Context: an optimization exercise on an open-source flow, tuned for small area and a short achievable clock period. The choices shown serve that exercise and are no tape-out recipe. RTL that was checked went through simulation tests only; none was proved equivalent to the original. Some runs may be left out. An edit can pass the tests and still lose a function that they never use. No functional check of the RTL was part of runs 1 to 6.

## flow/design.v in outline (module list and top-level ports)
// module FA: 9 lines
// module HA: 8 lines
// module RADD: 6 lines
// module YADD: 8 lines
// module YSEL: 48 lines
// module XOR2M: 6 lines
// module INV: 5 lines
// module G_INV: 5 lines
// module G_XOR2: 6 lines
// module G_XNOR2: 6 lines
// module G_NAND2: 6 lines
// module G_NOR2: 6 lines
// module G_AOI21: 7 lines
// module G_OAI21: 7 lines
// module G_AND2: 6 lines
// module G_OR2: 6 lines
// module G_ANDN: 6 lines
// module G_ORN: 6 lines
// module G_AO21: 7 lines
// module G_MUX2: 7 lines
// module G_MUX2I: 7 lines
// module G_MUX4: 10 lines
// module QCANDN: 13 lines
// module QCAND: 11 lines
// module FIR_transposed: 6063 lines
module FIR_transposed(clk, reset, noisy_signal, filtered_real);
  // ...
==> flow/run.sh <==
#!/bin/bash
# synth_recipe.tcl (not shown) runs the flow's synth.tcl, then flattens the netlist and writes it again
# the make line also repeats each setting of config.mk as NAME=value (left out here)
make -C /OpenROAD-flow-scripts/flow DESIGN_CONFIG=/design/flow/config.mk WORK_HOME=/design/flow/orfs CLKGATE_MAP_FILE= SYNTH_SCRIPT=/design/flow/synth_recipe.tcl finish
==> flow/config.mk <==
export PLATFORM = sky130hd
export DESIGN_NAME = FIR_transposed
export DESIGN_NICKNAME = FIR_transposed
export VERILOG_FILES = /design/flow/design.v
export SDC_FILE = /design/flow/constraint.sdc
export NUM_CORES = 8
export LEC_CHECK = 0
export ABC_CLOCK_PERIOD_IN_PS = 2000
export CAP_MARGIN = 20
export CORE_MARGIN = 2
export CORE_UTILIZATION = 40
export SETUP_SLACK_MARGIN = 5
export SLEW_MARGIN = 20
export SYNTH_HIERARCHICAL = 1
==> flow/constraint.sdc <==
create_clock -name core_clock -period 13.0 [get_ports {clk}]
set_input_delay 2.6000 -clock core_clock [delete_from_list [all_inputs] [get_ports {clk}]]
set_output_delay 2.6000 -clock core_clock [all_outputs]
set_load 0.01 [all_outputs]
Fig. 1: run 1, cells by drive strength
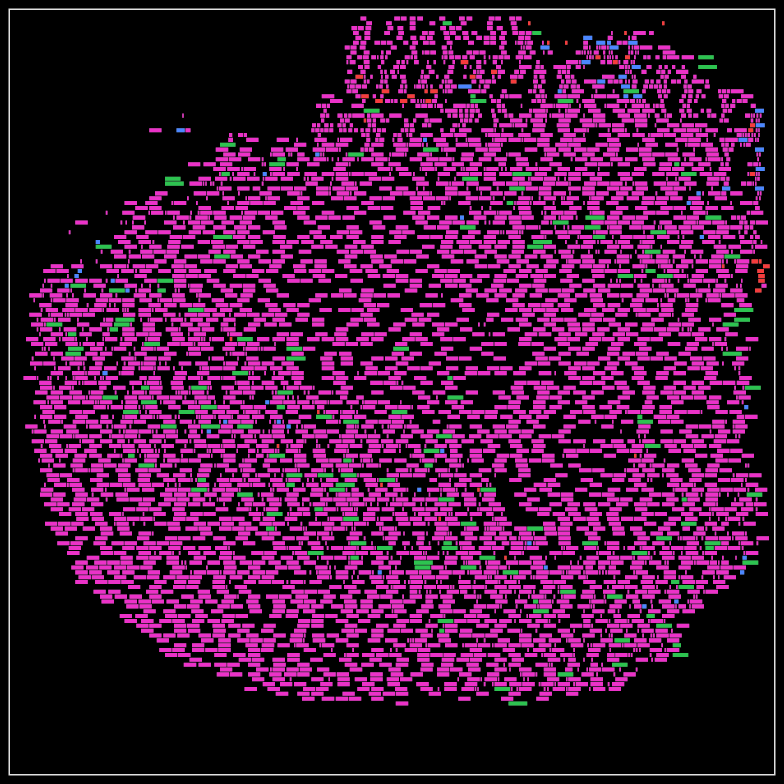
colour	size	cells	most used
red	x2	41	clkinv_2
blue	x3 and x4	52	buf_4
green	x6 and larger	145	clkbuf_16
magenta	x1 and smaller	4,886	fa_1
final instance area: 77,800 µm²
Syn-to-layout area delta: 8.30%

Fig. 2: run 1, critical path on the layout
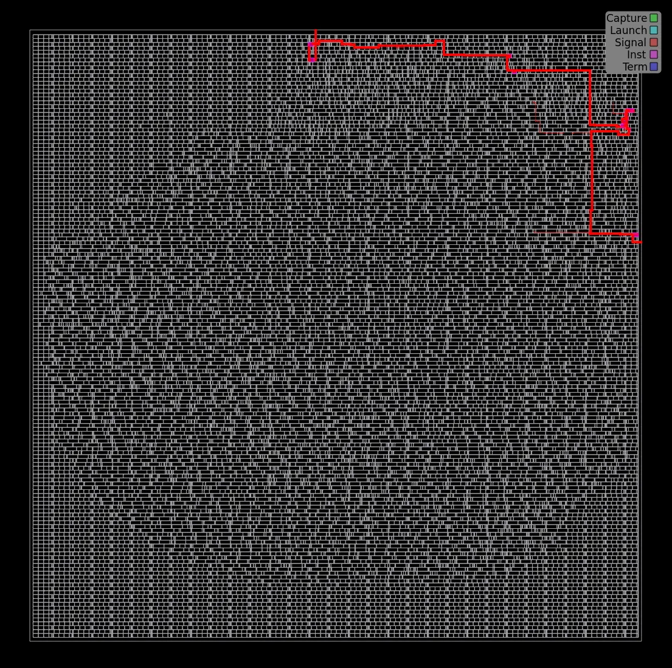
Setup TNS: 0 ns
fin cells: 7,482

Fig. 3: run 1, logic cells by family
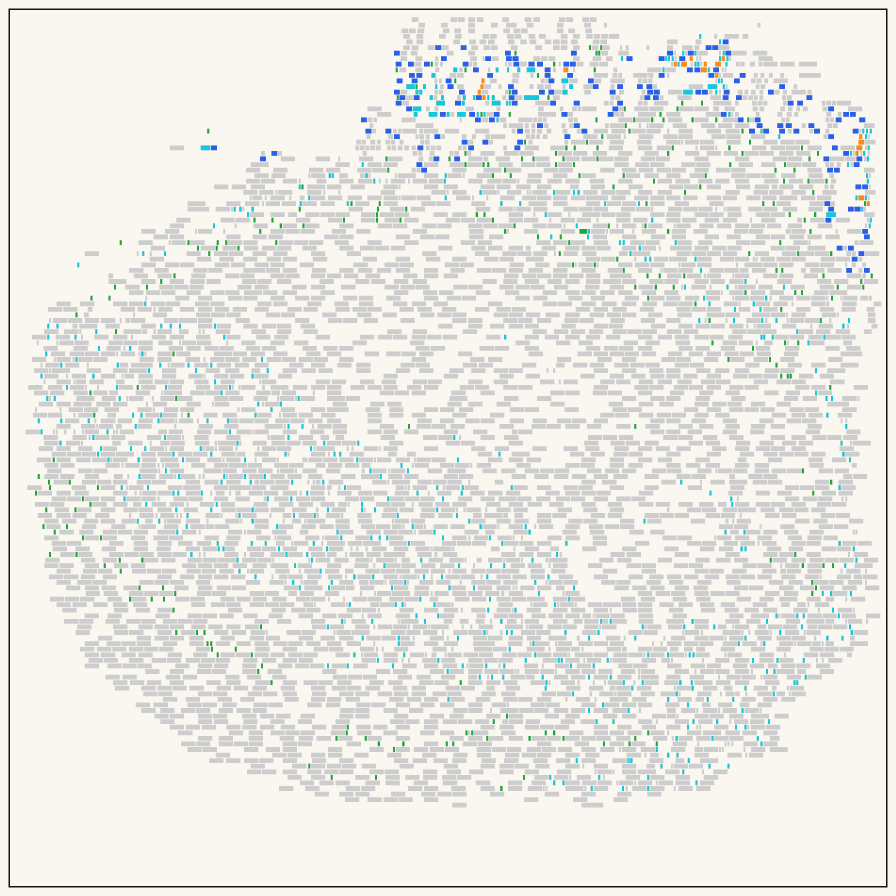
colour	family	cells
orange	aoi and oai cells	19
cyan	nor cells	503
green	inv cells	264
blue	xor and xnor cells	155
fraction of area in multi-input gates: 66.3%
commonest non-fill, non-tap cell in the layout: fa_1

==> results.json, run 1 <==
{
  "status": "finished clean",
  "slew_headroom_pct": 30.5,
  "busiest_layer": "met2",
  "vias_per_cell": 5.11,
  "worstSetupPathType": "input pin to output pin",
  "port_buffers": 33,
  "fin_nets": 7273,
  "synth_edf_count": 0,
  "hold_path_depth": 1,
  "slowest_stage": "clkdlybuf4s50_1",
  "met2_usage_pct": 40.8,
  "final-max-slew-violation-count": 0,
  "routed_wl_mm": 218,
  "grt_use_met3_pct": 6.39,
  "slowest_delay_ns": 0.56,
  "use_met1_pct": 33.8,
  "tritoncts": "done",
  "multiInputGateArea_um2": 51600,
  "globalRouteOverflowTotal": 0,
  "die_h_um": 428,
  "crit_path_end_kind": "output pin",
  "first_global_vias": 45339,
  "yosysSeqAreaShare_pct": 25.5,
  "path_depth": 11,
  "fillCellCount": 16136,
  "worst-path-buf-inv": 3
}
[run 1: kinds of logic (layout without fill, tap and decap cells)]
group | count (synthesis) | in the layout | synth area share [%]
muxes | 111 | 111 | 1.65
xor gates and xnor gates | 155 | 155 | 1.89
DFF | 913 | 913 | 25.5
adders and majority gates | 2211 | 2211 | 60.7
and+or+nand+nor | 1151 | 1151 | 6.76
AOI/OAI and AO/OA | 84 | 84 | 0.842
buffers and inverters | 383 | 499 | 2.71
other | 0 | 3 | 0
[run 1: layout make-up]
cell class	instances	share of cell area, %
multi-input cells	3712	66.3
flip-flops and latches	913	23.5
well taps	2355	3.79
clock buffers	135	3.60
inverters	264	1.28
clock inverters	45	0.838
repair buffers	55	0.634
diodes	3	0.00965
[run 1: what timing repair did]
| action | CTS | global route |
|---|---|---|
| setup endpoints to repair | 16 | 16 |
| buffers inserted | 0 | 0 |
| resized for setup | 28 | 13 |
[run 1: synth_stat cells, drive strengths merged (13+ instances only)]
cell   instances  area share, %
a21o          65           0.68
dfxtp        913             25
nand2        498            2.6
xor2          94            1.1
ha            92            1.6
nor2         474            2.5
fa          2119             59
mux2i         96            1.3
inv          263            1.4
nand3         13           0.11
nand4         17           0.16
xnor2         61           0.74
mux2          15           0.31
buf          116            1.3
and2         109           0.95
[run 1: metal layers]
layer,routed length (µm),up-vias,part of all wire [%]
li1,-,15244,-
met1,88700,21303,41
met2,104000,1356,48
met3,17300,339,7.9
met4,8200,4,3.8
met5,24,-,0.011
[run 1: per-stage QoR]
step                std cells  setup WS, ns  util [%]  cell area (µm²)
floorplan                5008          6.02         -            71800
global placement         7299          4.56      41.6            74300
detailed placement       7299          4.50      41.6            74300
CTS                      7479          5.02      43.6            77800
global route             7480          5.00      43.6            77800
finish                   7482          5.18      43.6            77800
==> run 2: changes to the inputs <==
--- a/flow/config.mk
+++ b/flow/config.mk
@@ -9,6 +9,8 @@
 export CAP_MARGIN = 20
 export CORE_MARGIN = 2
 export CORE_UTILIZATION = 40
+export CTS_CLUSTER_DIAMETER = 100
+export CTS_CLUSTER_SIZE = 22
 export SETUP_SLACK_MARGIN = 5
 export SLEW_MARGIN = 20
 export SYNTH_HIERARCHICAL = 1
==> run 2 against run 1 <==
Compared with the run above: still clean on timing, DRC and antenna; sequential share of layout area increased by 0.57 points; wire length down 0.92%; core utilization down 1.0 points; flip-flop and latch count is the same; worst hold slack better by 0.030 ns; first-iteration DRC count increased by 4.4%; clock skew decreased by 0.014 ns; synthesized cell count did not move; largest cell class unchanged; highest routed layer unchanged.
==> results.json, run 2 <==
{
  "syn-num-nets": 7237,
  "grt_use_met3_pct": 5.68,
  "busiest_layer": "met2",
  "fin_nets": 7228,
  "globalRouteOverflowTotal": 0,
  "hold_path_depth": 1,
  "dp_hpwl_mm": 186,
  "fillCellCount": 16328,
  "hp-class": "register to register",
  "hold_buffers": 0,
  "max_slew.worst_pin.slew_ns": 1.08,
  "clock-sinks": 913,
  "row_count": 155,
  "syn_to_final_growth_pct": 5.74,
  "tritoncts": "done",
  "synthTopCellsByCount": "2,119 x fa_1, 913 x dfxtp_1, 497 x nand2_1",
  "place_area_um2": 74300,
  "synth_edf_count": 0,
  "place_ws_ns": 4.50,
  "maxCapViolCount": 0,
  "tns_ns": 0,
  "worstSetupPathType": "input pin to output pin",
  "yosysMostFrequentCell": "fa_1",
  "use_met1_pct": 33.9,
  "first_global_vias": 44808,
  "top_level_ports": 34,
  "vias_per_cell": 5.12,
  "wl_per_cell_um": 29.3,
  "slowest_delay_ns": 0.56,
  "yosysTopAreaCell": "fa_1",
  "antennaDiodeCount": 0,
  "routed_wl_mm": 216,
  "drive_gt1_share_pct": 2.93,
  "worst-path-buf-inv": 3,
  "yosys.area.top_type_share_pct": 59.1,
  "port_buffers": 33,
  "worstSkewPairLatency_ns": 0.72,
  "die_h_um": 428,
  "synth.top_cells.by_area": "fa_1 59%, dfxtp_1 25%, nand2_1 2.6%",
  "slowest_stage": "clkdlybuf4s50_1",
  "final_cell_area_um2": 75900,
  "crit_path_end_kind": "output pin",
  "slew_headroom_pct": 27.9,
  "final-max-slew-violation-count": 0,
  "yosysSeqAreaShare_pct": 25.5,
  "ys_ff_latch": 913,
  "synth_ff_type": "dfxtp_1",
  "path_depth": 11,
  "cp_top_family": "buffers and inverters",
  "status": "finished clean",
  "met2_usage_pct": 40.6,
  "mostFrequentLayoutCell": "fa_1"
}
run 2: cell counts after synthesis:
No cell type changed its count.
run 2: timing repair:
action                                  CTS  global route
buffers inserted                          0             0
cloned                                    0             0
endpoints found under the setup margin   16            16
hold endpoints to repair                  0             0
gates resized for setup                  28            13
run 2: per-layer routing:
layer | wire (µm) | vias up
li1 | - | 15078
met1 | 88500 | 21070
met2 | 103000 | 1275
met3 | 16500 | 305
met4 | 8280 | 4
met5 | 31 | -
run 2: layout make-up:
cell class / count / area, µm² / area share (%)
clock buffers: 55 / 1340 / 1.77
clock inverters: 18 / 282 / 0.371
inverters: 264 / 998 / 1.32
multi-input cells: 3712 / 51600 / 67.9
flip-flops and latches: 913 / 18300 / 24.1
well taps: 2355 / 2950 / 3.88
repair buffers: 55 / 493 / 0.649
run 2: cell families (layout without fill, tap and decap cells):
kind of cell / Yosys count / count (layout) / synth area share [%]
DFF: 913 / 913 / 25.5
muxes: 111 / 111 / 1.65
and+or+nand+nor: 1151 / 1151 / 6.76
xor gates and xnor gates: 155 / 155 / 1.89
adders and majority gates: 2211 / 2211 / 60.7
buffers and inverters: 383 / 392 / 2.71
AOI/OAI and AO/OA: 84 / 84 / 0.842
run 2: per-stage QoR:
stage                     std cells  hold slack (ns)
after floorplan                5008            0.351
after global placement         7299            0.353
after detailed placement       7299            0.355
after CTS                      7372            0.321
after global routing           7372            0.360
final                          7372            0.335
Fig. 4: run 2, logic cells by family
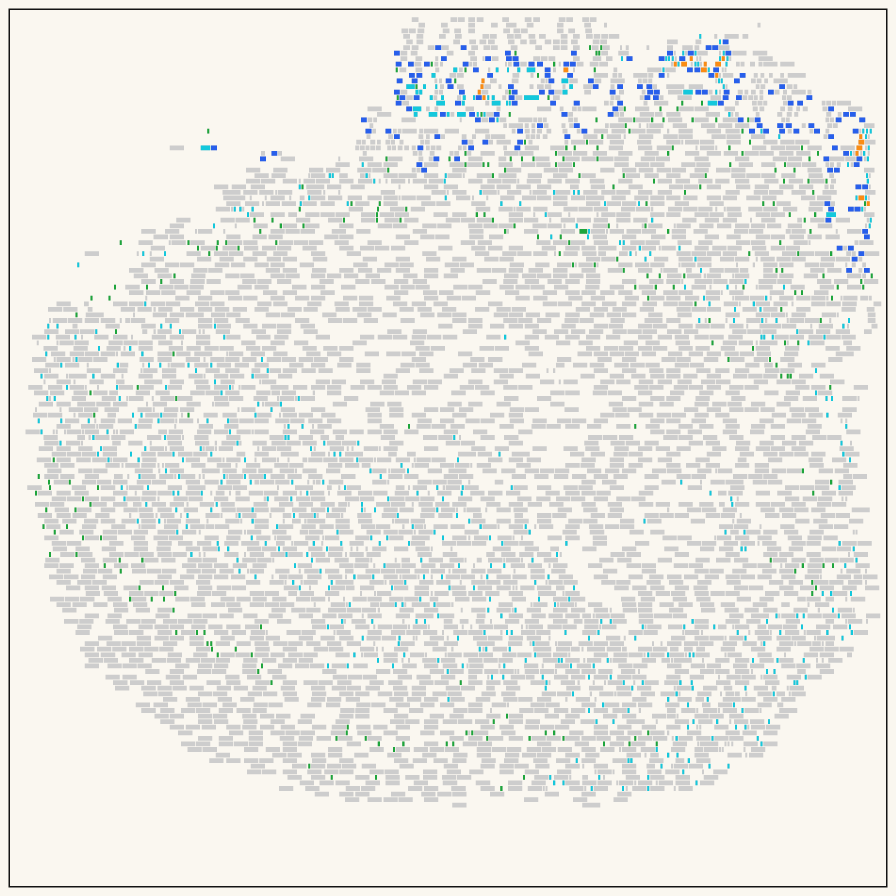
colour	family	cells
cyan	nor cells	503
orange	aoi and oai cells	19
green	inv cells	264
blue	xor and xnor cells	155
fin cells: 7,372
fraction of area in multi-input gates: 67.9%

Fig. 5: run 2, local utilization
21 x 21 tiles, from dark blue (low) to red (high), 0 to 100% covered.
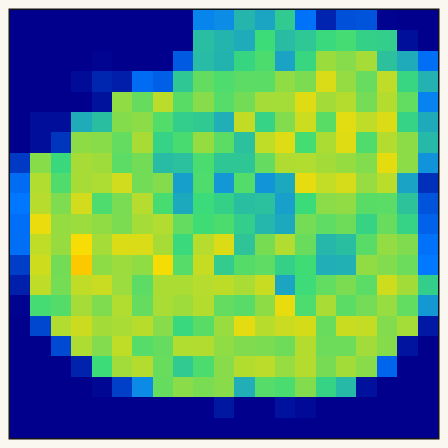
emptiest ninth of the die	north-west
fullest tile	77%
densest ninth of the die	west
Starting Density: 40.2%
final core utilization: 42.6%
CORE AREA: 178,000 µm²

Fig. 6: run 2, critical path on the layout
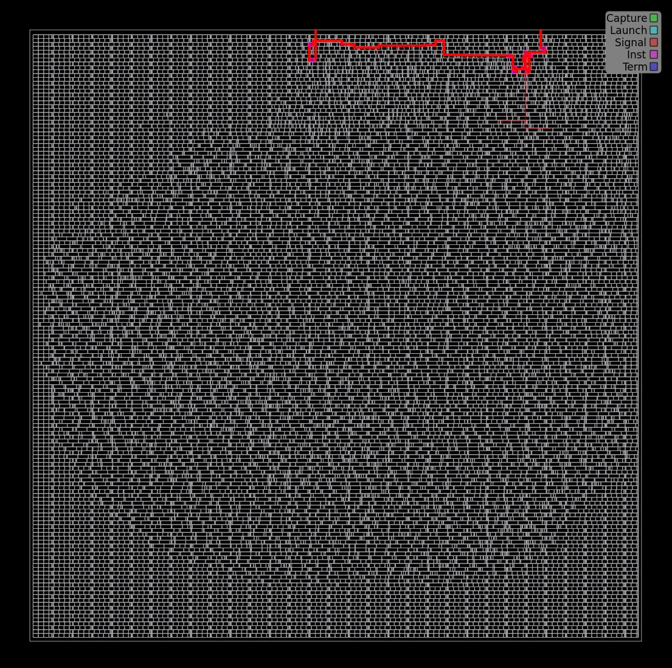
Tmin final: 7.82 ns
final worst slack: 5.18 ns

==> run 3: changes to the inputs <==
--- a/flow/config.mk
+++ b/flow/config.mk
@@ -8,7 +8,7 @@
 export ABC_CLOCK_PERIOD_IN_PS = 2000
 export CAP_MARGIN = 20
 export CORE_MARGIN = 2
-export CORE_UTILIZATION = 40
+export CORE_UTILIZATION = 55
 export CTS_CLUSTER_DIAMETER = 100
 export CTS_CLUSTER_SIZE = 22
 export SETUP_SLACK_MARGIN = 5
==> run 3 against run 2 <==
Compared with the run above: global-route usage increased by 8.9 points; register-to-register slack better by 0.07 ns; critical path type unchanged; sequential share of layout area increased by 0.32 points; fmax is 0.78% higher; critical endpoint is now filtered_real[14]; highest routed layer unchanged.
==> results.json, run 3 <==
{
  "status": "finished clean",
  "clock-sinks": 913,
  "mostFrequentLayoutCell": "fa_1",
  "synth_adder_area_share_pct": 60.7,
  "globalRouteOverflowTotal": 0,
  "crit_path_end_kind": "output pin",
  "final_cell_area_um2": 74900,
  "worstSkewPairLatency_ns": 0.69,
  "tritoncts": "done",
  "dp_hpwl_mm": 181,
  "synth_simple_gate_area_share_pct": 6.76,
  "place_area_um2": 73500,
  "synth_edf_count": 0,
  "worstSetupPathType": "input pin to output pin",
  "wl_per_cell_um": 31.1,
  "dp_cells": 6687,
  "fin_nets": 7226,
  "synth_top_family_by_area": "adder cells",
  "die_h_um": 365,
  "row_count": 132,
  "hold_buffers": 0,
  "synth-compound-area-share_pct": 0.842,
  "max_slew.worst_pin.slew_ns": 1.03,
  "synth_xor_area_share_pct": 1.89,
  "place_ws_ns": 4.72,
  "maxCapViolCount": 0
}
[run 3: area by class of cell]
type	instances	area, µm²
fill	10629	54600
multi-input combinational	3712	51600
sequential	913	18300
tap	1742	2180
clock buffer	52	1260
inverter	264	998
timing repair buffer	56	473
clock inverter	10	156
antenna	1	2.50
[run 3: through the flow]
step / hold slack (ns) / util (%)
after detailed placement: 0.355 / 56.8
final: 0.344 / 57.9
after floorplan: 0.351 / -
after global routing: 0.361 / 57.9
after CTS: 0.337 / 57.9
after global placement: 0.353 / 56.8
[run 3: metal layers]
layer  global-route usage [%]  part of all wire, %  up-vias
li1                         -                    -    15066
met4                     15.0                  5.6        2
met5                        0               0.0038        -
met2                     54.1                   47     1445
met3                     7.70                  8.0      443
met1                     45.3                   39    20828
[run 3: cell families (layout without fill, tap and decap cells)]
kind of cell,count (synthesis),in the layout
simple gates,1151,1151
compound gates,84,84
flops,913,913
xor+xnor,155,155
mux,111,111
fa+ha+maj,2211,2211
other cells,0,1
buf+inv,383,382
[run 3: critical path, stage by stage]
cell,delay (ns)
dlygate4sd2_1,0.41
nor2_1,0.09
mux2_4,0.28
nor2_1,0.10
nor2_1,0.06
a21oi_2,0.17
o21ai_1,0.19
a21oi_2,0.24
buf_6,0.25
mux2i_1,0.21
clkdlybuf4s50_1,0.56
[run 3: timing repair]
action | 4_1_cts | 5_1_grt
pin swaps | 0 | 0
endpoints found under the setup margin | 16 | 16
resized for setup | 22 | 24
Fig. 7: run 3, local utilization
37 x 37 tiles, from dark blue (low) to red (high), 0 to 100% covered.
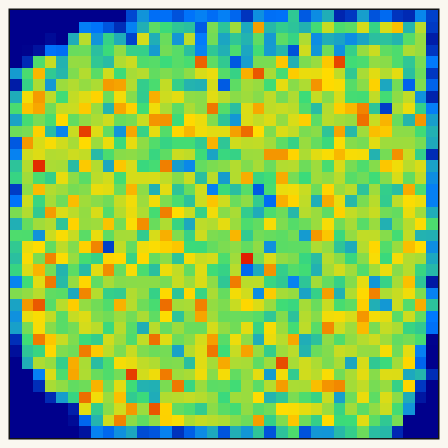
fullest tile	97%
nearly empty tiles	4.4%
tiles over 75% full	11%
mean over tiles	55%
final core utilization: 57.9%
CORE AREA: 129,000 µm²
Starting Density: 55.5%

Fig. 8: run 3, logic cells by family
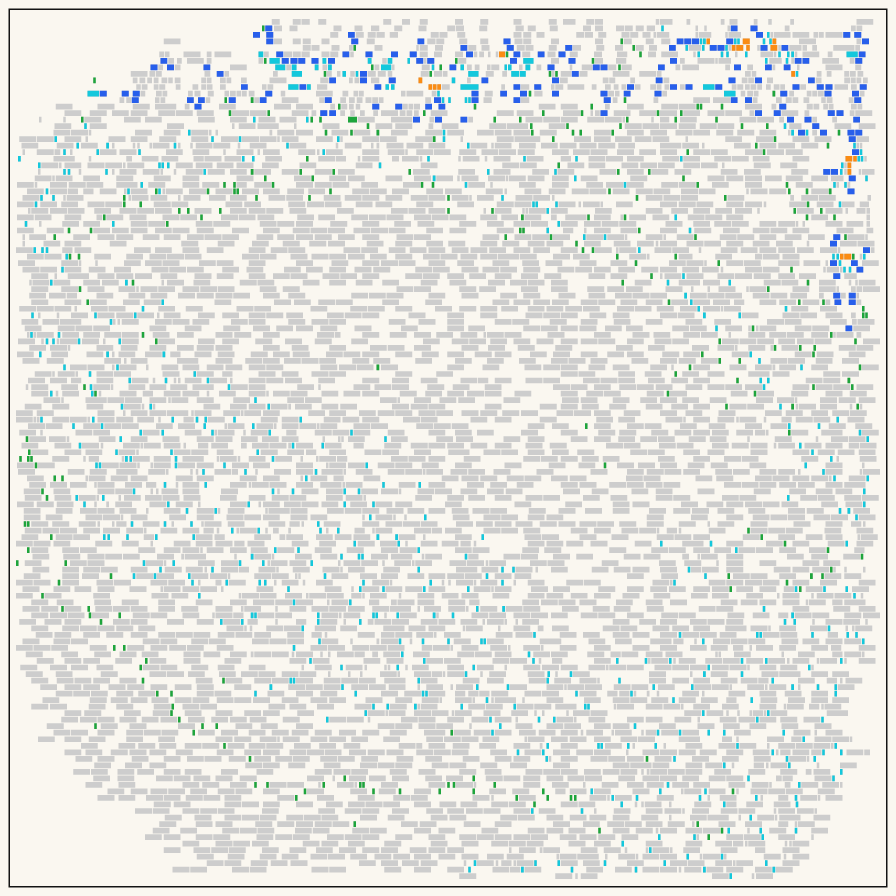
colour	family	cells
blue	xor and xnor cells	155
cyan	nor cells	503
orange	aoi and oai cells	19
green	inv cells	264
fraction of area in multi-input gates: 68.8%
fin cells: 6,750

Fig. 9: run 3, critical path on the layout
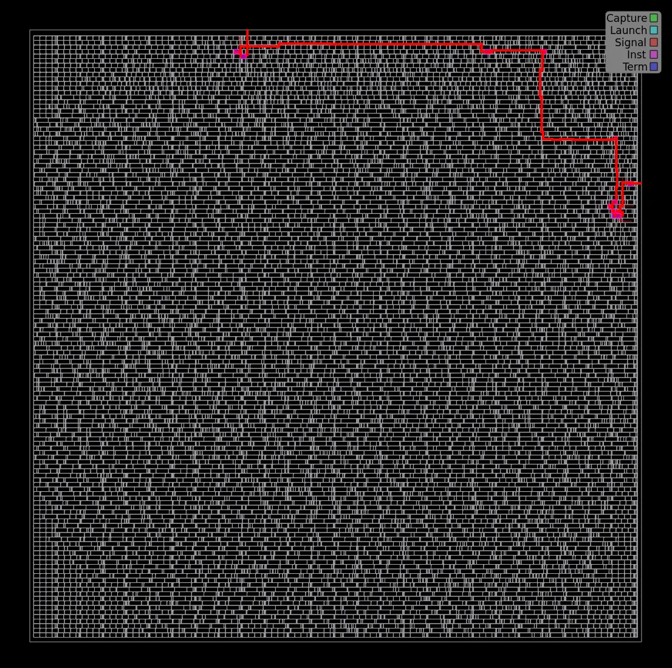
final worst slack: 5.24 ns
Tmin final: 7.76 ns

==> run 4: changes to the inputs <==
--- a/flow/config.mk
+++ b/flow/config.mk
@@ -8,9 +8,9 @@
 export ABC_CLOCK_PERIOD_IN_PS = 2000
 export CAP_MARGIN = 20
 export CORE_MARGIN = 2
-export CORE_UTILIZATION = 55
-export CTS_CLUSTER_DIAMETER = 100
-export CTS_CLUSTER_SIZE = 22
+export CORE_UTILIZATION = 40
+export CTS_CLUSTER_DIAMETER = 60
+export CTS_CLUSTER_SIZE = 30
 export SETUP_SLACK_MARGIN = 5
 export SLEW_MARGIN = 20
 export SYNTH_HIERARCHICAL = 1
==> run 4 against run 3 <==
Compared with the run above: non-clock buffer count down 1; flip-flop and latch count unchanged; first-iteration DRC count increased by 1.7%; largest cell class unchanged.
==> results.json, run 4 <==
{
  "die_h_um": 428,
  "start_util_pct": 40.2,
  "max_slew.worst_pin.slew_ns": 1.10,
  "core_um2": 178000,
  "status": "finished clean",
  "globalRouteOverflowTotal": 0,
  "ys_types": 39,
  "crit_path_end_kind": "output pin",
  "tritoncts": "done",
  "largest_reg_flops": 32,
  "clock.fmax_mhz": 128,
  "synth_edf_count": 0,
  "hold-worst-slack_ns": 0.328,
  "row_count": 155,
  "clock-sinks": 913,
  "hold_buffers": 0,
  "dp_hpwl_mm": 186,
  "wl_per_cell_um": 29.1,
  "maxCapViolCount": 0,
  "slowest_delay_ns": 0.56,
  "critical_path.cell_chain": "clkdlybuf4s15_2, nand2_1, mux2_4, nor2_1, nor2_1, a21oi_2, o21ai_2, a21oi_2, buf_4, mux2i_1, clkdlybuf4s50_1",
  "worstSetupPathType": "input pin to output pin",
  "worstSkewPairLatency_ns": 0.74,
  "die-area_um2": 183000,
  "mostFrequentLayoutCell": "fa_1",
  "slowest_stage": "clkdlybuf4s50_1"
}
-- run 4: cell counts after synthesis --
No cell type changed its count.
-- run 4: metal layers --
metal,global-route usage [%],wire [µm],vias up
li1,-,-,15178
met1,33.5,88000,21082
met2,40.5,103000,1268
met3,6.44,17000,332
met4,8.53,8780,4
met5,0,23,-
-- run 4: worst max-delay path: cells and delay by family --
kind,cells,cell delay (ns)
muxes,2,0.51
buffers and inverters,3,1.31
and+or+nand+nor,3,0.34
AOI/OAI and AO/OA,3,0.39
-- run 4: area by class of cell --
cell class / instances / area, µm²
multi-input combinational: 3712 / 51600
fill: 16190 / 101000
clock inverter: 61 / 1020
inverter: 264 / 998
timing repair buffer: 55 / 489
sequential: 913 / 18300
antenna: 2 / 5.00
clock buffer: 74 / 1850
tap: 2355 / 2950
-- run 4: timing repair --
action,in CTS,in global routing
setup endpoints to repair,16,16
resized for setup,28,15
buffers inserted,0,0
-- run 4: cell families after synthesis --
kind of cell / after synthesis / share of synthesized area (%)
muxes: 111 / 1.65
buffers and inverters: 383 / 2.71
DFF: 913 / 25.5
AOI/OAI and AO/OA: 84 / 0.842
adders and majority gates: 2211 / 60.7
xor gates and xnor gates: 155 / 1.89
and+or+nand+nor: 1151 / 6.76
-- run 4: through the flow --
step	cells	instance area, µm²	worst slack, ns
after floorplan	5008	71800	6.02
final	7436	77200	5.21
after global placement	7299	74300	4.56
after detailed placement	7299	74300	4.50
after CTS	7434	77200	5.02
after global routing	7435	77200	5.01
Fig. 10: run 4, cells by drive strength
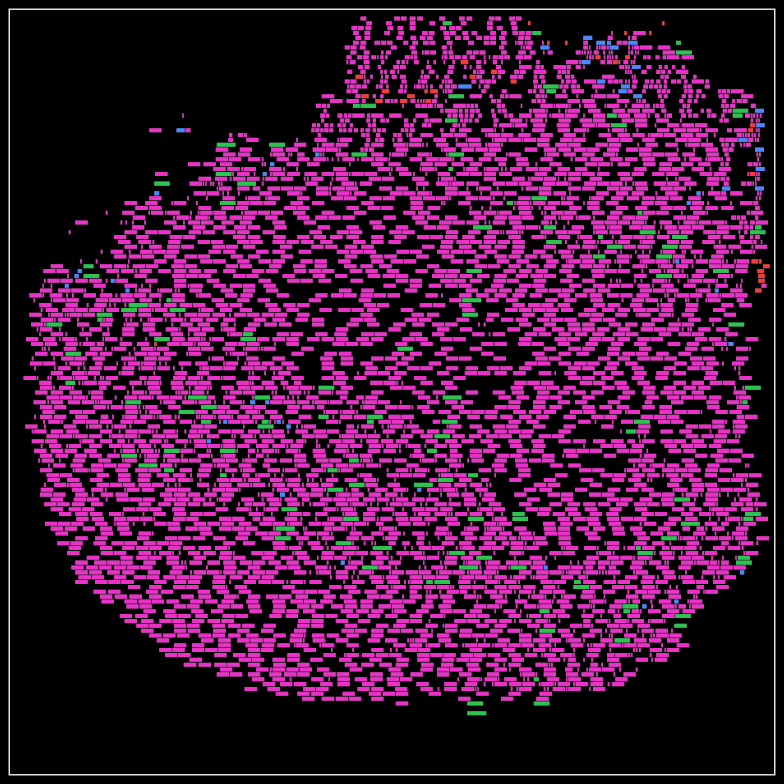
colour	size	cells
green	x6 and larger	130
red	x2	33
magenta	x1 and smaller	4,868
blue	x3 and x4	48
Syn-to-layout area delta: 7.48%
final worst slack: 5.21 ns
final instance area: 77,200 µm²

Fig. 11: run 4, logic cells by family
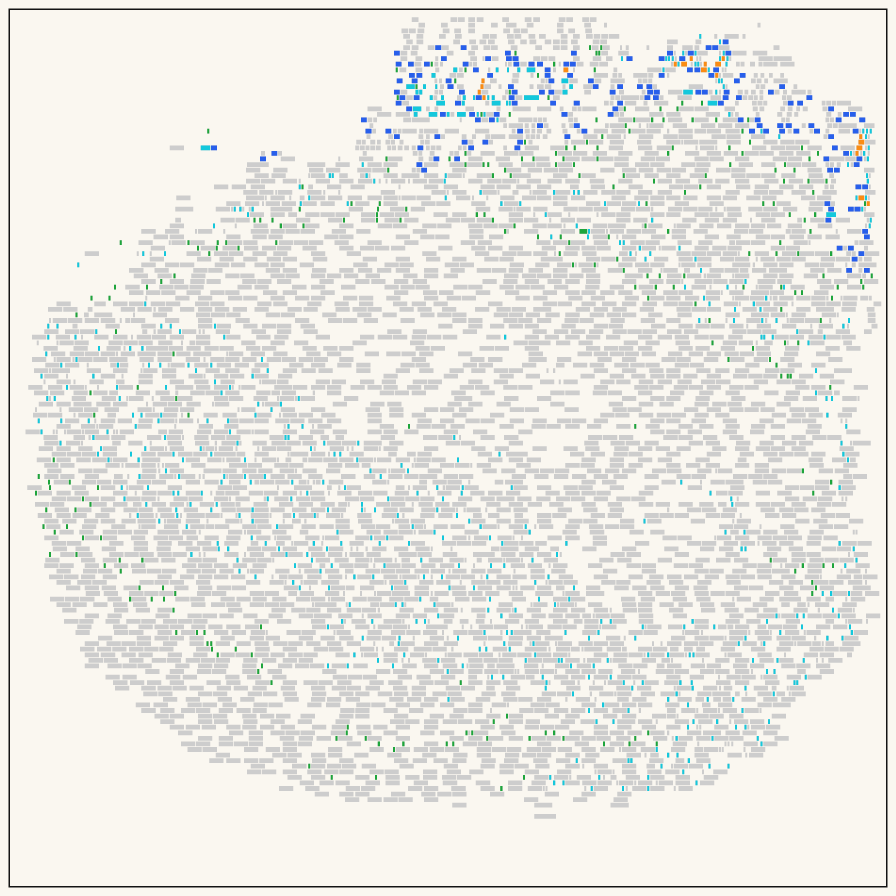
colour	family	cells
cyan	nor cells	503
green	inv cells	264
orange	aoi and oai cells	19
blue	xor and xnor cells	155
fin cells: 7,436
fraction of area in multi-input gates: 66.8%

Fig. 12: run 4, critical path on the layout
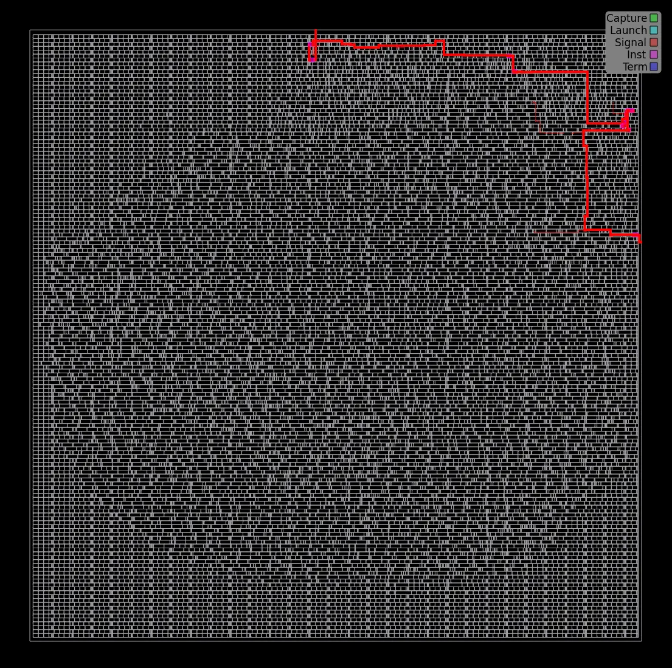
final core utilization: 43.3%
Tmin final: 7.79 ns

==> run 5: changes to the inputs <==
--- a/flow/config.mk
+++ b/flow/config.mk
@@ -9,8 +9,8 @@
 export CAP_MARGIN = 20
 export CORE_MARGIN = 2
 export CORE_UTILIZATION = 40
-export CTS_CLUSTER_DIAMETER = 60
-export CTS_CLUSTER_SIZE = 30
+export CTS_CLUSTER_DIAMETER = 140
+export CTS_CLUSTER_SIZE = 25
 export SETUP_SLACK_MARGIN = 5
 export SLEW_MARGIN = 20
 export SYNTH_HIERARCHICAL = 1
==> run 5 against run 4 <==
Compared with the run above: fmax decreased by 0.34%; setup slack got worse by 0.026 ns; sequential share of layout area increased by 0.48 points; final area decreased by 2.0%; synthesized cell count unchanged; critical path depth unchanged; wire length decreased by 0.33%; critical endpoint unchanged; highest routed layer is now met4.
==> results.json, run 5 <==
{
  "status": "finished clean",
  "multiInputGateArea_um2": 51600,
  "crit_path_end_kind": "output pin",
  "yosysSeqAreaShare_pct": 25.5,
  "async_flop_share_pct": 0,
  "row_count": 155,
  "clock-sinks": 913,
  "dp_hpwl_mm": 186,
  "synth_edf_count": 0,
  "tritoncts": "done",
  "largest_reg_flops": 32,
  "ys_types": 39,
  "ant_nets": 0,
  "wl_per_cell_um": 29.4,
  "globalRouteOverflowTotal": 0,
  "hold_buffers": 0,
  "clock.fmax_mhz": 128,
  "drive_gt1_share_pct": 2.62,
  "core_um2": 178000,
  "die-area_um2": 183000,
  "worstSetupPathType": "input pin to output pin",
  "max_slew.worst_pin.slew_ns": 1.02,
  "die_h_um": 428,
  "seqCellArea_um2": 18300,
  "cts_setup_buffers": 0,
  "fillCellCount": 16344,
  "worstSkewPairLatency_ns": 0.73,
  "mostFrequentLayoutCell": "fa_1",
  "post_cts_resized": 28,
  "start_util_pct": 40.2,
  "maxCapViolCount": 0,
  "drt_iter0_markers": 3028,
  "syn_to_final_growth_pct": 5.33,
  "cts_buffers": 45
}
[run 5: cell counts after synthesis]
Identical to the previous run, type by type.
[run 5: critical path, cell delays in order]
cell and delay [ns]:
dlygate4sd2_1 0.53, nand2_1 0.13, mux2_4 0.29, nor2_1 0.15, nor2_1 0.08, a21oi_2 0.13, o21ai_1 0.08, a21oi_2 0.11
buf_4 0.30, mux2i_1 0.23, clkdlybuf4s50_1 0.56
[run 5: metrics by stage]
| step | setup slack [ns] | hold slack (ns) | instances | cell area (µm²) |
|---|---|---|---|---|
| detailed placement | 4.50 | 0.355 | 7299 | 74300 |
| finish | 5.18 | 0.306 | 7356 | 75600 |
| floorplan | 6.02 | 0.351 | 5008 | 71800 |
| global route | 5.00 | 0.330 | 7355 | 75600 |
| CTS | 5.02 | 0.296 | 7355 | 75600 |
| global placement | 4.56 | 0.353 | 7299 | 74300 |
[run 5: cells by family after synthesis]
| kind of cell | Yosys count | synth area share, % |
|---|---|---|
| mux | 111 | 1.65 |
| xor+xnor | 155 | 1.89 |
| fa+ha+maj | 2211 | 60.7 |
| flops | 913 | 25.5 |
| buf+inv | 383 | 2.71 |
| simple gates | 1151 | 6.76 |
| compound gates | 84 | 0.842 |
[run 5: area by class of cell]
| class | instances | area share (%) |
|---|---|---|
| Multi-Input combinational cell | 3712 | 68.2 |
| Inverter | 264 | 1.32 |
| Clock buffer | 46 | 1.51 |
| Tap cell | 2355 | 3.90 |
| Antenna cell | 1 | 0.00331 |
| Sequential cell | 913 | 24.2 |
| Timing Repair Buffer | 55 | 0.652 |
| Clock inverter | 10 | 0.253 |
[run 5: metal layers]
layer	track usage, %	wire length [µm]	up-vias
met5	0	0	-
met4	7.85	8240	0
met3	5.69	16700	313
met1	33.8	88400	20988
met2	40.5	103000	1324
li1	-	-	15050
Fig. 13: run 5, logic cells by family
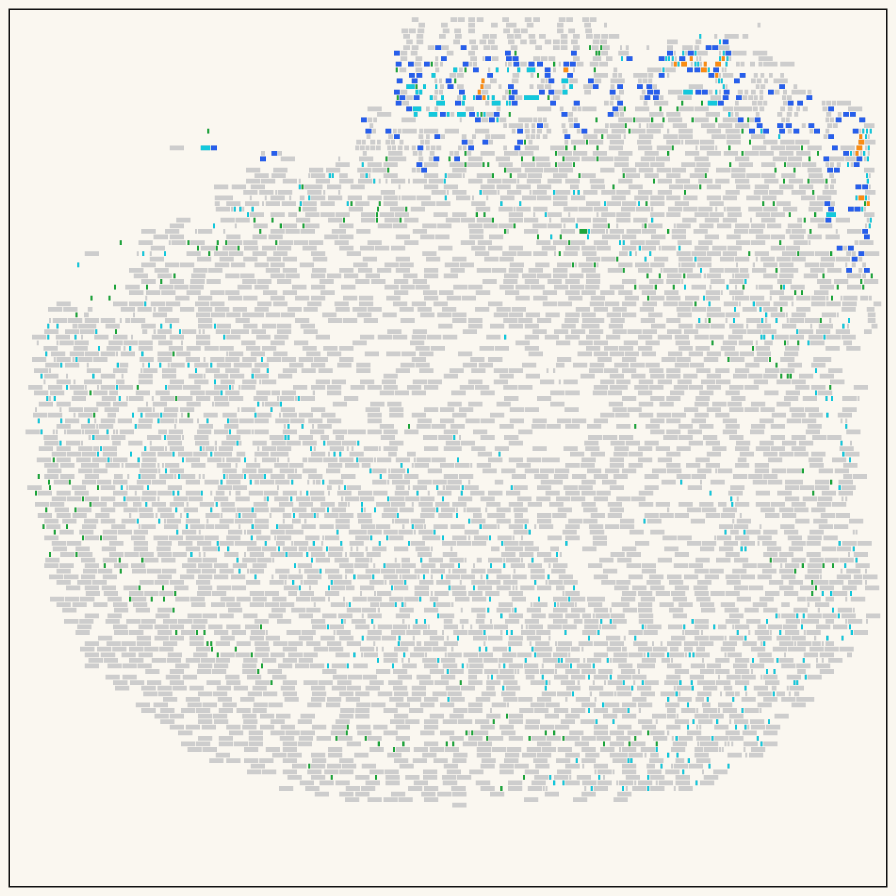
fin cells: 7,356
fraction of area in multi-input gates: 68.2%

Fig. 14: run 5, port wiring
Scale bar: 100 µm.
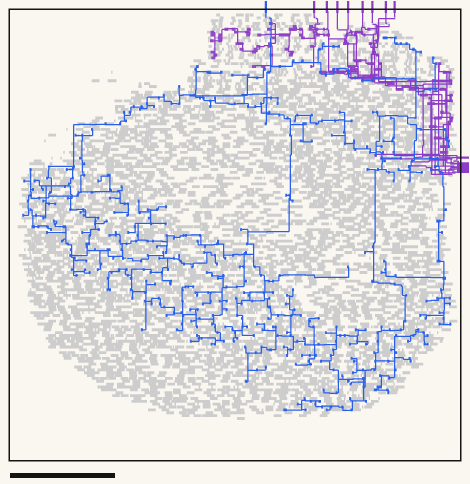
colour	port	bits	direction	edge	end cells	buffers	wire
blue	reset	1	input	north	489	7	6,100 µm
purple	noisy_signal	16	input	8 east, 8 north	136	17	2,760 µm
number of buffers added on ports: 33
Ports: 34

Fig. 15: run 5, critical path on the layout
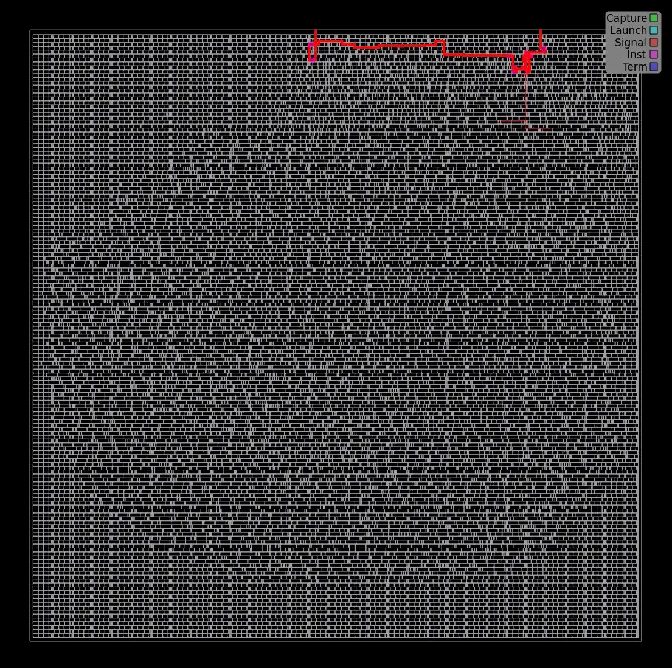
final worst slack: 5.18 ns
final core utilization: 42.4%
Tmin final: 7.82 ns

==> run 6: changes to the inputs <==
==> flow/flow/run.sh (new file) <==
#!/bin/bash
# Standard layout with a larger setup-repair margin.
bash standard.sh SETUP_SLACK_MARGIN=5.8 finish > standard.log 2>&1
==> flow/standard.sh (new file) <==
#!/bin/bash
# synth_recipe.tcl (not shown) runs the flow's synth.tcl, then flattens the netlist and writes it again
# the make line also repeats each setting of config.mk as NAME=value (left out here)
make -C /OpenROAD-flow-scripts/flow DESIGN_CONFIG=/design/flow/config.mk WORK_HOME=/design/flow/orfs CLKGATE_MAP_FILE= SYNTH_SCRIPT=/design/flow/synth_recipe.tcl "${@:-finish}"
--- a/flow/config.mk
+++ b/flow/config.mk
@@ -9,8 +9,6 @@
 export CAP_MARGIN = 20
 export CORE_MARGIN = 2
 export CORE_UTILIZATION = 40
-export CTS_CLUSTER_DIAMETER = 140
-export CTS_CLUSTER_SIZE = 25
 export SETUP_SLACK_MARGIN = 5
 export SLEW_MARGIN = 20
 export SYNTH_HIERARCHICAL = 1
removed: flow/run.sh
==> run 6 against run 5 <==
Compared with the run above: worst hold slack worse by 0.0030 ns; core utilization up 1.6 points; count of clock-buffer cells in the layout up 89; fmax up 9.9%; via count up 1.6%; wire length up 1.4%; area after synthesis unchanged; final cell count up 1.9%; register-to-register slack better by 0.31 ns; global-route usage up 0.38 points; critical path type unchanged.
==> results.json, run 6 <==
{
  "status": "finished clean",
  "die-area_um2": 183000,
  "clock.fmax_mhz": 140,
  "worstSkewPairLatency_ns": 0.76,
  "cp_top_family": "buffers and inverters",
  "worstSetupPathType": "input pin to output pin",
  "hold-worst-slack_ns": 0.303,
  "dp_hpwl_mm": 186,
  "wl_per_cell_um": 29.2,
  "drt_iter0_markers": 3036,
  "ant_nets": 0,
  "port_buffers": 33,
  "globalRouteOverflowTotal": 0,
  "synth_simple_gate_area_share_pct": 6.76,
  "largest_reg_flops": 32,
  "max_slew.worst_pin.slew_ns": 1.00,
  "clock-sinks": 913,
  "tritoncts": "done",
  "start_util_pct": 40.2,
  "synth_edf_count": 0,
  "cts_buffers": 98,
  "yosysSeqAreaShare_pct": 25.5,
  "synth_top_family_by_area": "adder cells",
  "muxShareOfSynthArea_pct": 1.65,
  "path_depth": 12,
  "maxCapViolCount": 0,
  "slowest_stage": "mux2_4",
  "crit_path_end_kind": "output pin",
  "critical_path.cell_chain": "buf_6, nor2_1, mux2_4, nor2_1, nor2_2, a21oi_2, o21ai_4, a21oi_4, buf_12, buf_12, mux2i_1, clkdlybuf4s15_1",
  "synth_xor_area_share_pct": 1.89,
  "finalCriticalPeriod_ns": 7.12,
  "row_count": 155
}
==> run 6: routing by layer <==
layer / global-route usage [%] / part of all wire, %
met3: 6.54 / 8.0
met2: 40.6 / 47
met5: 0 / 0.011
met1: 33.9 / 40
met4: 8.75 / 4.2
==> run 6: kinds of logic after synthesis <==
group,Yosys count
AND/OR/NAND/NOR,1151
AO/OA/AOI/OAI,84
XOR/XNOR,155
multiplexers,111
buffers and inverters,383
adder cells (fa/ha/maj),2211
flip-flops,913
==> run 6: area by class of cell <==
type / count / area, µm²
Clock buffer: 135 / 2800
Fill cell: 16061 / 99900
Inverter: 264 / 998
Clock inverter: 45 / 652
Multi-Input combinational cell: 3712 / 52000
Sequential cell: 913 / 18300
Timing Repair Buffer: 73 / 746
Tap cell: 2355 / 2950
Antenna cell: 2 / 5.00
==> run 6: repair_timing <==
action | 4_1_cts | 5_1_grt
buffers inserted | 4 | 11
resized for setup | 149 | 176
cloned | 3 | 0
pin swaps | 6 | 18
setup endpoints to repair | 38 | 45
==> run 6: worst register-to-register path, stage by stage (launching register included) <==
cell and delay, ns:
dfxtp_1 0.36, ha_1 0.23, fa_1 0.42, fa_1 0.40, fa_1 0.40, fa_1 0.45
fa_2 0.38, fa_1 0.88, fa_1 0.54, fa_1 0.42, fa_1 0.47, fa_1 0.40
inv_1 0.07, fa_1 0.42, fa_1 0.39, fa_1 0.62, nand2_1 0.08
==> run 6: per-stage QoR <==
stage / worst slack, ns / util, % / instance area (µm²)
after global routing: 5.76 / 44.0 / 78500
after global placement: 4.56 / 41.6 / 74300
final: 5.88 / 44.0 / 78500
after detailed placement: 4.50 / 41.6 / 74300
after floorplan: 6.02 / - / 71800
after CTS: 5.79 / 43.7 / 78000
Fig. 16: run 6, logic cells by family
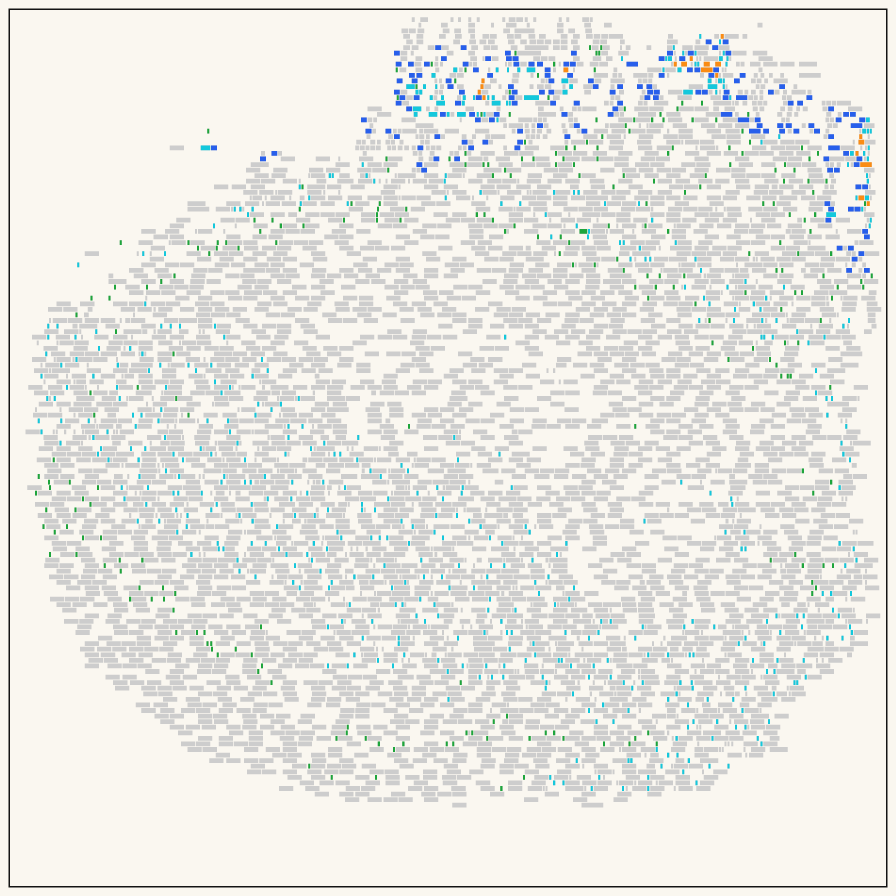
fin cells: 7,499
fraction of area in multi-input gates: 66.3%

Fig. 17: run 6, cells by drive strength
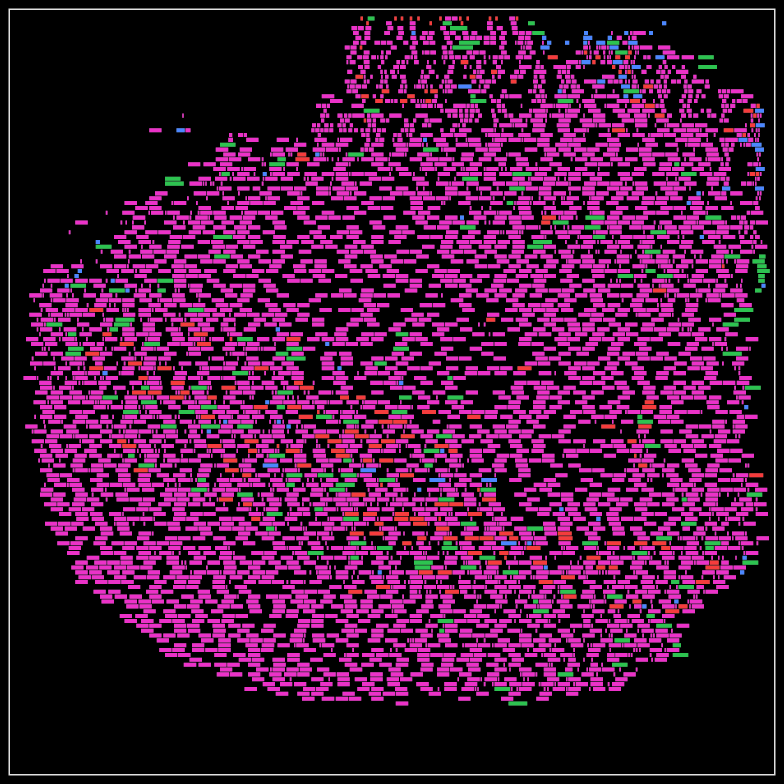
colour	size	cells	most used
blue	x3 and x4	76	buf_4
green	x6 and larger	163	clkbuf_16
red	x2	187	fa_2
magenta	x1 and smaller	4,716	fa_1
final instance area: 78,500 µm²
final worst slack: 5.88 ns
Syn-to-layout area delta: 9.31%
Non-CTS buffers: 73

Fig. 18: run 6, port wiring
Scale bar: 100 µm.
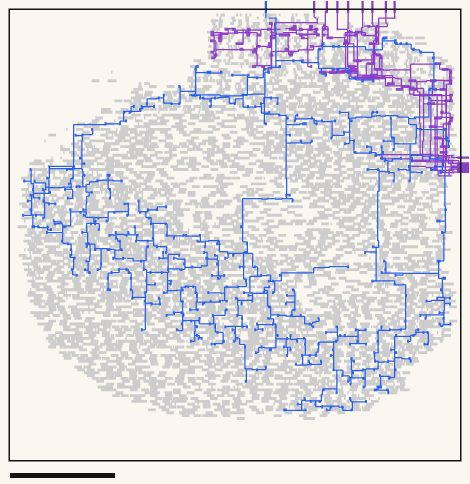
colour	port	bits	direction	edge	end cells	buffers	wire
blue	reset	1	input	north	489	7	6,140 µm
purple	noisy_signal	16	input	8 east, 8 north	136	20	3,070 µm

## Run 7: large edit since run 6, in outline
flow/design.v: 6275 -> 6281 lines; modules unchanged: 24
  FIR_transposed: edited, 6063 -> 6069 lines
==> flow/flow/run.sh (replaced) <==
#!/bin/bash
# Standard layout with a larger setup-repair margin.
bash standard.sh SETUP_SLACK_MARGIN=6.1 finish > standard.log 2>&1
--- a/flow/config.mk
+++ b/flow/config.mk
@@ -9,5 +9,7 @@
 export CAP_MARGIN = 20
 export CORE_MARGIN = 2
-export CORE_UTILIZATION = 40
+export CORE_UTILIZATION = 55
+export CTS_CLUSTER_DIAMETER = 100
+export CTS_CLUSTER_SIZE = 22
 export SETUP_SLACK_MARGIN = 5
 export SLEW_MARGIN = 20
==> run 7 against run 6 <==
Compared with the run above: final cell count is 8.2% lower; fmax fell by 0.69%; final area is 0.61% lower; first-iteration DRC count grew 6.2%; largest cell class unchanged; flip-flop and latch count stayed put; sequential share of layout area is 0.21 points higher; critical path type unchanged; still clean; count of clock-buffer cells in the layout fell by 83; non-clock buffer count is 109 higher.
==> results.json, run 7 <==
{
  "grt_max_degree": 192,
  "vias_per_cell": 5.63,
  "grt_usage_pct": 34.3,
  "clk_pin_slew_worst_paths_ns": 0.09,
  "clock.fmax_mhz": 140,
  "fillCellCount": 10300,
  "hold_viol_final": 0,
  "dr.pass1.iters": 5,
  "tritoncts": "done",
  "synthCells": 5011,
  "cts_buffers": 52,
  "synth_ff_type": "dfxtp_1",
  "critPathRequiredTime_ns": 10.40,
  "yosysTopAreaCell": "fa_1",
  "synth.top_cells.by_area": "fa_1 59%, dfxtp_1 25%, nand2_1 2.6%",
  "final-max-slew-violation-count": 0,
  "globalRouteOverflowTotal": 0,
  "status": "finished clean",
  "yosys.area.top_type_share_pct": 59.1,
  "yosysMostFrequentCell": "fa_1",
  "grt_pass1_wl_mm": 314,
  "worstSetupPathType": "input pin to output pin",
  "dr_total_vias": 38777,
  "syn_to_final_growth_pct": 8.60,
  "synth.avg_cell_area_um2": 14.3,
  "row_count": 132,
  "drt_iter0_markers": 3225,
  "max_slew.worst_pin.slew_ns": 1.06,
  "port_buffers": 33,
  "dp_hpwl_mm": 181,
  "largest_reg_flops": 32,
  "ys.warnings.count": 7,
  "synth_edf_count": 0,
  "cts-root-buf": "clkbuf_16",
  "clockBufferDepth": 3,
  "wl_per_cell_um": 31.2,
  "critPathMaxFanout": 10,
  "worstSkewPairLatency_ns": 0.72,
  "dr.max_layer_used": "met4",
  "setup_viol": 0,
  "slew_headroom_pct": 29.3,
  "crit_path_end_kind": "output pin",
  "syn-num-nets": 7240,
  "met2WireLength_mm": 102,
  "top_level_ports": 34,
  "wl_met1_mm": 82.4,
  "ys_ff_latch": 913,
  "final_cell_mix": "1,785 x fa_1, 870 x dfxtp_1, 495 x nand2_1",
  "async_flop_share_pct": 0,
  "wl_met3_mm": 18.4,
  "clock-sinks": 913,
  "ant_nets": 0,
  "cts_max_level": 2,
  "die-area_um2": 133000,
  "antennaDiodeCount": 0,
  "maxCapViolCount": 0,
  "rr_worst_depth": 17,
  "yosysSeqAreaShare_pct": 25.4,
  "final.setup_skew_ns": 0.0605
}
-- run 7: final cells by class --
type                       count  area (µm²)  area share (%)
clock inverter                16         235           0.302
sequential                   913       18300            23.5
tap                         1742        2180            2.79
inverter                     264         998            1.28
timing repair buffer         182        1780            2.28
clock buffer                  52        1300            1.67
multi-input combinational   3716       53200            68.2
-- run 7: cells by family (layout without fill, tap and decap cells) --
group | count (synthesis) | count (layout) | share of synthesized area (%)
adders and majority gates | 2211 | 2211 | 60.7
muxes | 111 | 111 | 1.65
buffers and inverters | 383 | 514 | 2.71
DFF | 913 | 913 | 25.4
AOI/OAI and AO/OA | 87 | 88 | 0.878
xor gates and xnor gates | 155 | 155 | 1.89
and+or+nand+nor | 1151 | 1151 | 6.76
-- run 7: worst max-delay path: stages --
cell,delay [ns]
buf_8,0.14
nor2_1,0.06
mux2_4,0.27
nor2_1,0.14
nor2_1,0.09
a21oi_2,0.23
o21ai_4,0.08
buf_12,0.14
a21oi_4,0.23
buf_6,0.15
buf_6,0.08
mux2i_1,0.18
buf_2,0.15
-- run 7: through the flow --
step | instance area (µm²) | hold WS [ns] | worst slack (ns) | std cells
6_report | 78000 | 0.344 | 5.83 | 6885
5_1_grt | 78000 | 0.359 | 5.79 | 6885
3_5_place_dp | 73600 | 0.355 | 4.40 | 6687
4_1_cts | 76500 | 0.347 | 5.86 | 6812
3_3_place_gp | 73600 | 0.353 | 4.49 | 6687
2_1_floorplan | 71800 | 0.351 | 6.35 | 5011
-- run 7: what timing repair did --
item / 4_1_cts / 5_1_grt
cloned: 2 / 1
resized for setup: 469 / 255
setup buffers: 55 / 72
setup endpoints to repair: 55 / 49
pin swaps: 51 / 96
hold buffers: 0 / 0
-- run 7: routing by layer --
metal | vias to the layer above | global-route usage [%]
li1 | 15345 | -
met1 | 21502 | 45.2
met2 | 1509 | 55.1
met4 | 0 | 14.1
met5 | - | 0
met3 | 421 | 8.44
Fig. 19: run 7, critical path on the layout
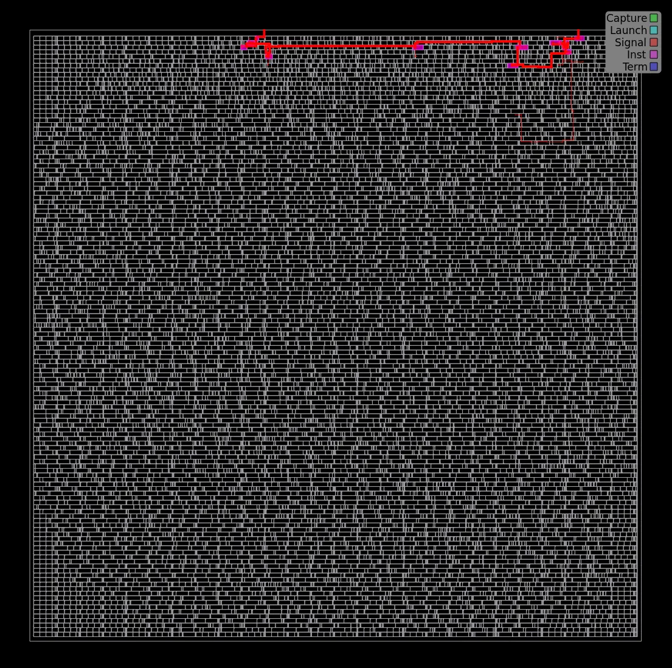
Tmin final: 7.17 ns
final worst slack: 5.83 ns
final core utilization: 60.2%

Fig. 20: run 7, logic cells by family
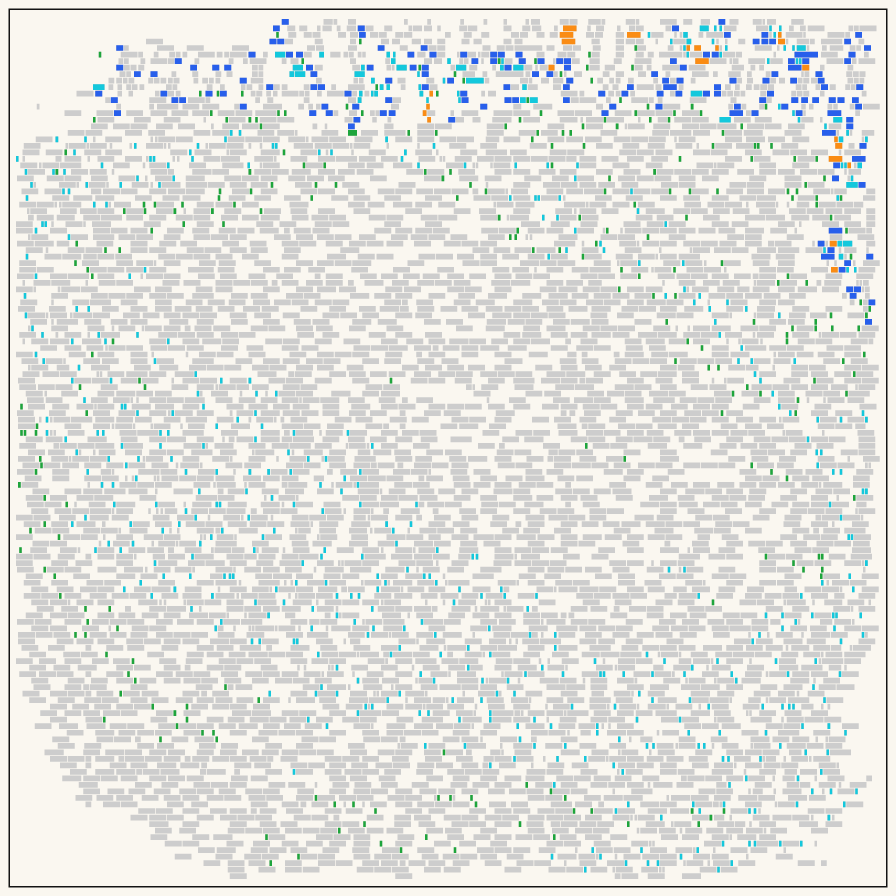
colour	family	cells
green	inv cells	264
blue	xor and xnor cells	155
cyan	nor cells	503
orange	aoi and oai cells	22
fin cells: 6,885
fraction of area in multi-input gates: 68.2%

Fig. 21: run 7, local utilization
37 x 37 tiles, from dark blue (low) to red (high), 0 to 100% covered.
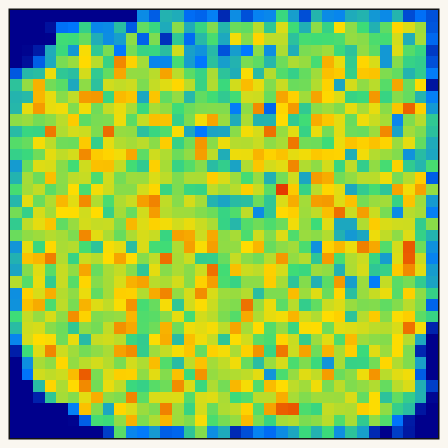
mean over tiles	57%
nearly empty tiles	4.2%
fullest tile	93%
tiles over 75% full	16%
Starting Density: 55.5%

==> run 8: changes to the inputs <==
==> flow/run.sh (new file) <==
#!/bin/bash
# synth_recipe.tcl (not shown) runs the flow's synth.tcl, then flattens the netlist and writes it again
# the make line also repeats each setting of config.mk as NAME=value (left out here)
make -C /OpenROAD-flow-scripts/flow DESIGN_CONFIG=/design/flow/config.mk WORK_HOME=/design/flow/orfs CLKGATE_MAP_FILE= SYNTH_SCRIPT=/design/flow/synth_recipe.tcl finish
--- a/flow/config.mk
+++ b/flow/config.mk
@@ -11,6 +11,6 @@
 export CORE_UTILIZATION = 55
 export CTS_CLUSTER_DIAMETER = 100
 export CTS_CLUSTER_SIZE = 22
-export SETUP_SLACK_MARGIN = 5
+export SETUP_SLACK_MARGIN = 0
 export SLEW_MARGIN = 20
 export SYNTH_HIERARCHICAL = 1
removed: flow/flow/run.sh
removed: flow/standard.sh
==> run 8 against run 7 <==
Compared with the run above: still clean; die area stayed put; global-route usage is 0.28 points lower; non-clock buffer count is 129 lower; synthesized cell count stayed put; setup slack worse by 1.4 ns; area after synthesis stayed put; final area is 3.7% lower; critical path depth is 3 lower; highest routed layer unchanged.
==> results.json, run 8 <==
{
  "status": "finished clean",
  "synth.top_cells.by_area": "fa_1 59%, dfxtp_1 25%, nand2_1 2.6%",
  "top_level_ports": 34,
  "die-area_um2": 133000,
  "hold_buffers": 0,
  "slowest_stage": "clkdlybuf4s50_1",
  "clock-sinks": 913,
  "clk_pin_slew_worst_paths_ns": 0.09,
  "drt_iter0_markers": 2994,
  "critPathRequiredTime_ns": 10.40,
  "worstSetupPathType": "input pin to output pin",
  "yosysSeqAreaShare_pct": 25.4,
  "fillCellCount": 10554,
  "critPathMaxFanout": 10,
  "critical_path.cell_chain": "clkdlybuf4s50_1, xor2_1, xor2_1, nor2_1, nor2_1, nand2_1, o21ai_1, a21oi_2, mux2i_1, clkdlybuf4s50_1",
  "slew_headroom_pct": 27.5,
  "clockBufferDepth": 3,
  "post_cts_resized": 0,
  "final.setup_skew_ns": 0.0654,
  "worstSkewPairLatency_ns": 0.72,
  "synth_edf_count": 0,
  "ant_nets": 0,
  "cts_max_level": 2,
  "cts-root-buf": "clkbuf_16",
  "synth_ff_type": "dfxtp_1",
  "dp_hpwl_mm": 181,
  "synthCells": 5011,
  "largest_reg_flops": 32
}
[run 8: cells by family after synthesis]
group                    Yosys count  share of synthesized area, %
buffers and inverters            383                          2.71
XOR/XNOR                         155                          1.89
multiplexers                     111                          1.65
AND/OR/NAND/NOR                 1151                          6.76
AO/OA/AOI/OAI                     87                         0.878
flip-flops                       913                          25.4
adder cells (fa/ha/maj)         2211                          60.7
[run 8: layer usage]
| metal | share of wire, % | wire length (µm) | GRT usage (%) |
|---|---|---|---|
| met5 | 0 | 0 | 0 |
| met4 | 4.8 | 10000 | 12.9 |
| met3 | 8.9 | 18700 | 8.65 |
| met2 | 48 | 102000 | 55.2 |
| met1 | 38 | 80100 | 44.6 |
[run 8: metrics by stage]
step / hold WS (ns) / cells / setup WS [ns]
detailed placement: 0.355 / 6687 / 4.40
floorplan: 0.351 / 5011 / 6.35
global placement: 0.353 / 6687 / 4.49
finish: 0.347 / 6757 / 4.45
CTS: 0.347 / 6755 / 4.40
global route: 0.357 / 6755 / 4.22
[run 8: critical path: cells and delay by family]
family | cells | cell delay, ns
buffers and inverters | 2 | 1.38
xor gates and xnor gates | 2 | 0.45
muxes | 1 | 0.24
AOI/OAI and AO/OA | 2 | 0.96
and+or+nand+nor | 3 | 0.30
[run 8: cell type report]
class / count / area [µm²] / area share, %
diodes: 2 / 5.00 / 0.00666
clock buffers: 52 / 1300 / 1.73
clock inverters: 16 / 235 / 0.313
inverters: 264 / 998 / 1.33
multi-input cells: 3715 / 51600 / 68.7
flip-flops and latches: 913 / 18300 / 24.3
well taps: 1742 / 2180 / 2.90
repair buffers: 53 / 493 / 0.656
Fig. 22: run 8, local utilization
37 x 37 tiles, from dark blue (low) to red (high), 0 to 100% covered.
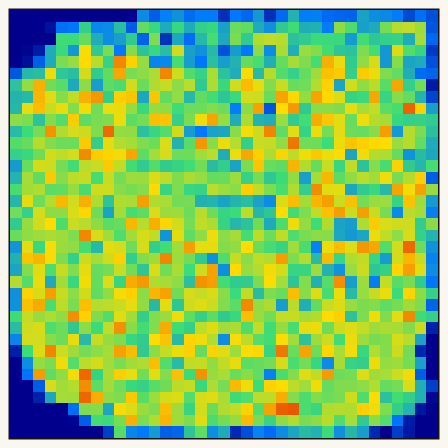
final core utilization: 58.0%

Fig. 23: run 8, critical path on the layout
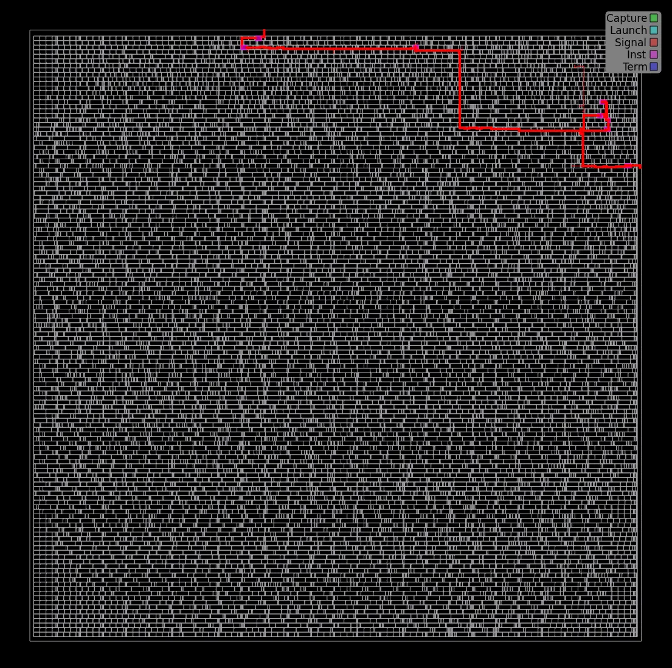
final worst slack: 4.45 ns
fin cells: 6,757
Tmin final: 8.55 ns

Fig. 24: run 8, cells by drive strength
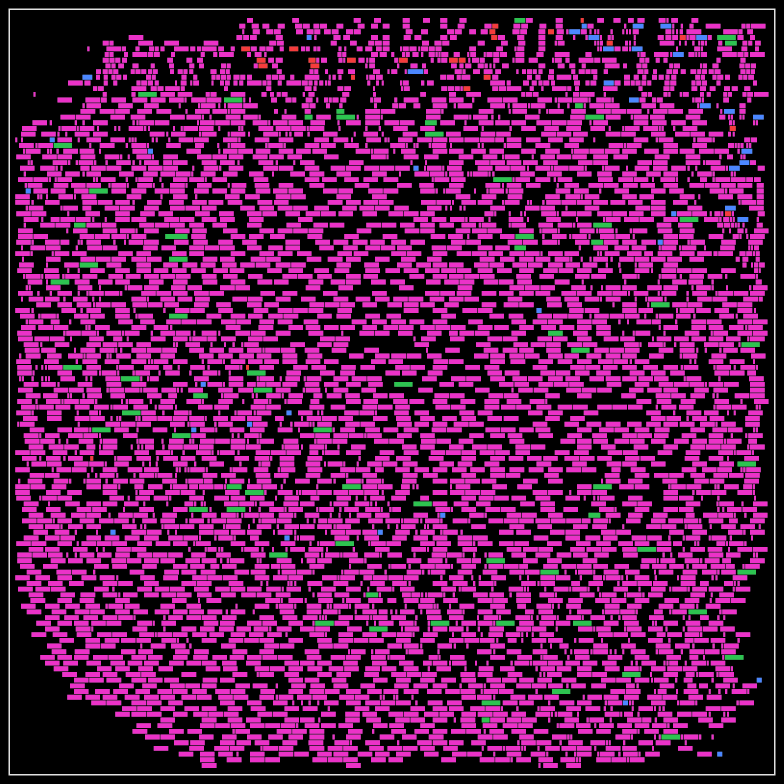
colour	size	cells	most used
blue	x3 and x4	40	buf_4
magenta	x1 and smaller	4,881	fa_1
green	x6 and larger	68	clkbuf_16
red	x2	24	a21oi_2
Syn-to-layout area delta: 4.55%
final instance area: 75,100 µm²
Non-CTS buffers: 53

==> run 9: changes to the inputs <==
==> flow/flow/run.sh (new file) <==
#!/bin/bash
# Standard layout with a larger setup-repair margin.
bash standard.sh SETUP_SLACK_MARGIN=5.8 finish > standard.log 2>&1
==> flow/standard.sh (new file) <==
#!/bin/bash
# synth_recipe.tcl (not shown) runs the flow's synth.tcl, then flattens the netlist and writes it again
# the make line also repeats each setting of config.mk as NAME=value (left out here)
make -C /OpenROAD-flow-scripts/flow DESIGN_CONFIG=/design/flow/config.mk WORK_HOME=/design/flow/orfs CLKGATE_MAP_FILE= SYNTH_SCRIPT=/design/flow/synth_recipe.tcl "${@:-finish}"
--- a/flow/config.mk
+++ b/flow/config.mk
@@ -8,9 +8,9 @@
 export ABC_CLOCK_PERIOD_IN_PS = 2000
 export CAP_MARGIN = 20
 export CORE_MARGIN = 2
-export CORE_UTILIZATION = 55
+export CORE_UTILIZATION = 65
 export CTS_CLUSTER_DIAMETER = 100
 export CTS_CLUSTER_SIZE = 22
-export SETUP_SLACK_MARGIN = 0
+export SETUP_SLACK_MARGIN = 5
 export SLEW_MARGIN = 20
 export SYNTH_HIERARCHICAL = 1
removed: flow/run.sh
==> run 9 against run 8 <==
Compared with the run above: still clean; wire length is 1.4% lower; setup slack improved by 1.4 ns; final area is 0.18% higher; clock skew shrank 0.030 ns; global-route usage increased by 5.8 points; count of clock-buffer cells in the layout stayed put; register-to-register slack improved by 0.22 ns.
==> results.json, run 9 <==
{
  "critPathMaxFanout": 4,
  "final_cell_area_um2": 75200,
  "die-area_um2": 113000,
  "met2_usage_pct": 62.7,
  "critPathRequiredTime_ns": 13.49,
  "largest_reg_flops": 32,
  "yosysSeqAreaShare_pct": 25.4,
  "worst-path-buf-inv": 1,
  "path_depth": 15,
  "clockBufferDepth": 3,
  "worstSetupPathType": "register to register",
  "multiInputGateArea_um2": 52000,
  "place_ws_ns": 4.57,
  "ant_nets": 0,
  "cts_max_level": 2,
  "drt_iter0_markers": 3145,
  "synth_edf_count": 0,
  "slew_headroom_pct": 29.1,
  "final.setup_skew_ns": 0.0351,
  "top_level_ports": 34,
  "busiest_layer": "met2",
  "status": "finished clean"
}
-- run 9: per-layer routing --
layer | wire (µm) | vias up | share of wire, %
li1 | - | 15147 | -
met1 | 77000 | 21166 | 37
met2 | 97800 | 1635 | 47
met3 | 18600 | 542 | 9.0
met4 | 14200 | 4 | 6.8
met5 | 24 | - | 0.012
-- run 9: through the flow --
step | hold slack (ns) | instances
finish | 0.367 | 6502
global route | 0.367 | 6502
CTS | 0.357 | 6498
detailed placement | 0.355 | 6428
global placement | 0.353 | 6428
floorplan | 0.351 | 5011
-- run 9: cells by family (layout without fill, tap and decap cells) --
family	after synthesis	in the layout	synth area share, %
compound gates	87	87	0.878
mux	111	111	1.65
simple gates	1151	1151	6.76
fa+ha+maj	2211	2211	60.7
buf+inv	383	398	2.71
flops	913	913	25.4
xor+xnor	155	155	1.89
-- run 9: worst reg2reg max path, stage by stage (launching register included) --
cell and delay (ns):
dfxtp_1 0.38, ha_1 0.25, fa_1 0.91, fa_1 0.57
fa_1 0.52, fa_1 0.48, fa_1 0.43, fa_1 0.46
fa_1 0.43, fa_1 0.51, fa_1 0.49, inv_1 0.05
fa_1 0.45, fa_1 0.41, fa_1 0.50, nand2_1 0.13
-- run 9: repair_timing --
item	CTS	global route
gates resized for setup	136	139
hold buffers	0	0
pin swaps	7	7
buffers inserted	7	4
setup endpoints to repair	31	43
-- run 9: final cells by class --
type	count	area share, %
clock inverter	11	0.213
multi-input combinational	3715	69.1
sequential	913	24.3
timing repair buffer	71	0.852
inverter	264	1.33
clock buffer	52	1.71
tap	1476	2.45
Fig. 25: run 9, local utilization
34 x 34 tiles, from dark blue (low) to red (high), 0 to 100% covered.
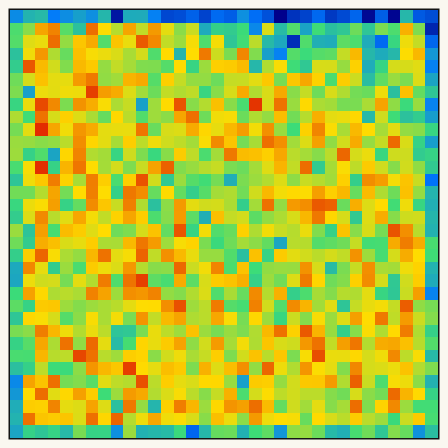
tiles over 75% full	29%
fullest tile	95%
mean over tiles	65%
nearly empty tiles	0.30%
Starting Density: 65.7%
final core utilization: 68.8%

Fig. 26: run 9, logic cells by family
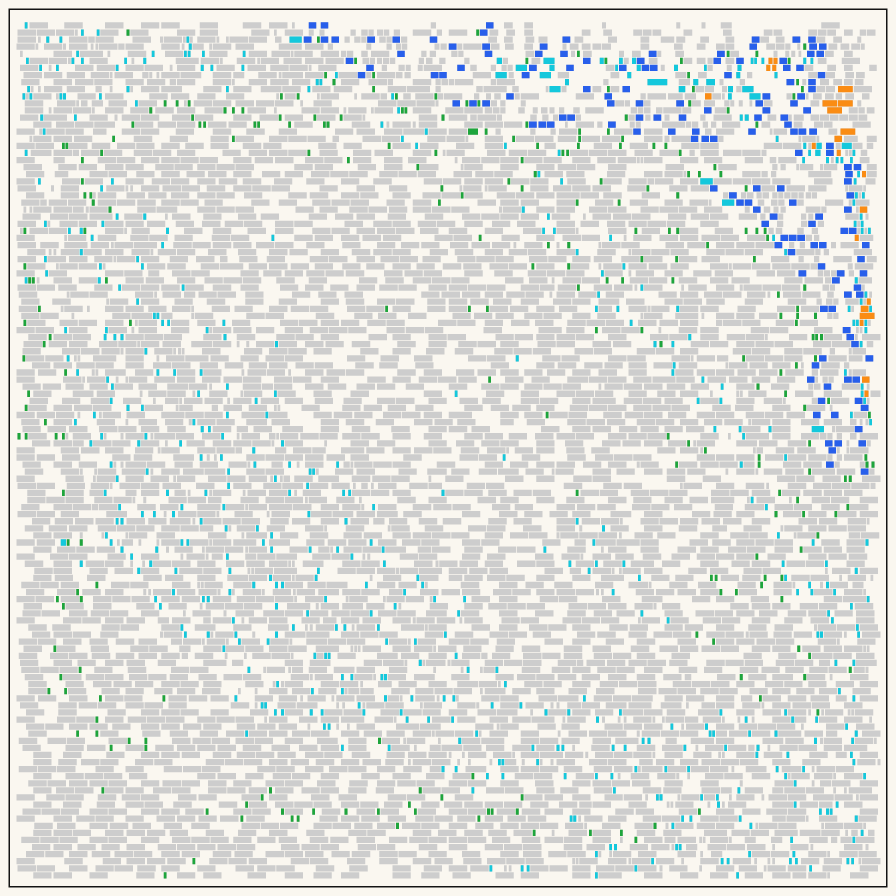
colour	family	cells
orange	aoi and oai cells	22
green	inv cells	264
cyan	nor cells	503
blue	xor and xnor cells	155
fraction of area in multi-input gates: 69.1%
fin cells: 6,502

Fig. 27: run 9, critical path on the layout
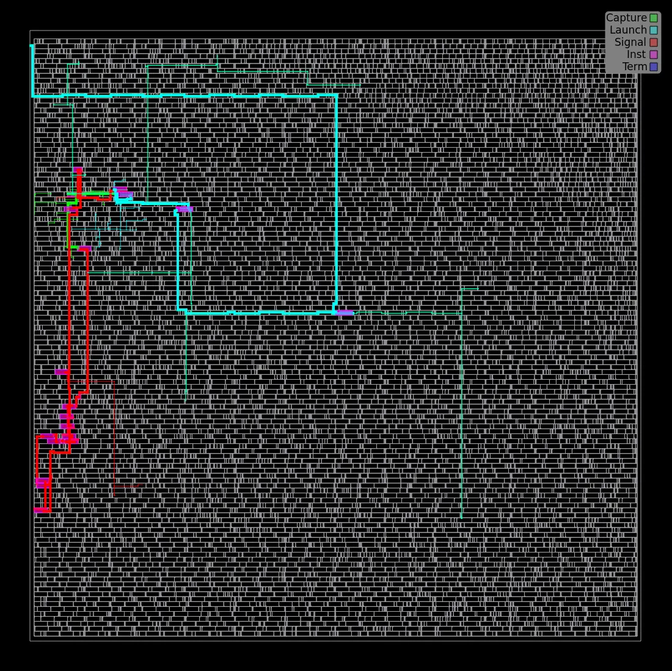
Tmin final: 7.13 ns
final worst slack: 5.87 ns

==> run 10: changes to the inputs <==
--- a/flow/config.mk
+++ b/flow/config.mk
@@ -8,7 +8,7 @@
 export ABC_CLOCK_PERIOD_IN_PS = 2000
 export CAP_MARGIN = 20
 export CORE_MARGIN = 2
-export CORE_UTILIZATION = 65
+export CORE_UTILIZATION = 75
 export CTS_CLUSTER_DIAMETER = 100
 export CTS_CLUSTER_SIZE = 22
 export SETUP_SLACK_MARGIN = 5
==> run 10 against run 9 <==
Compared with the run above: count of clock-buffer cells in the layout did not move; fmax fell by 2.2%; core utilization rose by 10 points; register-to-register slack hardly changed; wire length is 2.3% higher; final cell count down 3.1%; first-iteration DRC count is 37% higher; area after synthesis did not move; via count increased by 4.2%; critical path type is now input pin to output pin; critical endpoint is now filtered_real[10]; highest routed layer unchanged.
==> results.json, run 10 <==
{
  "cts_max_level": 2,
  "final.setup_skew_ns": 0.0679,
  "die-area_um2": 98300,
  "clockBufferDepth": 3,
  "grt_usage_pct": 46.4,
  "cts-root-buf": "clkbuf_16",
  "drt_iter0_markers": 4312,
  "fin_nets": 7255,
  "yosysSeqAreaShare_pct": 25.4,
  "worst-path-buf-inv": 7,
  "dieWidth_um": 313,
  "top_level_ports": 34,
  "slew_headroom_pct": 21.1,
  "row_count": 113,
  "critPathMaxFanout": 10,
  "largest_reg_flops": 32,
  "final_cell_area_um2": 75100,
  "route.detailed.drc": 0,
  "worstSetupPathType": "input pin to output pin",
  "dp_cells": 6209,
  "path_depth": 15,
  "status": "finished clean",
  "synthCells": 5011,
  "grt_pass1_wl_mm": 313,
  "synth_edf_count": 0,
  "slowest_stage": "a21oi_4",
  "hold_path_depth": 1,
  "cts_buffers": 50,
  "hold-worst-slack_ns": 0.342,
  "final_cell_mix": "2,032 x fa_1, 906 x dfxtp_1, 496 x nand2_1",
  "ant_nets": 0,
  "critPathRequiredTime_ns": 10.40,
  "start_util_pct": 75.6,
  "hold_buffers": 0,
  "synth.top_cells.by_area": "fa_1 59%, dfxtp_1 25%, nand2_1 2.6%"
}
[run 10: cell types whose count changed in the layout (fill, tap and decap cells not counted), sizes merged]
cell | previous run | this run
diode | 0 | 1
clkdlybuf4s15 | 6 | 2
bufbuf | 0 | 2
inv | 272 | 269
clkinv | 3 | 4
buf | 55 | 65
clkbuf | 58 | 61
[run 10: cell families (layout without fill, tap and decap cells)]
group | count (synthesis) | after routing | synth area share (%)
compound gates | 87 | 87 | 0.878
xor+xnor | 155 | 155 | 1.89
fa+ha+maj | 2211 | 2211 | 60.7
buf+inv | 383 | 407 | 2.71
flops | 913 | 913 | 25.4
mux | 111 | 111 | 1.65
other cells | 0 | 1 | 0
simple gates | 1151 | 1151 | 6.76
[run 10: final cells by class]
cell class	count	area, µm²	area share (%)
timing repair buffer	82	805	1.07
tap	1265	1580	2.11
clock buffer	52	1260	1.68
clock inverter	9	121	0.162
sequential	913	18300	24.3
antenna	1	2.50	0.00333
inverter	264	998	1.33
multi-input combinational	3715	52100	69.3
[run 10: layer usage]
metal  vias to the layer above  track usage (%)  share of wire (%)  wire (µm)
met5                         -                0             0.0038          8
met4                         2             32.1                9.4      20000
met3                       904             14.3                 12      24900
met2                      2508             71.2                 46      98100
met1                     21546             57.6                 33      69200
li1                      15168                -                  -          -
[run 10: per-stage QoR]
stage          setup WS, ns
6_report               5.71
5_1_grt                5.58
4_1_cts                5.69
3_5_place_dp           4.59
3_3_place_gp           4.63
2_1_floorplan          6.35
[run 10: what timing repair did]
item | in CTS | in global routing
setup buffers | 14 | 14
gates cloned | 2 | 0
pin swaps | 14 | 9
gates resized for setup | 159 | 154
endpoints found under the setup margin | 37 | 39
hold endpoints to repair | 0 | 0
Fig. 28: run 10, local utilization
31 x 31 tiles, from dark blue (low) to red (high), 0 to 100% covered.
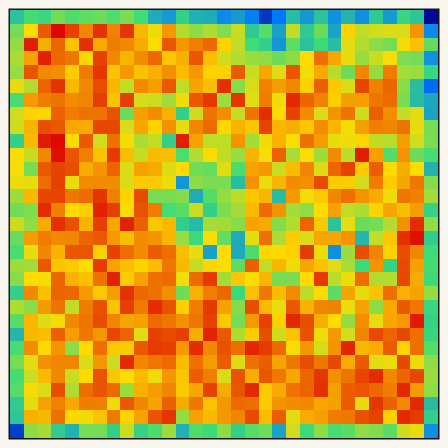
final core utilization: 79.1%
CORE AREA: 95,000 µm²

Fig. 29: run 10, logic cells by family
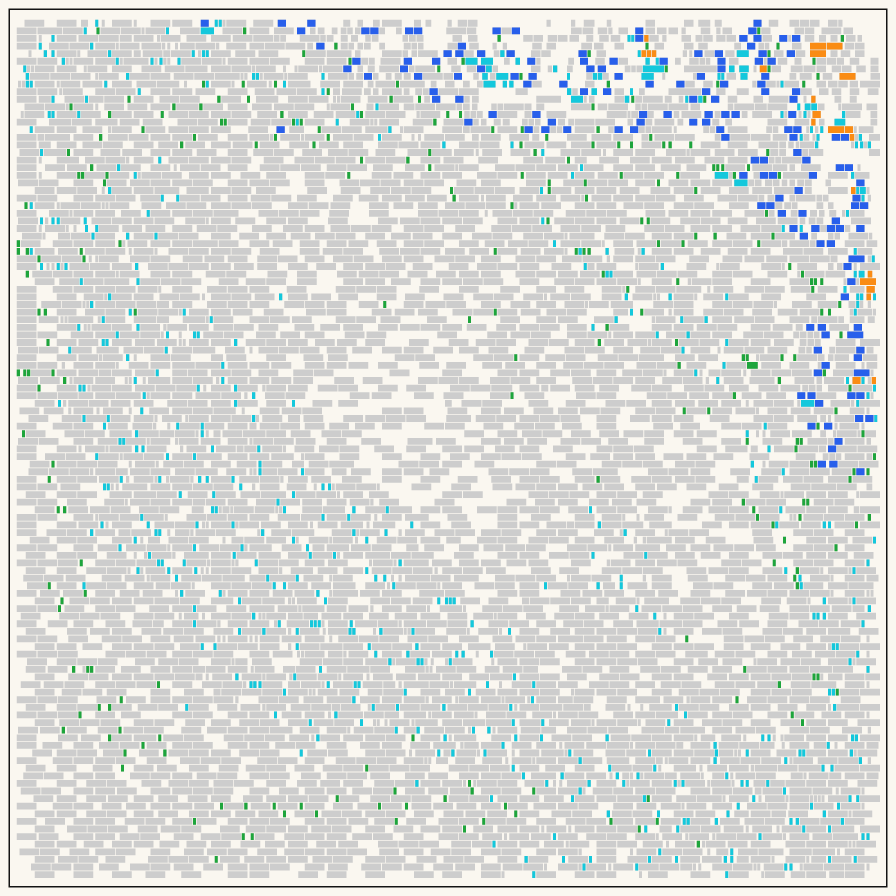
colour	family	cells
orange	aoi and oai cells	22
cyan	nor cells	503
blue	xor and xnor cells	155
green	inv cells	264
fin cells: 6,301
fraction of area in multi-input gates: 69.3%

Fig. 30: run 10, critical path on the layout
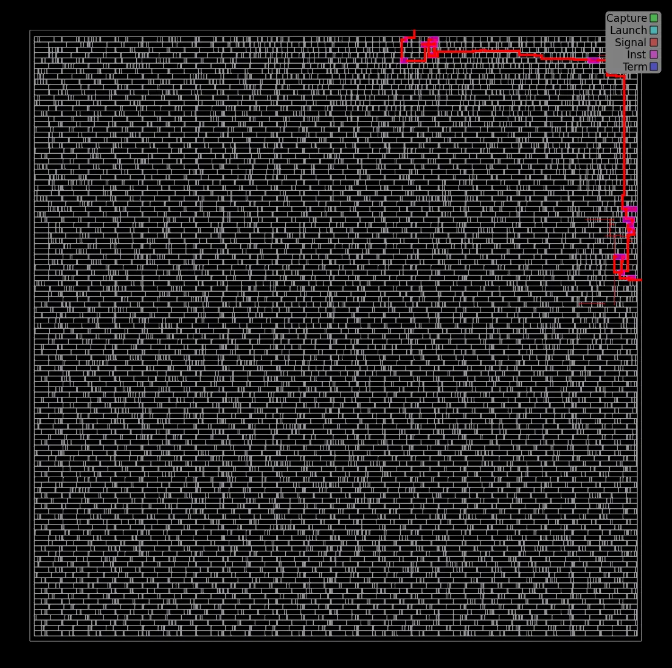
final worst slack: 5.71 ns
Tmin final: 7.29 ns

==> run 11: changes to the inputs <==
--- a/flow/config.mk
+++ b/flow/config.mk
@@ -8,7 +8,7 @@
 export ABC_CLOCK_PERIOD_IN_PS = 2000
 export CAP_MARGIN = 20
 export CORE_MARGIN = 2
-export CORE_UTILIZATION = 75
+export CORE_UTILIZATION = 55
 export CTS_CLUSTER_DIAMETER = 100
 export CTS_CLUSTER_SIZE = 22
 export SETUP_SLACK_MARGIN = 5
==> run 11 against run 10 <==
Compared with the run above: still clean; first-iteration DRC count is 28% lower; final cell count is 7.6% higher; area after synthesis stayed put; global-route usage is 12 points lower; setup slack better by 0.097 ns; critical path type unchanged.
==> results.json, run 11 <==
{
  "synth_top_family_by_area": "adder cells",
  "cts_buffers": 52,
  "critPathRequiredTime_ns": 10.40,
  "synth-compound-area-share_pct": 0.878,
  "synth_edf_count": 0,
  "grt_pass1_wl_mm": 312,
  "finalCriticalPeriod_ns": 7.20,
  "tns_ns": 0,
  "syn-num-nets": 7240,
  "drt_iter0_markers": 3108,
  "hold_path_depth": 1,
  "slowest_stage": "a21oi_2",
  "fin_nets": 7250,
  "dp_cells": 6687,
  "seqCellArea_um2": 18300,
  "synthCells": 5011,
  "route.detailed.drc": 0,
  "hold_buffers": 0,
  "final.setup_skew_ns": 0.0629,
  "final_cell_mix": "2,033 x fa_1, 904 x dfxtp_1, 496 x nand2_1",
  "critPathMaxFanout": 7,
  "antennaDiodeCount": 0,
  "yosysSeqAreaShare_pct": 25.4,
  "cts-root-buf": "clkbuf_16",
  "ant_nets": 0,
  "hold-worst-slack_ns": 0.349,
  "dieWidth_um": 365,
  "die-area_um2": 133000,
  "synth_simple_gate_area_share_pct": 6.76,
  "worstSetupPathType": "input pin to output pin",
  "grt_usage_pct": 34.1,
  "multiInputGateArea_um2": 52000,
  "status": "finished clean"
}
run 11: cell count changes in the layout (fill, tap and decap cells not counted), moves of 3 or more:
cell           previous run  this run
buf_2                     2         6
ha_1                     50        63
buf_6                    12        16
buf_4                    42        32
dfxtp_2                   6         9
ha_2                     36        29
ha_4                      6         0
clkbuf_2                  9         3
dlygate4sd2_1             3         7
clkinv_8                  1         6
run 11: cell type report:
type                            instances  share of cell area [%]
Inverter                              264                    1.32
Sequential cell                       913                    24.1
Timing Repair Buffer                   75                    1.02
Multi-Input combinational cell       3715                    68.6
Clock inverter                         16                   0.310
Tap cell                             1742                    2.88
Clock buffer                           52                    1.72
run 11: what timing repair did:
item | CTS | global route
gates cloned | 2 | 0
buffers inserted | 13 | 7
pin swaps | 6 | 16
endpoints found under the setup margin | 36 | 45
resized for setup | 164 | 144
run 11: per-layer routing:
| metal | part of all wire, % | track usage, % | wire length (µm) | up-vias |
|---|---|---|---|---|
| li1 | - | - | - | 15125 |
| met1 | 38 | 44.9 | 81100 | 21038 |
| met2 | 48 | 55.4 | 102000 | 1386 |
| met3 | 8.7 | 8.51 | 18400 | 386 |
| met4 | 4.9 | 12.7 | 10300 | 2 |
| met5 | 0.0061 | 0 | 13 | - |
run 11: critical path, delay by kind of cell:
kind,cells,cell delay (ns)
AO/OA/AOI/OAI,4,0.66
XOR/XNOR,2,0.35
buffers and inverters,5,0.65
multiplexers,1,0.18
AND/OR/NAND/NOR,1,0.16
run 11: logic make-up (layout without fill, tap and decap cells):
logic type | after synthesis | count (layout)
adders and majority gates | 2211 | 2211
DFF | 913 | 913
muxes | 111 | 111
and+or+nand+nor | 1151 | 1151
buffers and inverters | 383 | 407
AOI/OAI and AO/OA | 87 | 87
xor gates and xnor gates | 155 | 155
Fig. 31: run 11, cells by drive strength
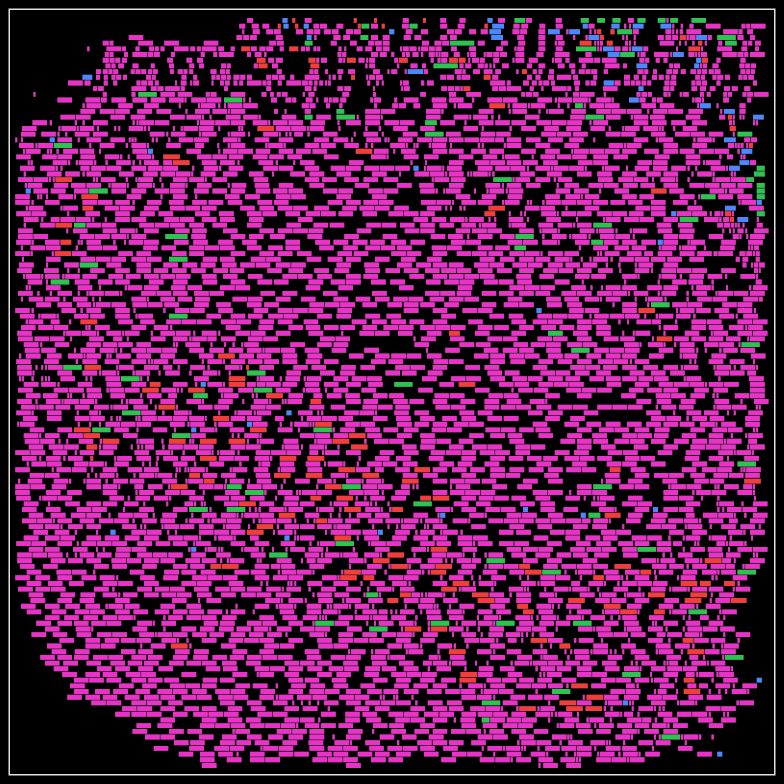
Non-CTS buffers: 75
final instance area: 75,800 µm²
final worst slack: 5.80 ns
Syn-to-layout area delta: 5.49%

Fig. 32: run 11, local utilization
37 x 37 tiles, from dark blue (low) to red (high), 0 to 100% covered.
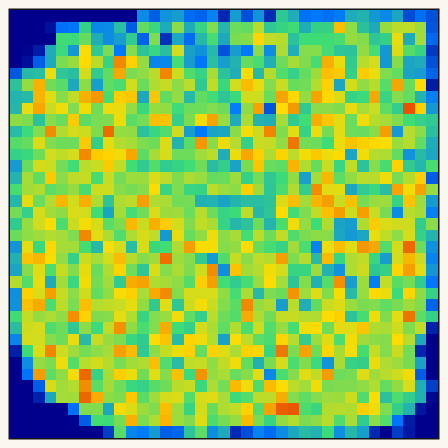
Starting Density: 55.5%
final core utilization: 58.5%
CORE AREA: 129,000 µm²

Fig. 33: run 11, logic cells by family
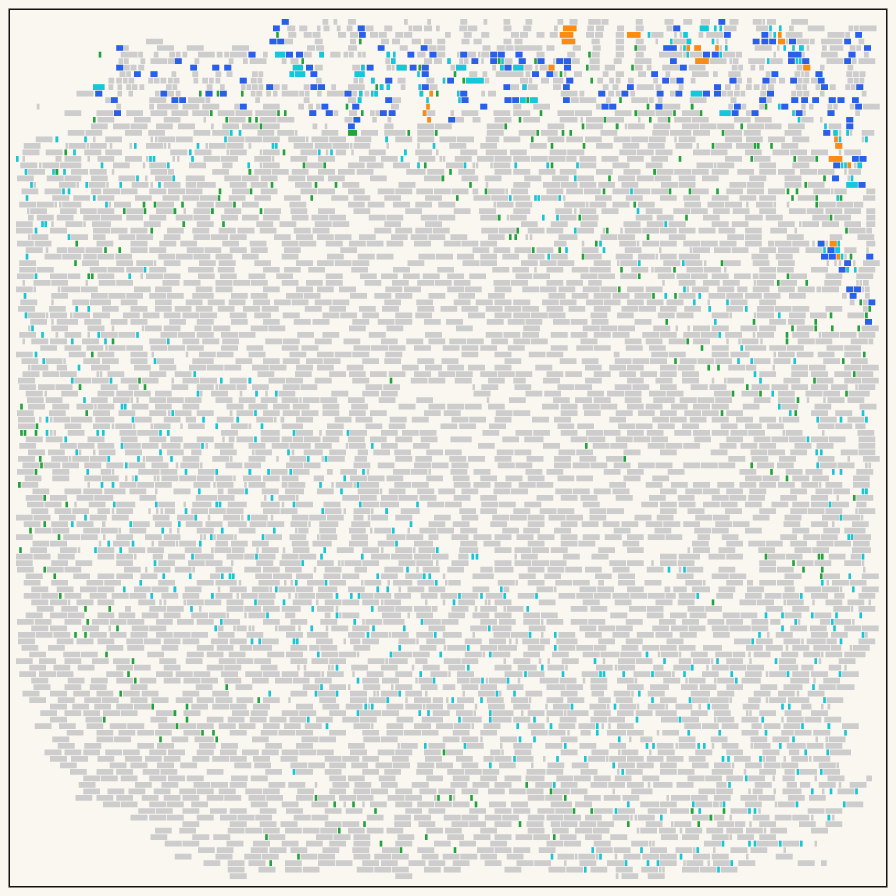
fraction of area in multi-input gates: 68.6%
fin cells: 6,777

==> run 12: too many edits to list; what changed since run 11 <==
flow/design.v: 6281 -> 6279 lines; modules unchanged: 24
  FIR_transposed: edited, 6069 -> 6067 lines
--- a/flow/config.mk
+++ b/flow/config.mk
@@ -9,5 +9,5 @@
 export CAP_MARGIN = 20
 export CORE_MARGIN = 2
-export CORE_UTILIZATION = 55
+export CORE_UTILIZATION = 65
 export CTS_CLUSTER_DIAMETER = 100
 export CTS_CLUSTER_SIZE = 22
==> run 12 against run 11 <==
Compared with the run above: still clean on timing, DRC and antenna; via count increased by 1.1%; flip-flop and latch count unchanged; register-to-register slack got worse by 0.04 ns; non-clock buffer count decreased by 2; clock skew decreased by 0.022 ns; critical path depth increased by 2; critical endpoint is now T1b[18]$_DFF_P_; highest routed layer unchanged.
==> results.json, run 12 <==
{
  "synth_edf_count": 0,
  "hold_path_depth": 1,
  "seqCellArea_um2": 18300,
  "drt_iter0_markers": 3266,
  "grt_usage_pct": 39.7,
  "worstSetupPathType": "register to register",
  "final_cell_mix": "2,042 x fa_1, 905 x dfxtp_1, 499 x nand2_1",
  "tns_ns": 0,
  "dieWidth_um": 336,
  "hold-worst-slack_ns": 0.339,
  "synth_top_family_by_area": "adder cells",
  "final_cell_area_um2": 75300,
  "synth-compound-area-share_pct": 0.884,
  "slowest_stage": "fa_1",
  "syn-num-nets": 7239,
  "critPathMaxFanout": 5,
  "status": "finished clean",
  "syn_to_final_growth_pct": 4.93,
  "cts-root-buf": "clkbuf_16",
  "grt_pass1_wl_mm": 307,
  "synth_simple_gate_area_share_pct": 6.77,
  "ant_nets": 0,
  "route.detailed.drc": 0,
  "die-area_um2": 113000,
  "critPathRequiredTime_ns": 13.55
}
run 12: cell count changes after synthesis, sizes merged:
cell	before	now
a21oi	12	13
mux2	15	0
nand2	498	502
xor2	94	79
mux2i	96	111
nand2b	7	8
xnor2	61	76
inv	263	262
o21ai	9	8
nor2	474	469
run 12: kinds of logic after synthesis:
| group | count (synthesis) |
|---|---|
| compound gates | 87 |
| xor+xnor | 155 |
| fa+ha+maj | 2211 |
| buf+inv | 382 |
| flops | 913 |
| mux | 111 |
| simple gates | 1151 |
run 12: cell type report:
type	count	share of cell area [%]
diodes	2	0.00665
clock buffers	55	1.71
clock inverters	10	0.196
inverters	263	1.32
multi-input cells	3715	69.1
flip-flops and latches	913	24.3
well taps	1476	2.45
repair buffers	73	0.927
run 12: timing repair:
action / in CTS / in global routing
endpoints found under the setup margin: 38 / 42
gates resized for setup: 127 / 150
cloned: 2 / 0
hold buffers: 0 / 0
setup buffers: 10 / 4
pin swaps: 7 / 11
run 12: worst max-delay path: cells and delay by family (launching register included):
family	cells	cell delay, ns
adder cells (fa/ha/maj)	13	6.48
buffers and inverters	1	0.05
flip-flops	1	0.38
AND/OR/NAND/NOR	1	0.05
run 12: per-stage QoR:
stage                     setup slack, ns  cells
final                                5.90   6507
after CTS                            5.71   6501
after floorplan                      6.35   5010
after detailed placement             4.60   6424
after global placement               4.65   6424
after global routing                 5.80   6505
run 12: routing by layer:
layer	part of all wire, %	track usage (%)
met1	37	51.5
met2	47	62.2
met5	0.019	0
met4	6.6	20.1
met3	9.5	11.0
Fig. 34: run 12, critical path on the layout
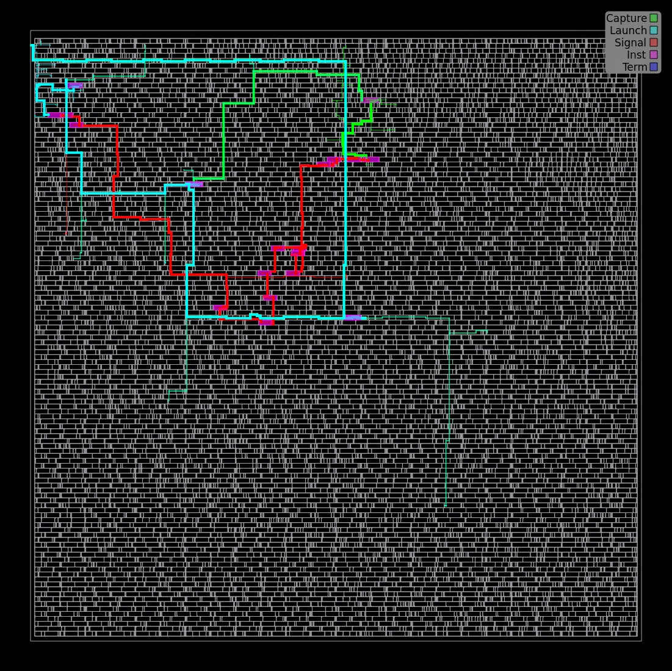
Tmin final: 7.10 ns
fin cells: 6,507

Fig. 35: run 12, logic cells by family
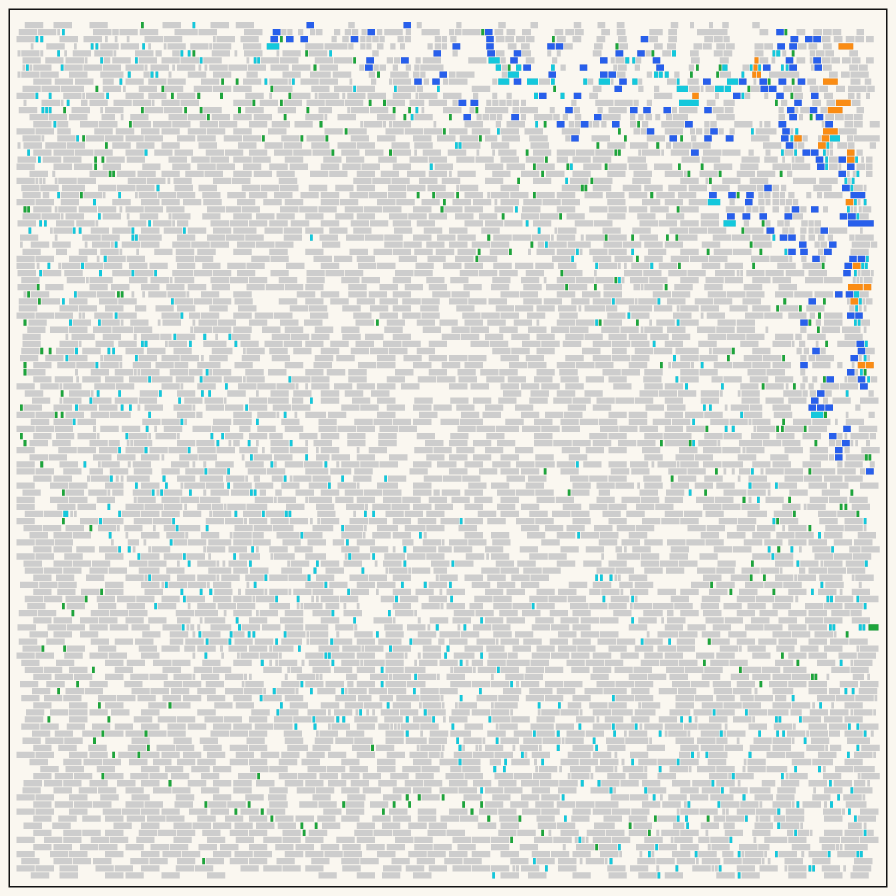
colour	family	cells
green	inv cells	263
blue	xor and xnor cells	155
cyan	nor cells	498
orange	aoi and oai cells	22
fraction of area in multi-input gates: 69.1%

Fig. 36: run 12, local utilization
34 x 34 tiles, from dark blue (low) to red (high), 0 to 100% covered.
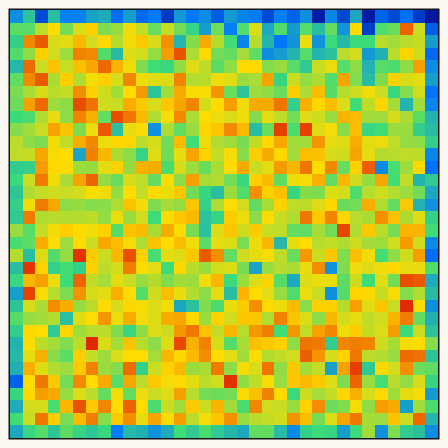
mean over tiles	65%
fullest tile	96%
tiles over 75% full	28%
final core utilization: 69.0%
CORE AREA: 109,000 µm²
Starting Density: 65.7%

==> run 13: changes to the inputs <==
==> flow/flow/run.sh (replaced) <==
#!/bin/bash
# Standard layout with a larger setup-repair margin.
bash standard.sh SETUP_SLACK_MARGIN=6.2 finish > standard.log 2>&1
==> run 13 against run 12 <==
Compared with the run above: sequential share of layout area fell by 0.93 points; setup slack improved by 0.098 ns; area after synthesis did not move; fmax rose by 1.4%; synthesized cell count did not move; critical endpoint is now filtered_real[2]; largest cell class unchanged.
==> results.json, run 13 <==
{
  "worstSetupPathType": "input pin to output pin",
  "grt_pass1_wl_mm": 311,
  "status": "finished clean",
  "layout_setup_ws_ns": 6.00,
  "maxCapViolCount": 0,
  "antennaDiodeCount": 0,
  "place_ws_ns": 4.60,
  "ys.warnings.count": 7,
  "start_util_pct": 65.7,
  "slowest_stage": "xnor2_1",
  "synth_ff_type": "dfxtp_1",
  "dieWidth_um": 336,
  "crit_path_end_kind": "output pin",
  "critPathMaxFanout": 10,
  "critPathRequiredTime_ns": 10.40,
  "layoutNonFillerInstCount": 6693,
  "ys_ff_latch": 913,
  "final_cell_mix": "1,702 x fa_1, 848 x dfxtp_1, 496 x nand2_1",
  "die-area_um2": 113000,
  "top_level_ports": 34,
  "clockBufferDepth": 3,
  "grt_usage_pct": 40.2,
  "multiInputGateArea_um2": 53400,
  "slowest_delay_ns": 0.20,
  "core_um2": 109000,
  "dr_total_vias": 39290,
  "tns_ns": 0,
  "synth_edf_count": 0,
  "finalCriticalPeriod_ns": 7.00,
  "fin_nets": 7433,
  "drt_iter0_markers": 3341,
  "ant_nets": 0,
  "hold_path_depth": 1,
  "syn-num-nets": 7239,
  "cts-root-buf": "clkbuf_16",
  "fillCellCount": 7389
}
run 13: cell counts after synthesis:
Identical to the previous run, type by type.
run 13: per-layer routing:
| layer | vias to the layer above | wire (µm) | global-route usage (%) | share of wire, % |
|---|---|---|---|---|
| met4 | 4 | 14200 | 21.4 | 6.7 |
| met2 | 1831 | 99400 | 62.7 | 47 |
| met5 | - | 27 | 0 | 0.013 |
| met1 | 21342 | 76700 | 52.6 | 36 |
| met3 | 605 | 20500 | 10.6 | 9.7 |
| li1 | 15508 | - | - | - |
run 13: logic make-up after synthesis:
family,Yosys count,synth area share [%]
xor+xnor,155,1.89
simple gates,1151,6.77
fa+ha+maj,2211,60.7
mux,111,1.55
compound gates,87,0.884
buf+inv,382,2.71
flops,913,25.5
run 13: per-stage QoR:
step           util [%]  hold WS [ns]  instance area (µm²)
2_1_floorplan         -         0.351                71800
3_3_place_gp       67.0         0.353                73200
3_5_place_dp       67.0         0.355                73200
4_1_cts            70.3         0.342                76700
5_1_grt            72.1         0.359                78700
6_report           72.1         0.346                78700
run 13: layout make-up:
cell class / count / share of cell area (%)
multi-input cells: 3716 / 67.9
well taps: 1476 / 2.35
repair buffers: 260 / 3.32
clock inverters: 10 / 0.188
inverters: 263 / 1.27
flip-flops and latches: 913 / 23.4
clock buffers: 55 / 1.64
run 13: timing repair:
item,in CTS,in global routing
pin swaps,99,138
hold buffers,0,0
endpoints found under the setup margin,64,50
cloned,3,0
resized for setup,609,244
setup buffers,68,133
hold endpoints to repair,0,0
run 13: critical path, delay by kind of cell:
family / cells / cell delay (ns)
mux: 1 / 0.14
simple gates: 1 / 0.13
xor+xnor: 2 / 0.37
compound gates: 4 / 0.47
buf+inv: 5 / 0.67
Fig. 37: run 13, port wiring
Scale bar: 100 µm.
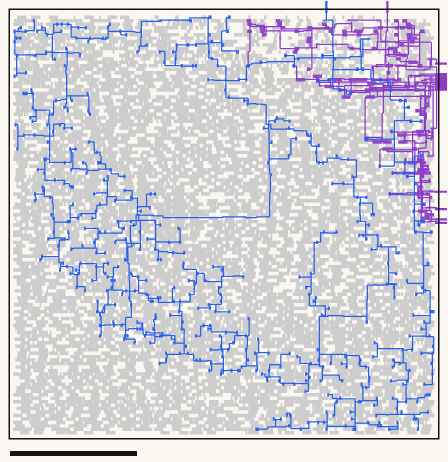

Fig. 38: run 13, local utilization
34 x 34 tiles, from dark blue (low) to red (high), 0 to 100% covered.
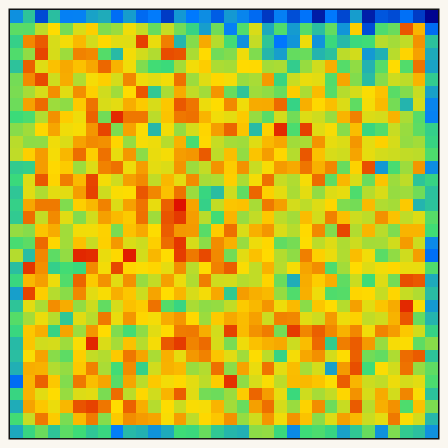
mean over tiles	68%
tiles over 75% full	39%
nearly empty tiles	0.10%
fullest tile	98%
final core utilization: 72.1%

Fig. 39: run 13, cells by drive strength
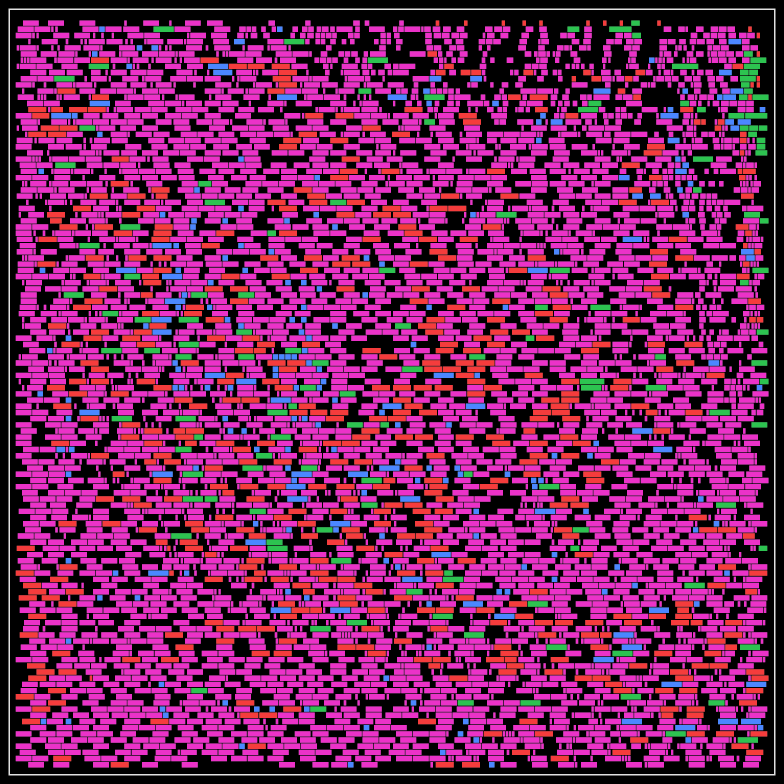
final instance area: 78,700 µm²
Non-CTS buffers: 260
Syn-to-layout area delta: 9.68%

==> run 14: changes to the inputs <==
==> flow/flow/run.sh (replaced) <==
#!/bin/bash
# Standard layout with a larger setup-repair margin.
bash standard.sh SETUP_SLACK_MARGIN=6.0 finish > standard.log 2>&1
==> run 14 against run 13 <==
Compared with the run above: register-to-register slack lost 0.09 ns; setup slack gained 0.0073 ns; area after synthesis is the same; final cell count shrank 2.0%; wire length shrank 1.3%; flip-flop and latch count is the same; global-route usage shrank 0.45 points; count of clock-buffer cells in the layout is the same; largest cell class unchanged.
==> results.json, run 14 <==
{
  "grt_max_degree": 165,
  "vias_per_cell": 5.89,
  "ant_nets": 0,
  "antennaDiodeCount": 0,
  "fin_nets": 7297,
  "dr.pass1.iters": 5,
  "clockBufferDepth": 3,
  "finalCriticalPeriod_ns": 6.99,
  "die_h_um": 336,
  "cts-root-buf": "clkbuf_16",
  "critPathMaxFanout": 4,
  "path_depth": 14,
  "synth_adder_area_share_pct": 60.7,
  "synth_top_family_by_area": "adder cells",
  "critPathArrivalTime_ns": 4.39,
  "synth_edf_count": 0,
  "syn-num-nets": 7239,
  "synth-compound-area-share_pct": 0.884,
  "core_um2": 109000,
  "top_level_ports": 34,
  "worst-path-buf-inv": 6,
  "final_cell_mix": "1,918 x fa_1, 885 x dfxtp_1, 497 x nand2_1",
  "setup_viol": 0,
  "ys.warnings.count": 7,
  "grt_usage_pct": 39.8,
  "slowest_delay_ns": 0.19,
  "grt_pass1_wl_mm": 308,
  "drive_gt1_share_pct": 10.4,
  "finalCritPeriodShare_pct": 53.8,
  "clock-sinks": 913,
  "status": "finished clean",
  "port_buffers": 33,
  "maxCapViolCount": 0,
  "slowest_stage": "xnor2_1",
  "synth_xor_area_share_pct": 1.89,
  "cp_top_family": "buffers and inverters",
  "hold_path_depth": 1,
  "slew_headroom_pct": 27.5,
  "dieWidth_um": 336,
  "fillCellCount": 7637,
  "dr_total_vias": 38613,
  "final-max-slew-violation-count": 0,
  "die-area_um2": 113000,
  "globalRouteOverflowTotal": 0,
  "yosysSeqAreaShare_pct": 25.5,
  "critPathRequiredTime_ns": 10.40,
  "synth_simple_gate_area_share_pct": 6.77,
  "worstSetupPathType": "input pin to output pin",
  "tns_ns": 0,
  "drt_iter0_markers": 3331,
  "muxShareOfSynthArea_pct": 1.55,
  "critical_path.cell_chain": "buf_12, buf_16, xor2_2, xnor2_1, nand2_1, a21oi_2, o21ai_2, a21oi_4, buf_12, buf_6, o21ai_4, buf_12, mux2i_1, buf_2",
  "start_util_pct": 65.7,
  "dp_hpwl_mm": 177,
  "final.setup_skew_ns": 0.0442,
  "crit_path_end_kind": "output pin",
  "synth_ff_type": "dfxtp_1",
  "ys_ff_latch": 913
}
run 14: changes by cell type in the layout (fill, tap and decap cells not counted), sizes merged:
cell / delta
bufbuf: +1
inv: +1
clkinvlp: -1
buf: -138
clkbuf: +1
run 14: what timing repair did:
item	in CTS	in global routing
endpoints found under the setup margin	50	50
buffers inserted	18	47
resized for setup	325	196
cloned	2	1
pin swaps	27	45
hold buffers	0	0
run 14: cell type report:
type / instances / area, µm² / area share [%]
Tap cell: 1476 / 1850 / 2.42
Inverter: 263 / 995 / 1.30
Multi-Input combinational cell: 3716 / 52600 / 68.9
Timing Repair Buffer: 124 / 1190 / 1.56
Clock buffer: 55 / 1290 / 1.69
Sequential cell: 913 / 18300 / 24.0
Clock inverter: 10 / 148 / 0.193
run 14: through the flow:
stage | hold WS, ns | worst slack [ns] | utilization, % | instances | area [µm²]
2_1_floorplan | 0.351 | 6.35 | - | 5010 | 71800
3_3_place_gp | 0.353 | 4.65 | 67.0 | 6424 | 73200
3_5_place_dp | 0.355 | 4.60 | 67.0 | 6424 | 73200
4_1_cts | 0.342 | 5.97 | 69.0 | 6509 | 75300
5_1_grt | 0.358 | 5.87 | 70.0 | 6557 | 76400
6_report | 0.337 | 6.01 | 70.0 | 6557 | 76400
run 14: kinds of logic after synthesis:
family,count (synthesis)
AO/OA/AOI/OAI,87
XOR/XNOR,155
adder cells (fa/ha/maj),2211
buffers and inverters,382
flip-flops,913
multiplexers,111
AND/OR/NAND/NOR,1151
run 14: per-layer routing:
metal	global-route usage (%)	wire length (µm)	up-vias
li1	-	-	15249
met1	51.6	75800	20987
met2	62.0	97400	1764
met3	11.0	20200	607
met4	21.1	14800	6
met5	0	47	-
Fig. 40: run 14, logic cells by family
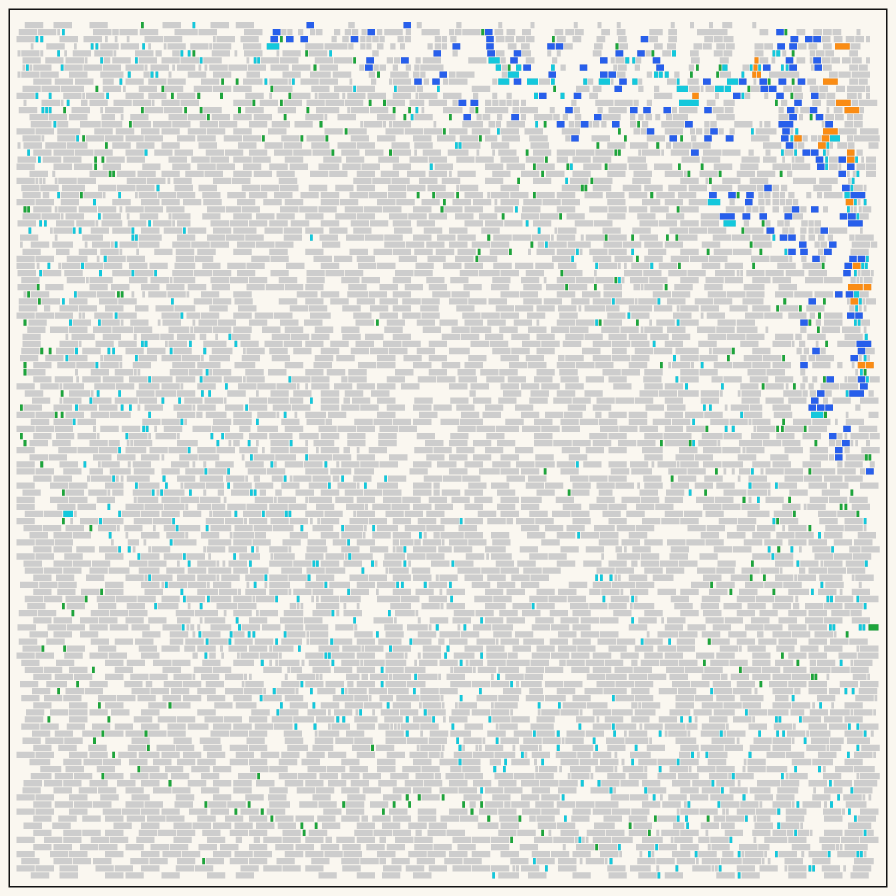
fin cells: 6,557
fraction of area in multi-input gates: 68.9%

Fig. 41: run 14, cells by drive strength
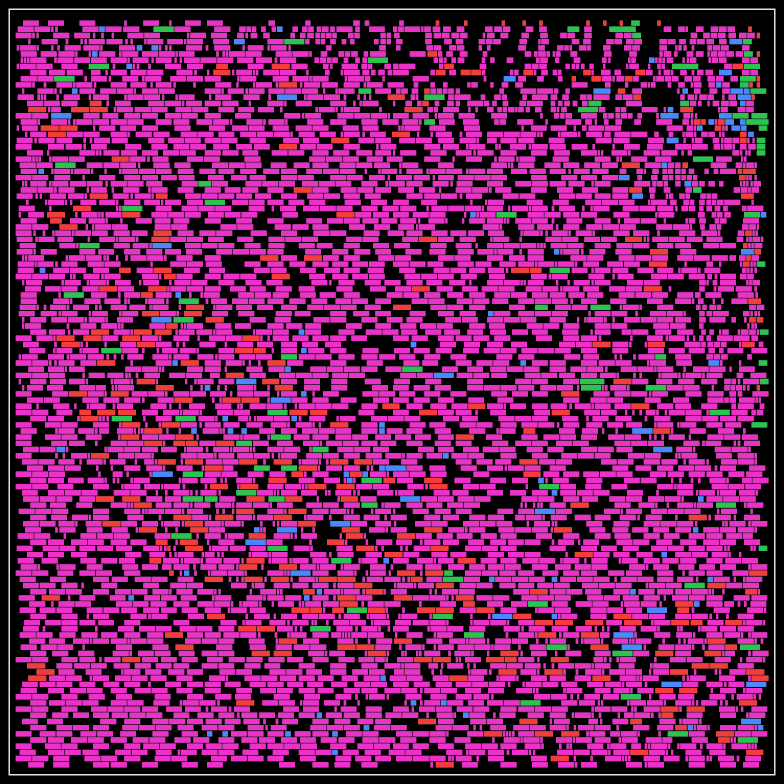
Non-CTS buffers: 124
final worst slack: 6.01 ns
Syn-to-layout area delta: 6.45%

Fig. 42: run 14, local utilization
34 x 34 tiles, from dark blue (low) to red (high), 0 to 100% covered.
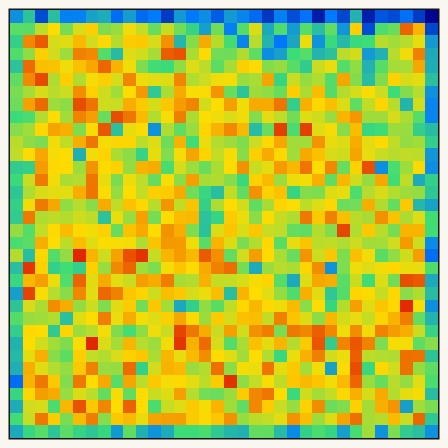
final core utilization: 70.0%

afterwards: timing with drivers on the ports:
How much do the figures lean on ideal ports? The routed layouts below were timed once more, with nothing changed but the port constraints.
Step 1, drivers: a clkbuf_16 drives clk and a buf_2 each remaining input, both assumed.
Step 2 also shifts input and output timing later by t, the mid clock arrival at the registers, as if the neighbouring blocks saw the same clock.
Slacks: ideal / step 1 / step 2; pairs: ideal / step 1.
run	t (ns)	setup slack, ns	worst setup path after step 2	slew at the worst register clock pin (ns)
run 1	0.799	5.178 / 5.151 / 5.151	input to output	0.09 / 0.09
run 2	0.772	5.176 / 5.154 / 5.154	input to output	0.10 / 0.10
run 3	0.738	5.237 / 5.215 / 5.215	input to output	0.09 / 0.09
run 4	0.779	5.206 / 5.179 / 5.179	input to output	0.11 / 0.11
run 5	0.752	5.179 / 5.157 / 5.157	input to output	0.12 / 0.12
run 6	0.799	5.881 / 5.831 / 5.681	input to register	0.09 / 0.09
run 7	0.765	5.832 / 5.770 / 5.606	input to register	0.10 / 0.10
run 8	0.766	4.449 / 4.422 / 4.422	input to output	0.10 / 0.10
run 9	0.744	5.866 / 5.863 / 5.492	input to register	0.09 / 0.09
run 10	0.734	5.705 / 5.660 / 5.652	input to register	0.10 / 0.10
run 11	0.766	5.802 / 5.739 / 5.583	input to register	0.10 / 0.10
run 12	0.743	5.902 / 5.879 / 5.662	input to register	0.10 / 0.10
run 13	0.740	6.000 / 5.939 / 5.731	input to register	0.10 / 0.10
run 14	0.740	6.007 / 5.959 / 5.551	input to register	0.10 / 0.10
After both steps every run listed still meets setup and hold. The setup slack of run 14, which loses most, moves by -0.048 ns with the drivers and by -0.456 ns with both steps.
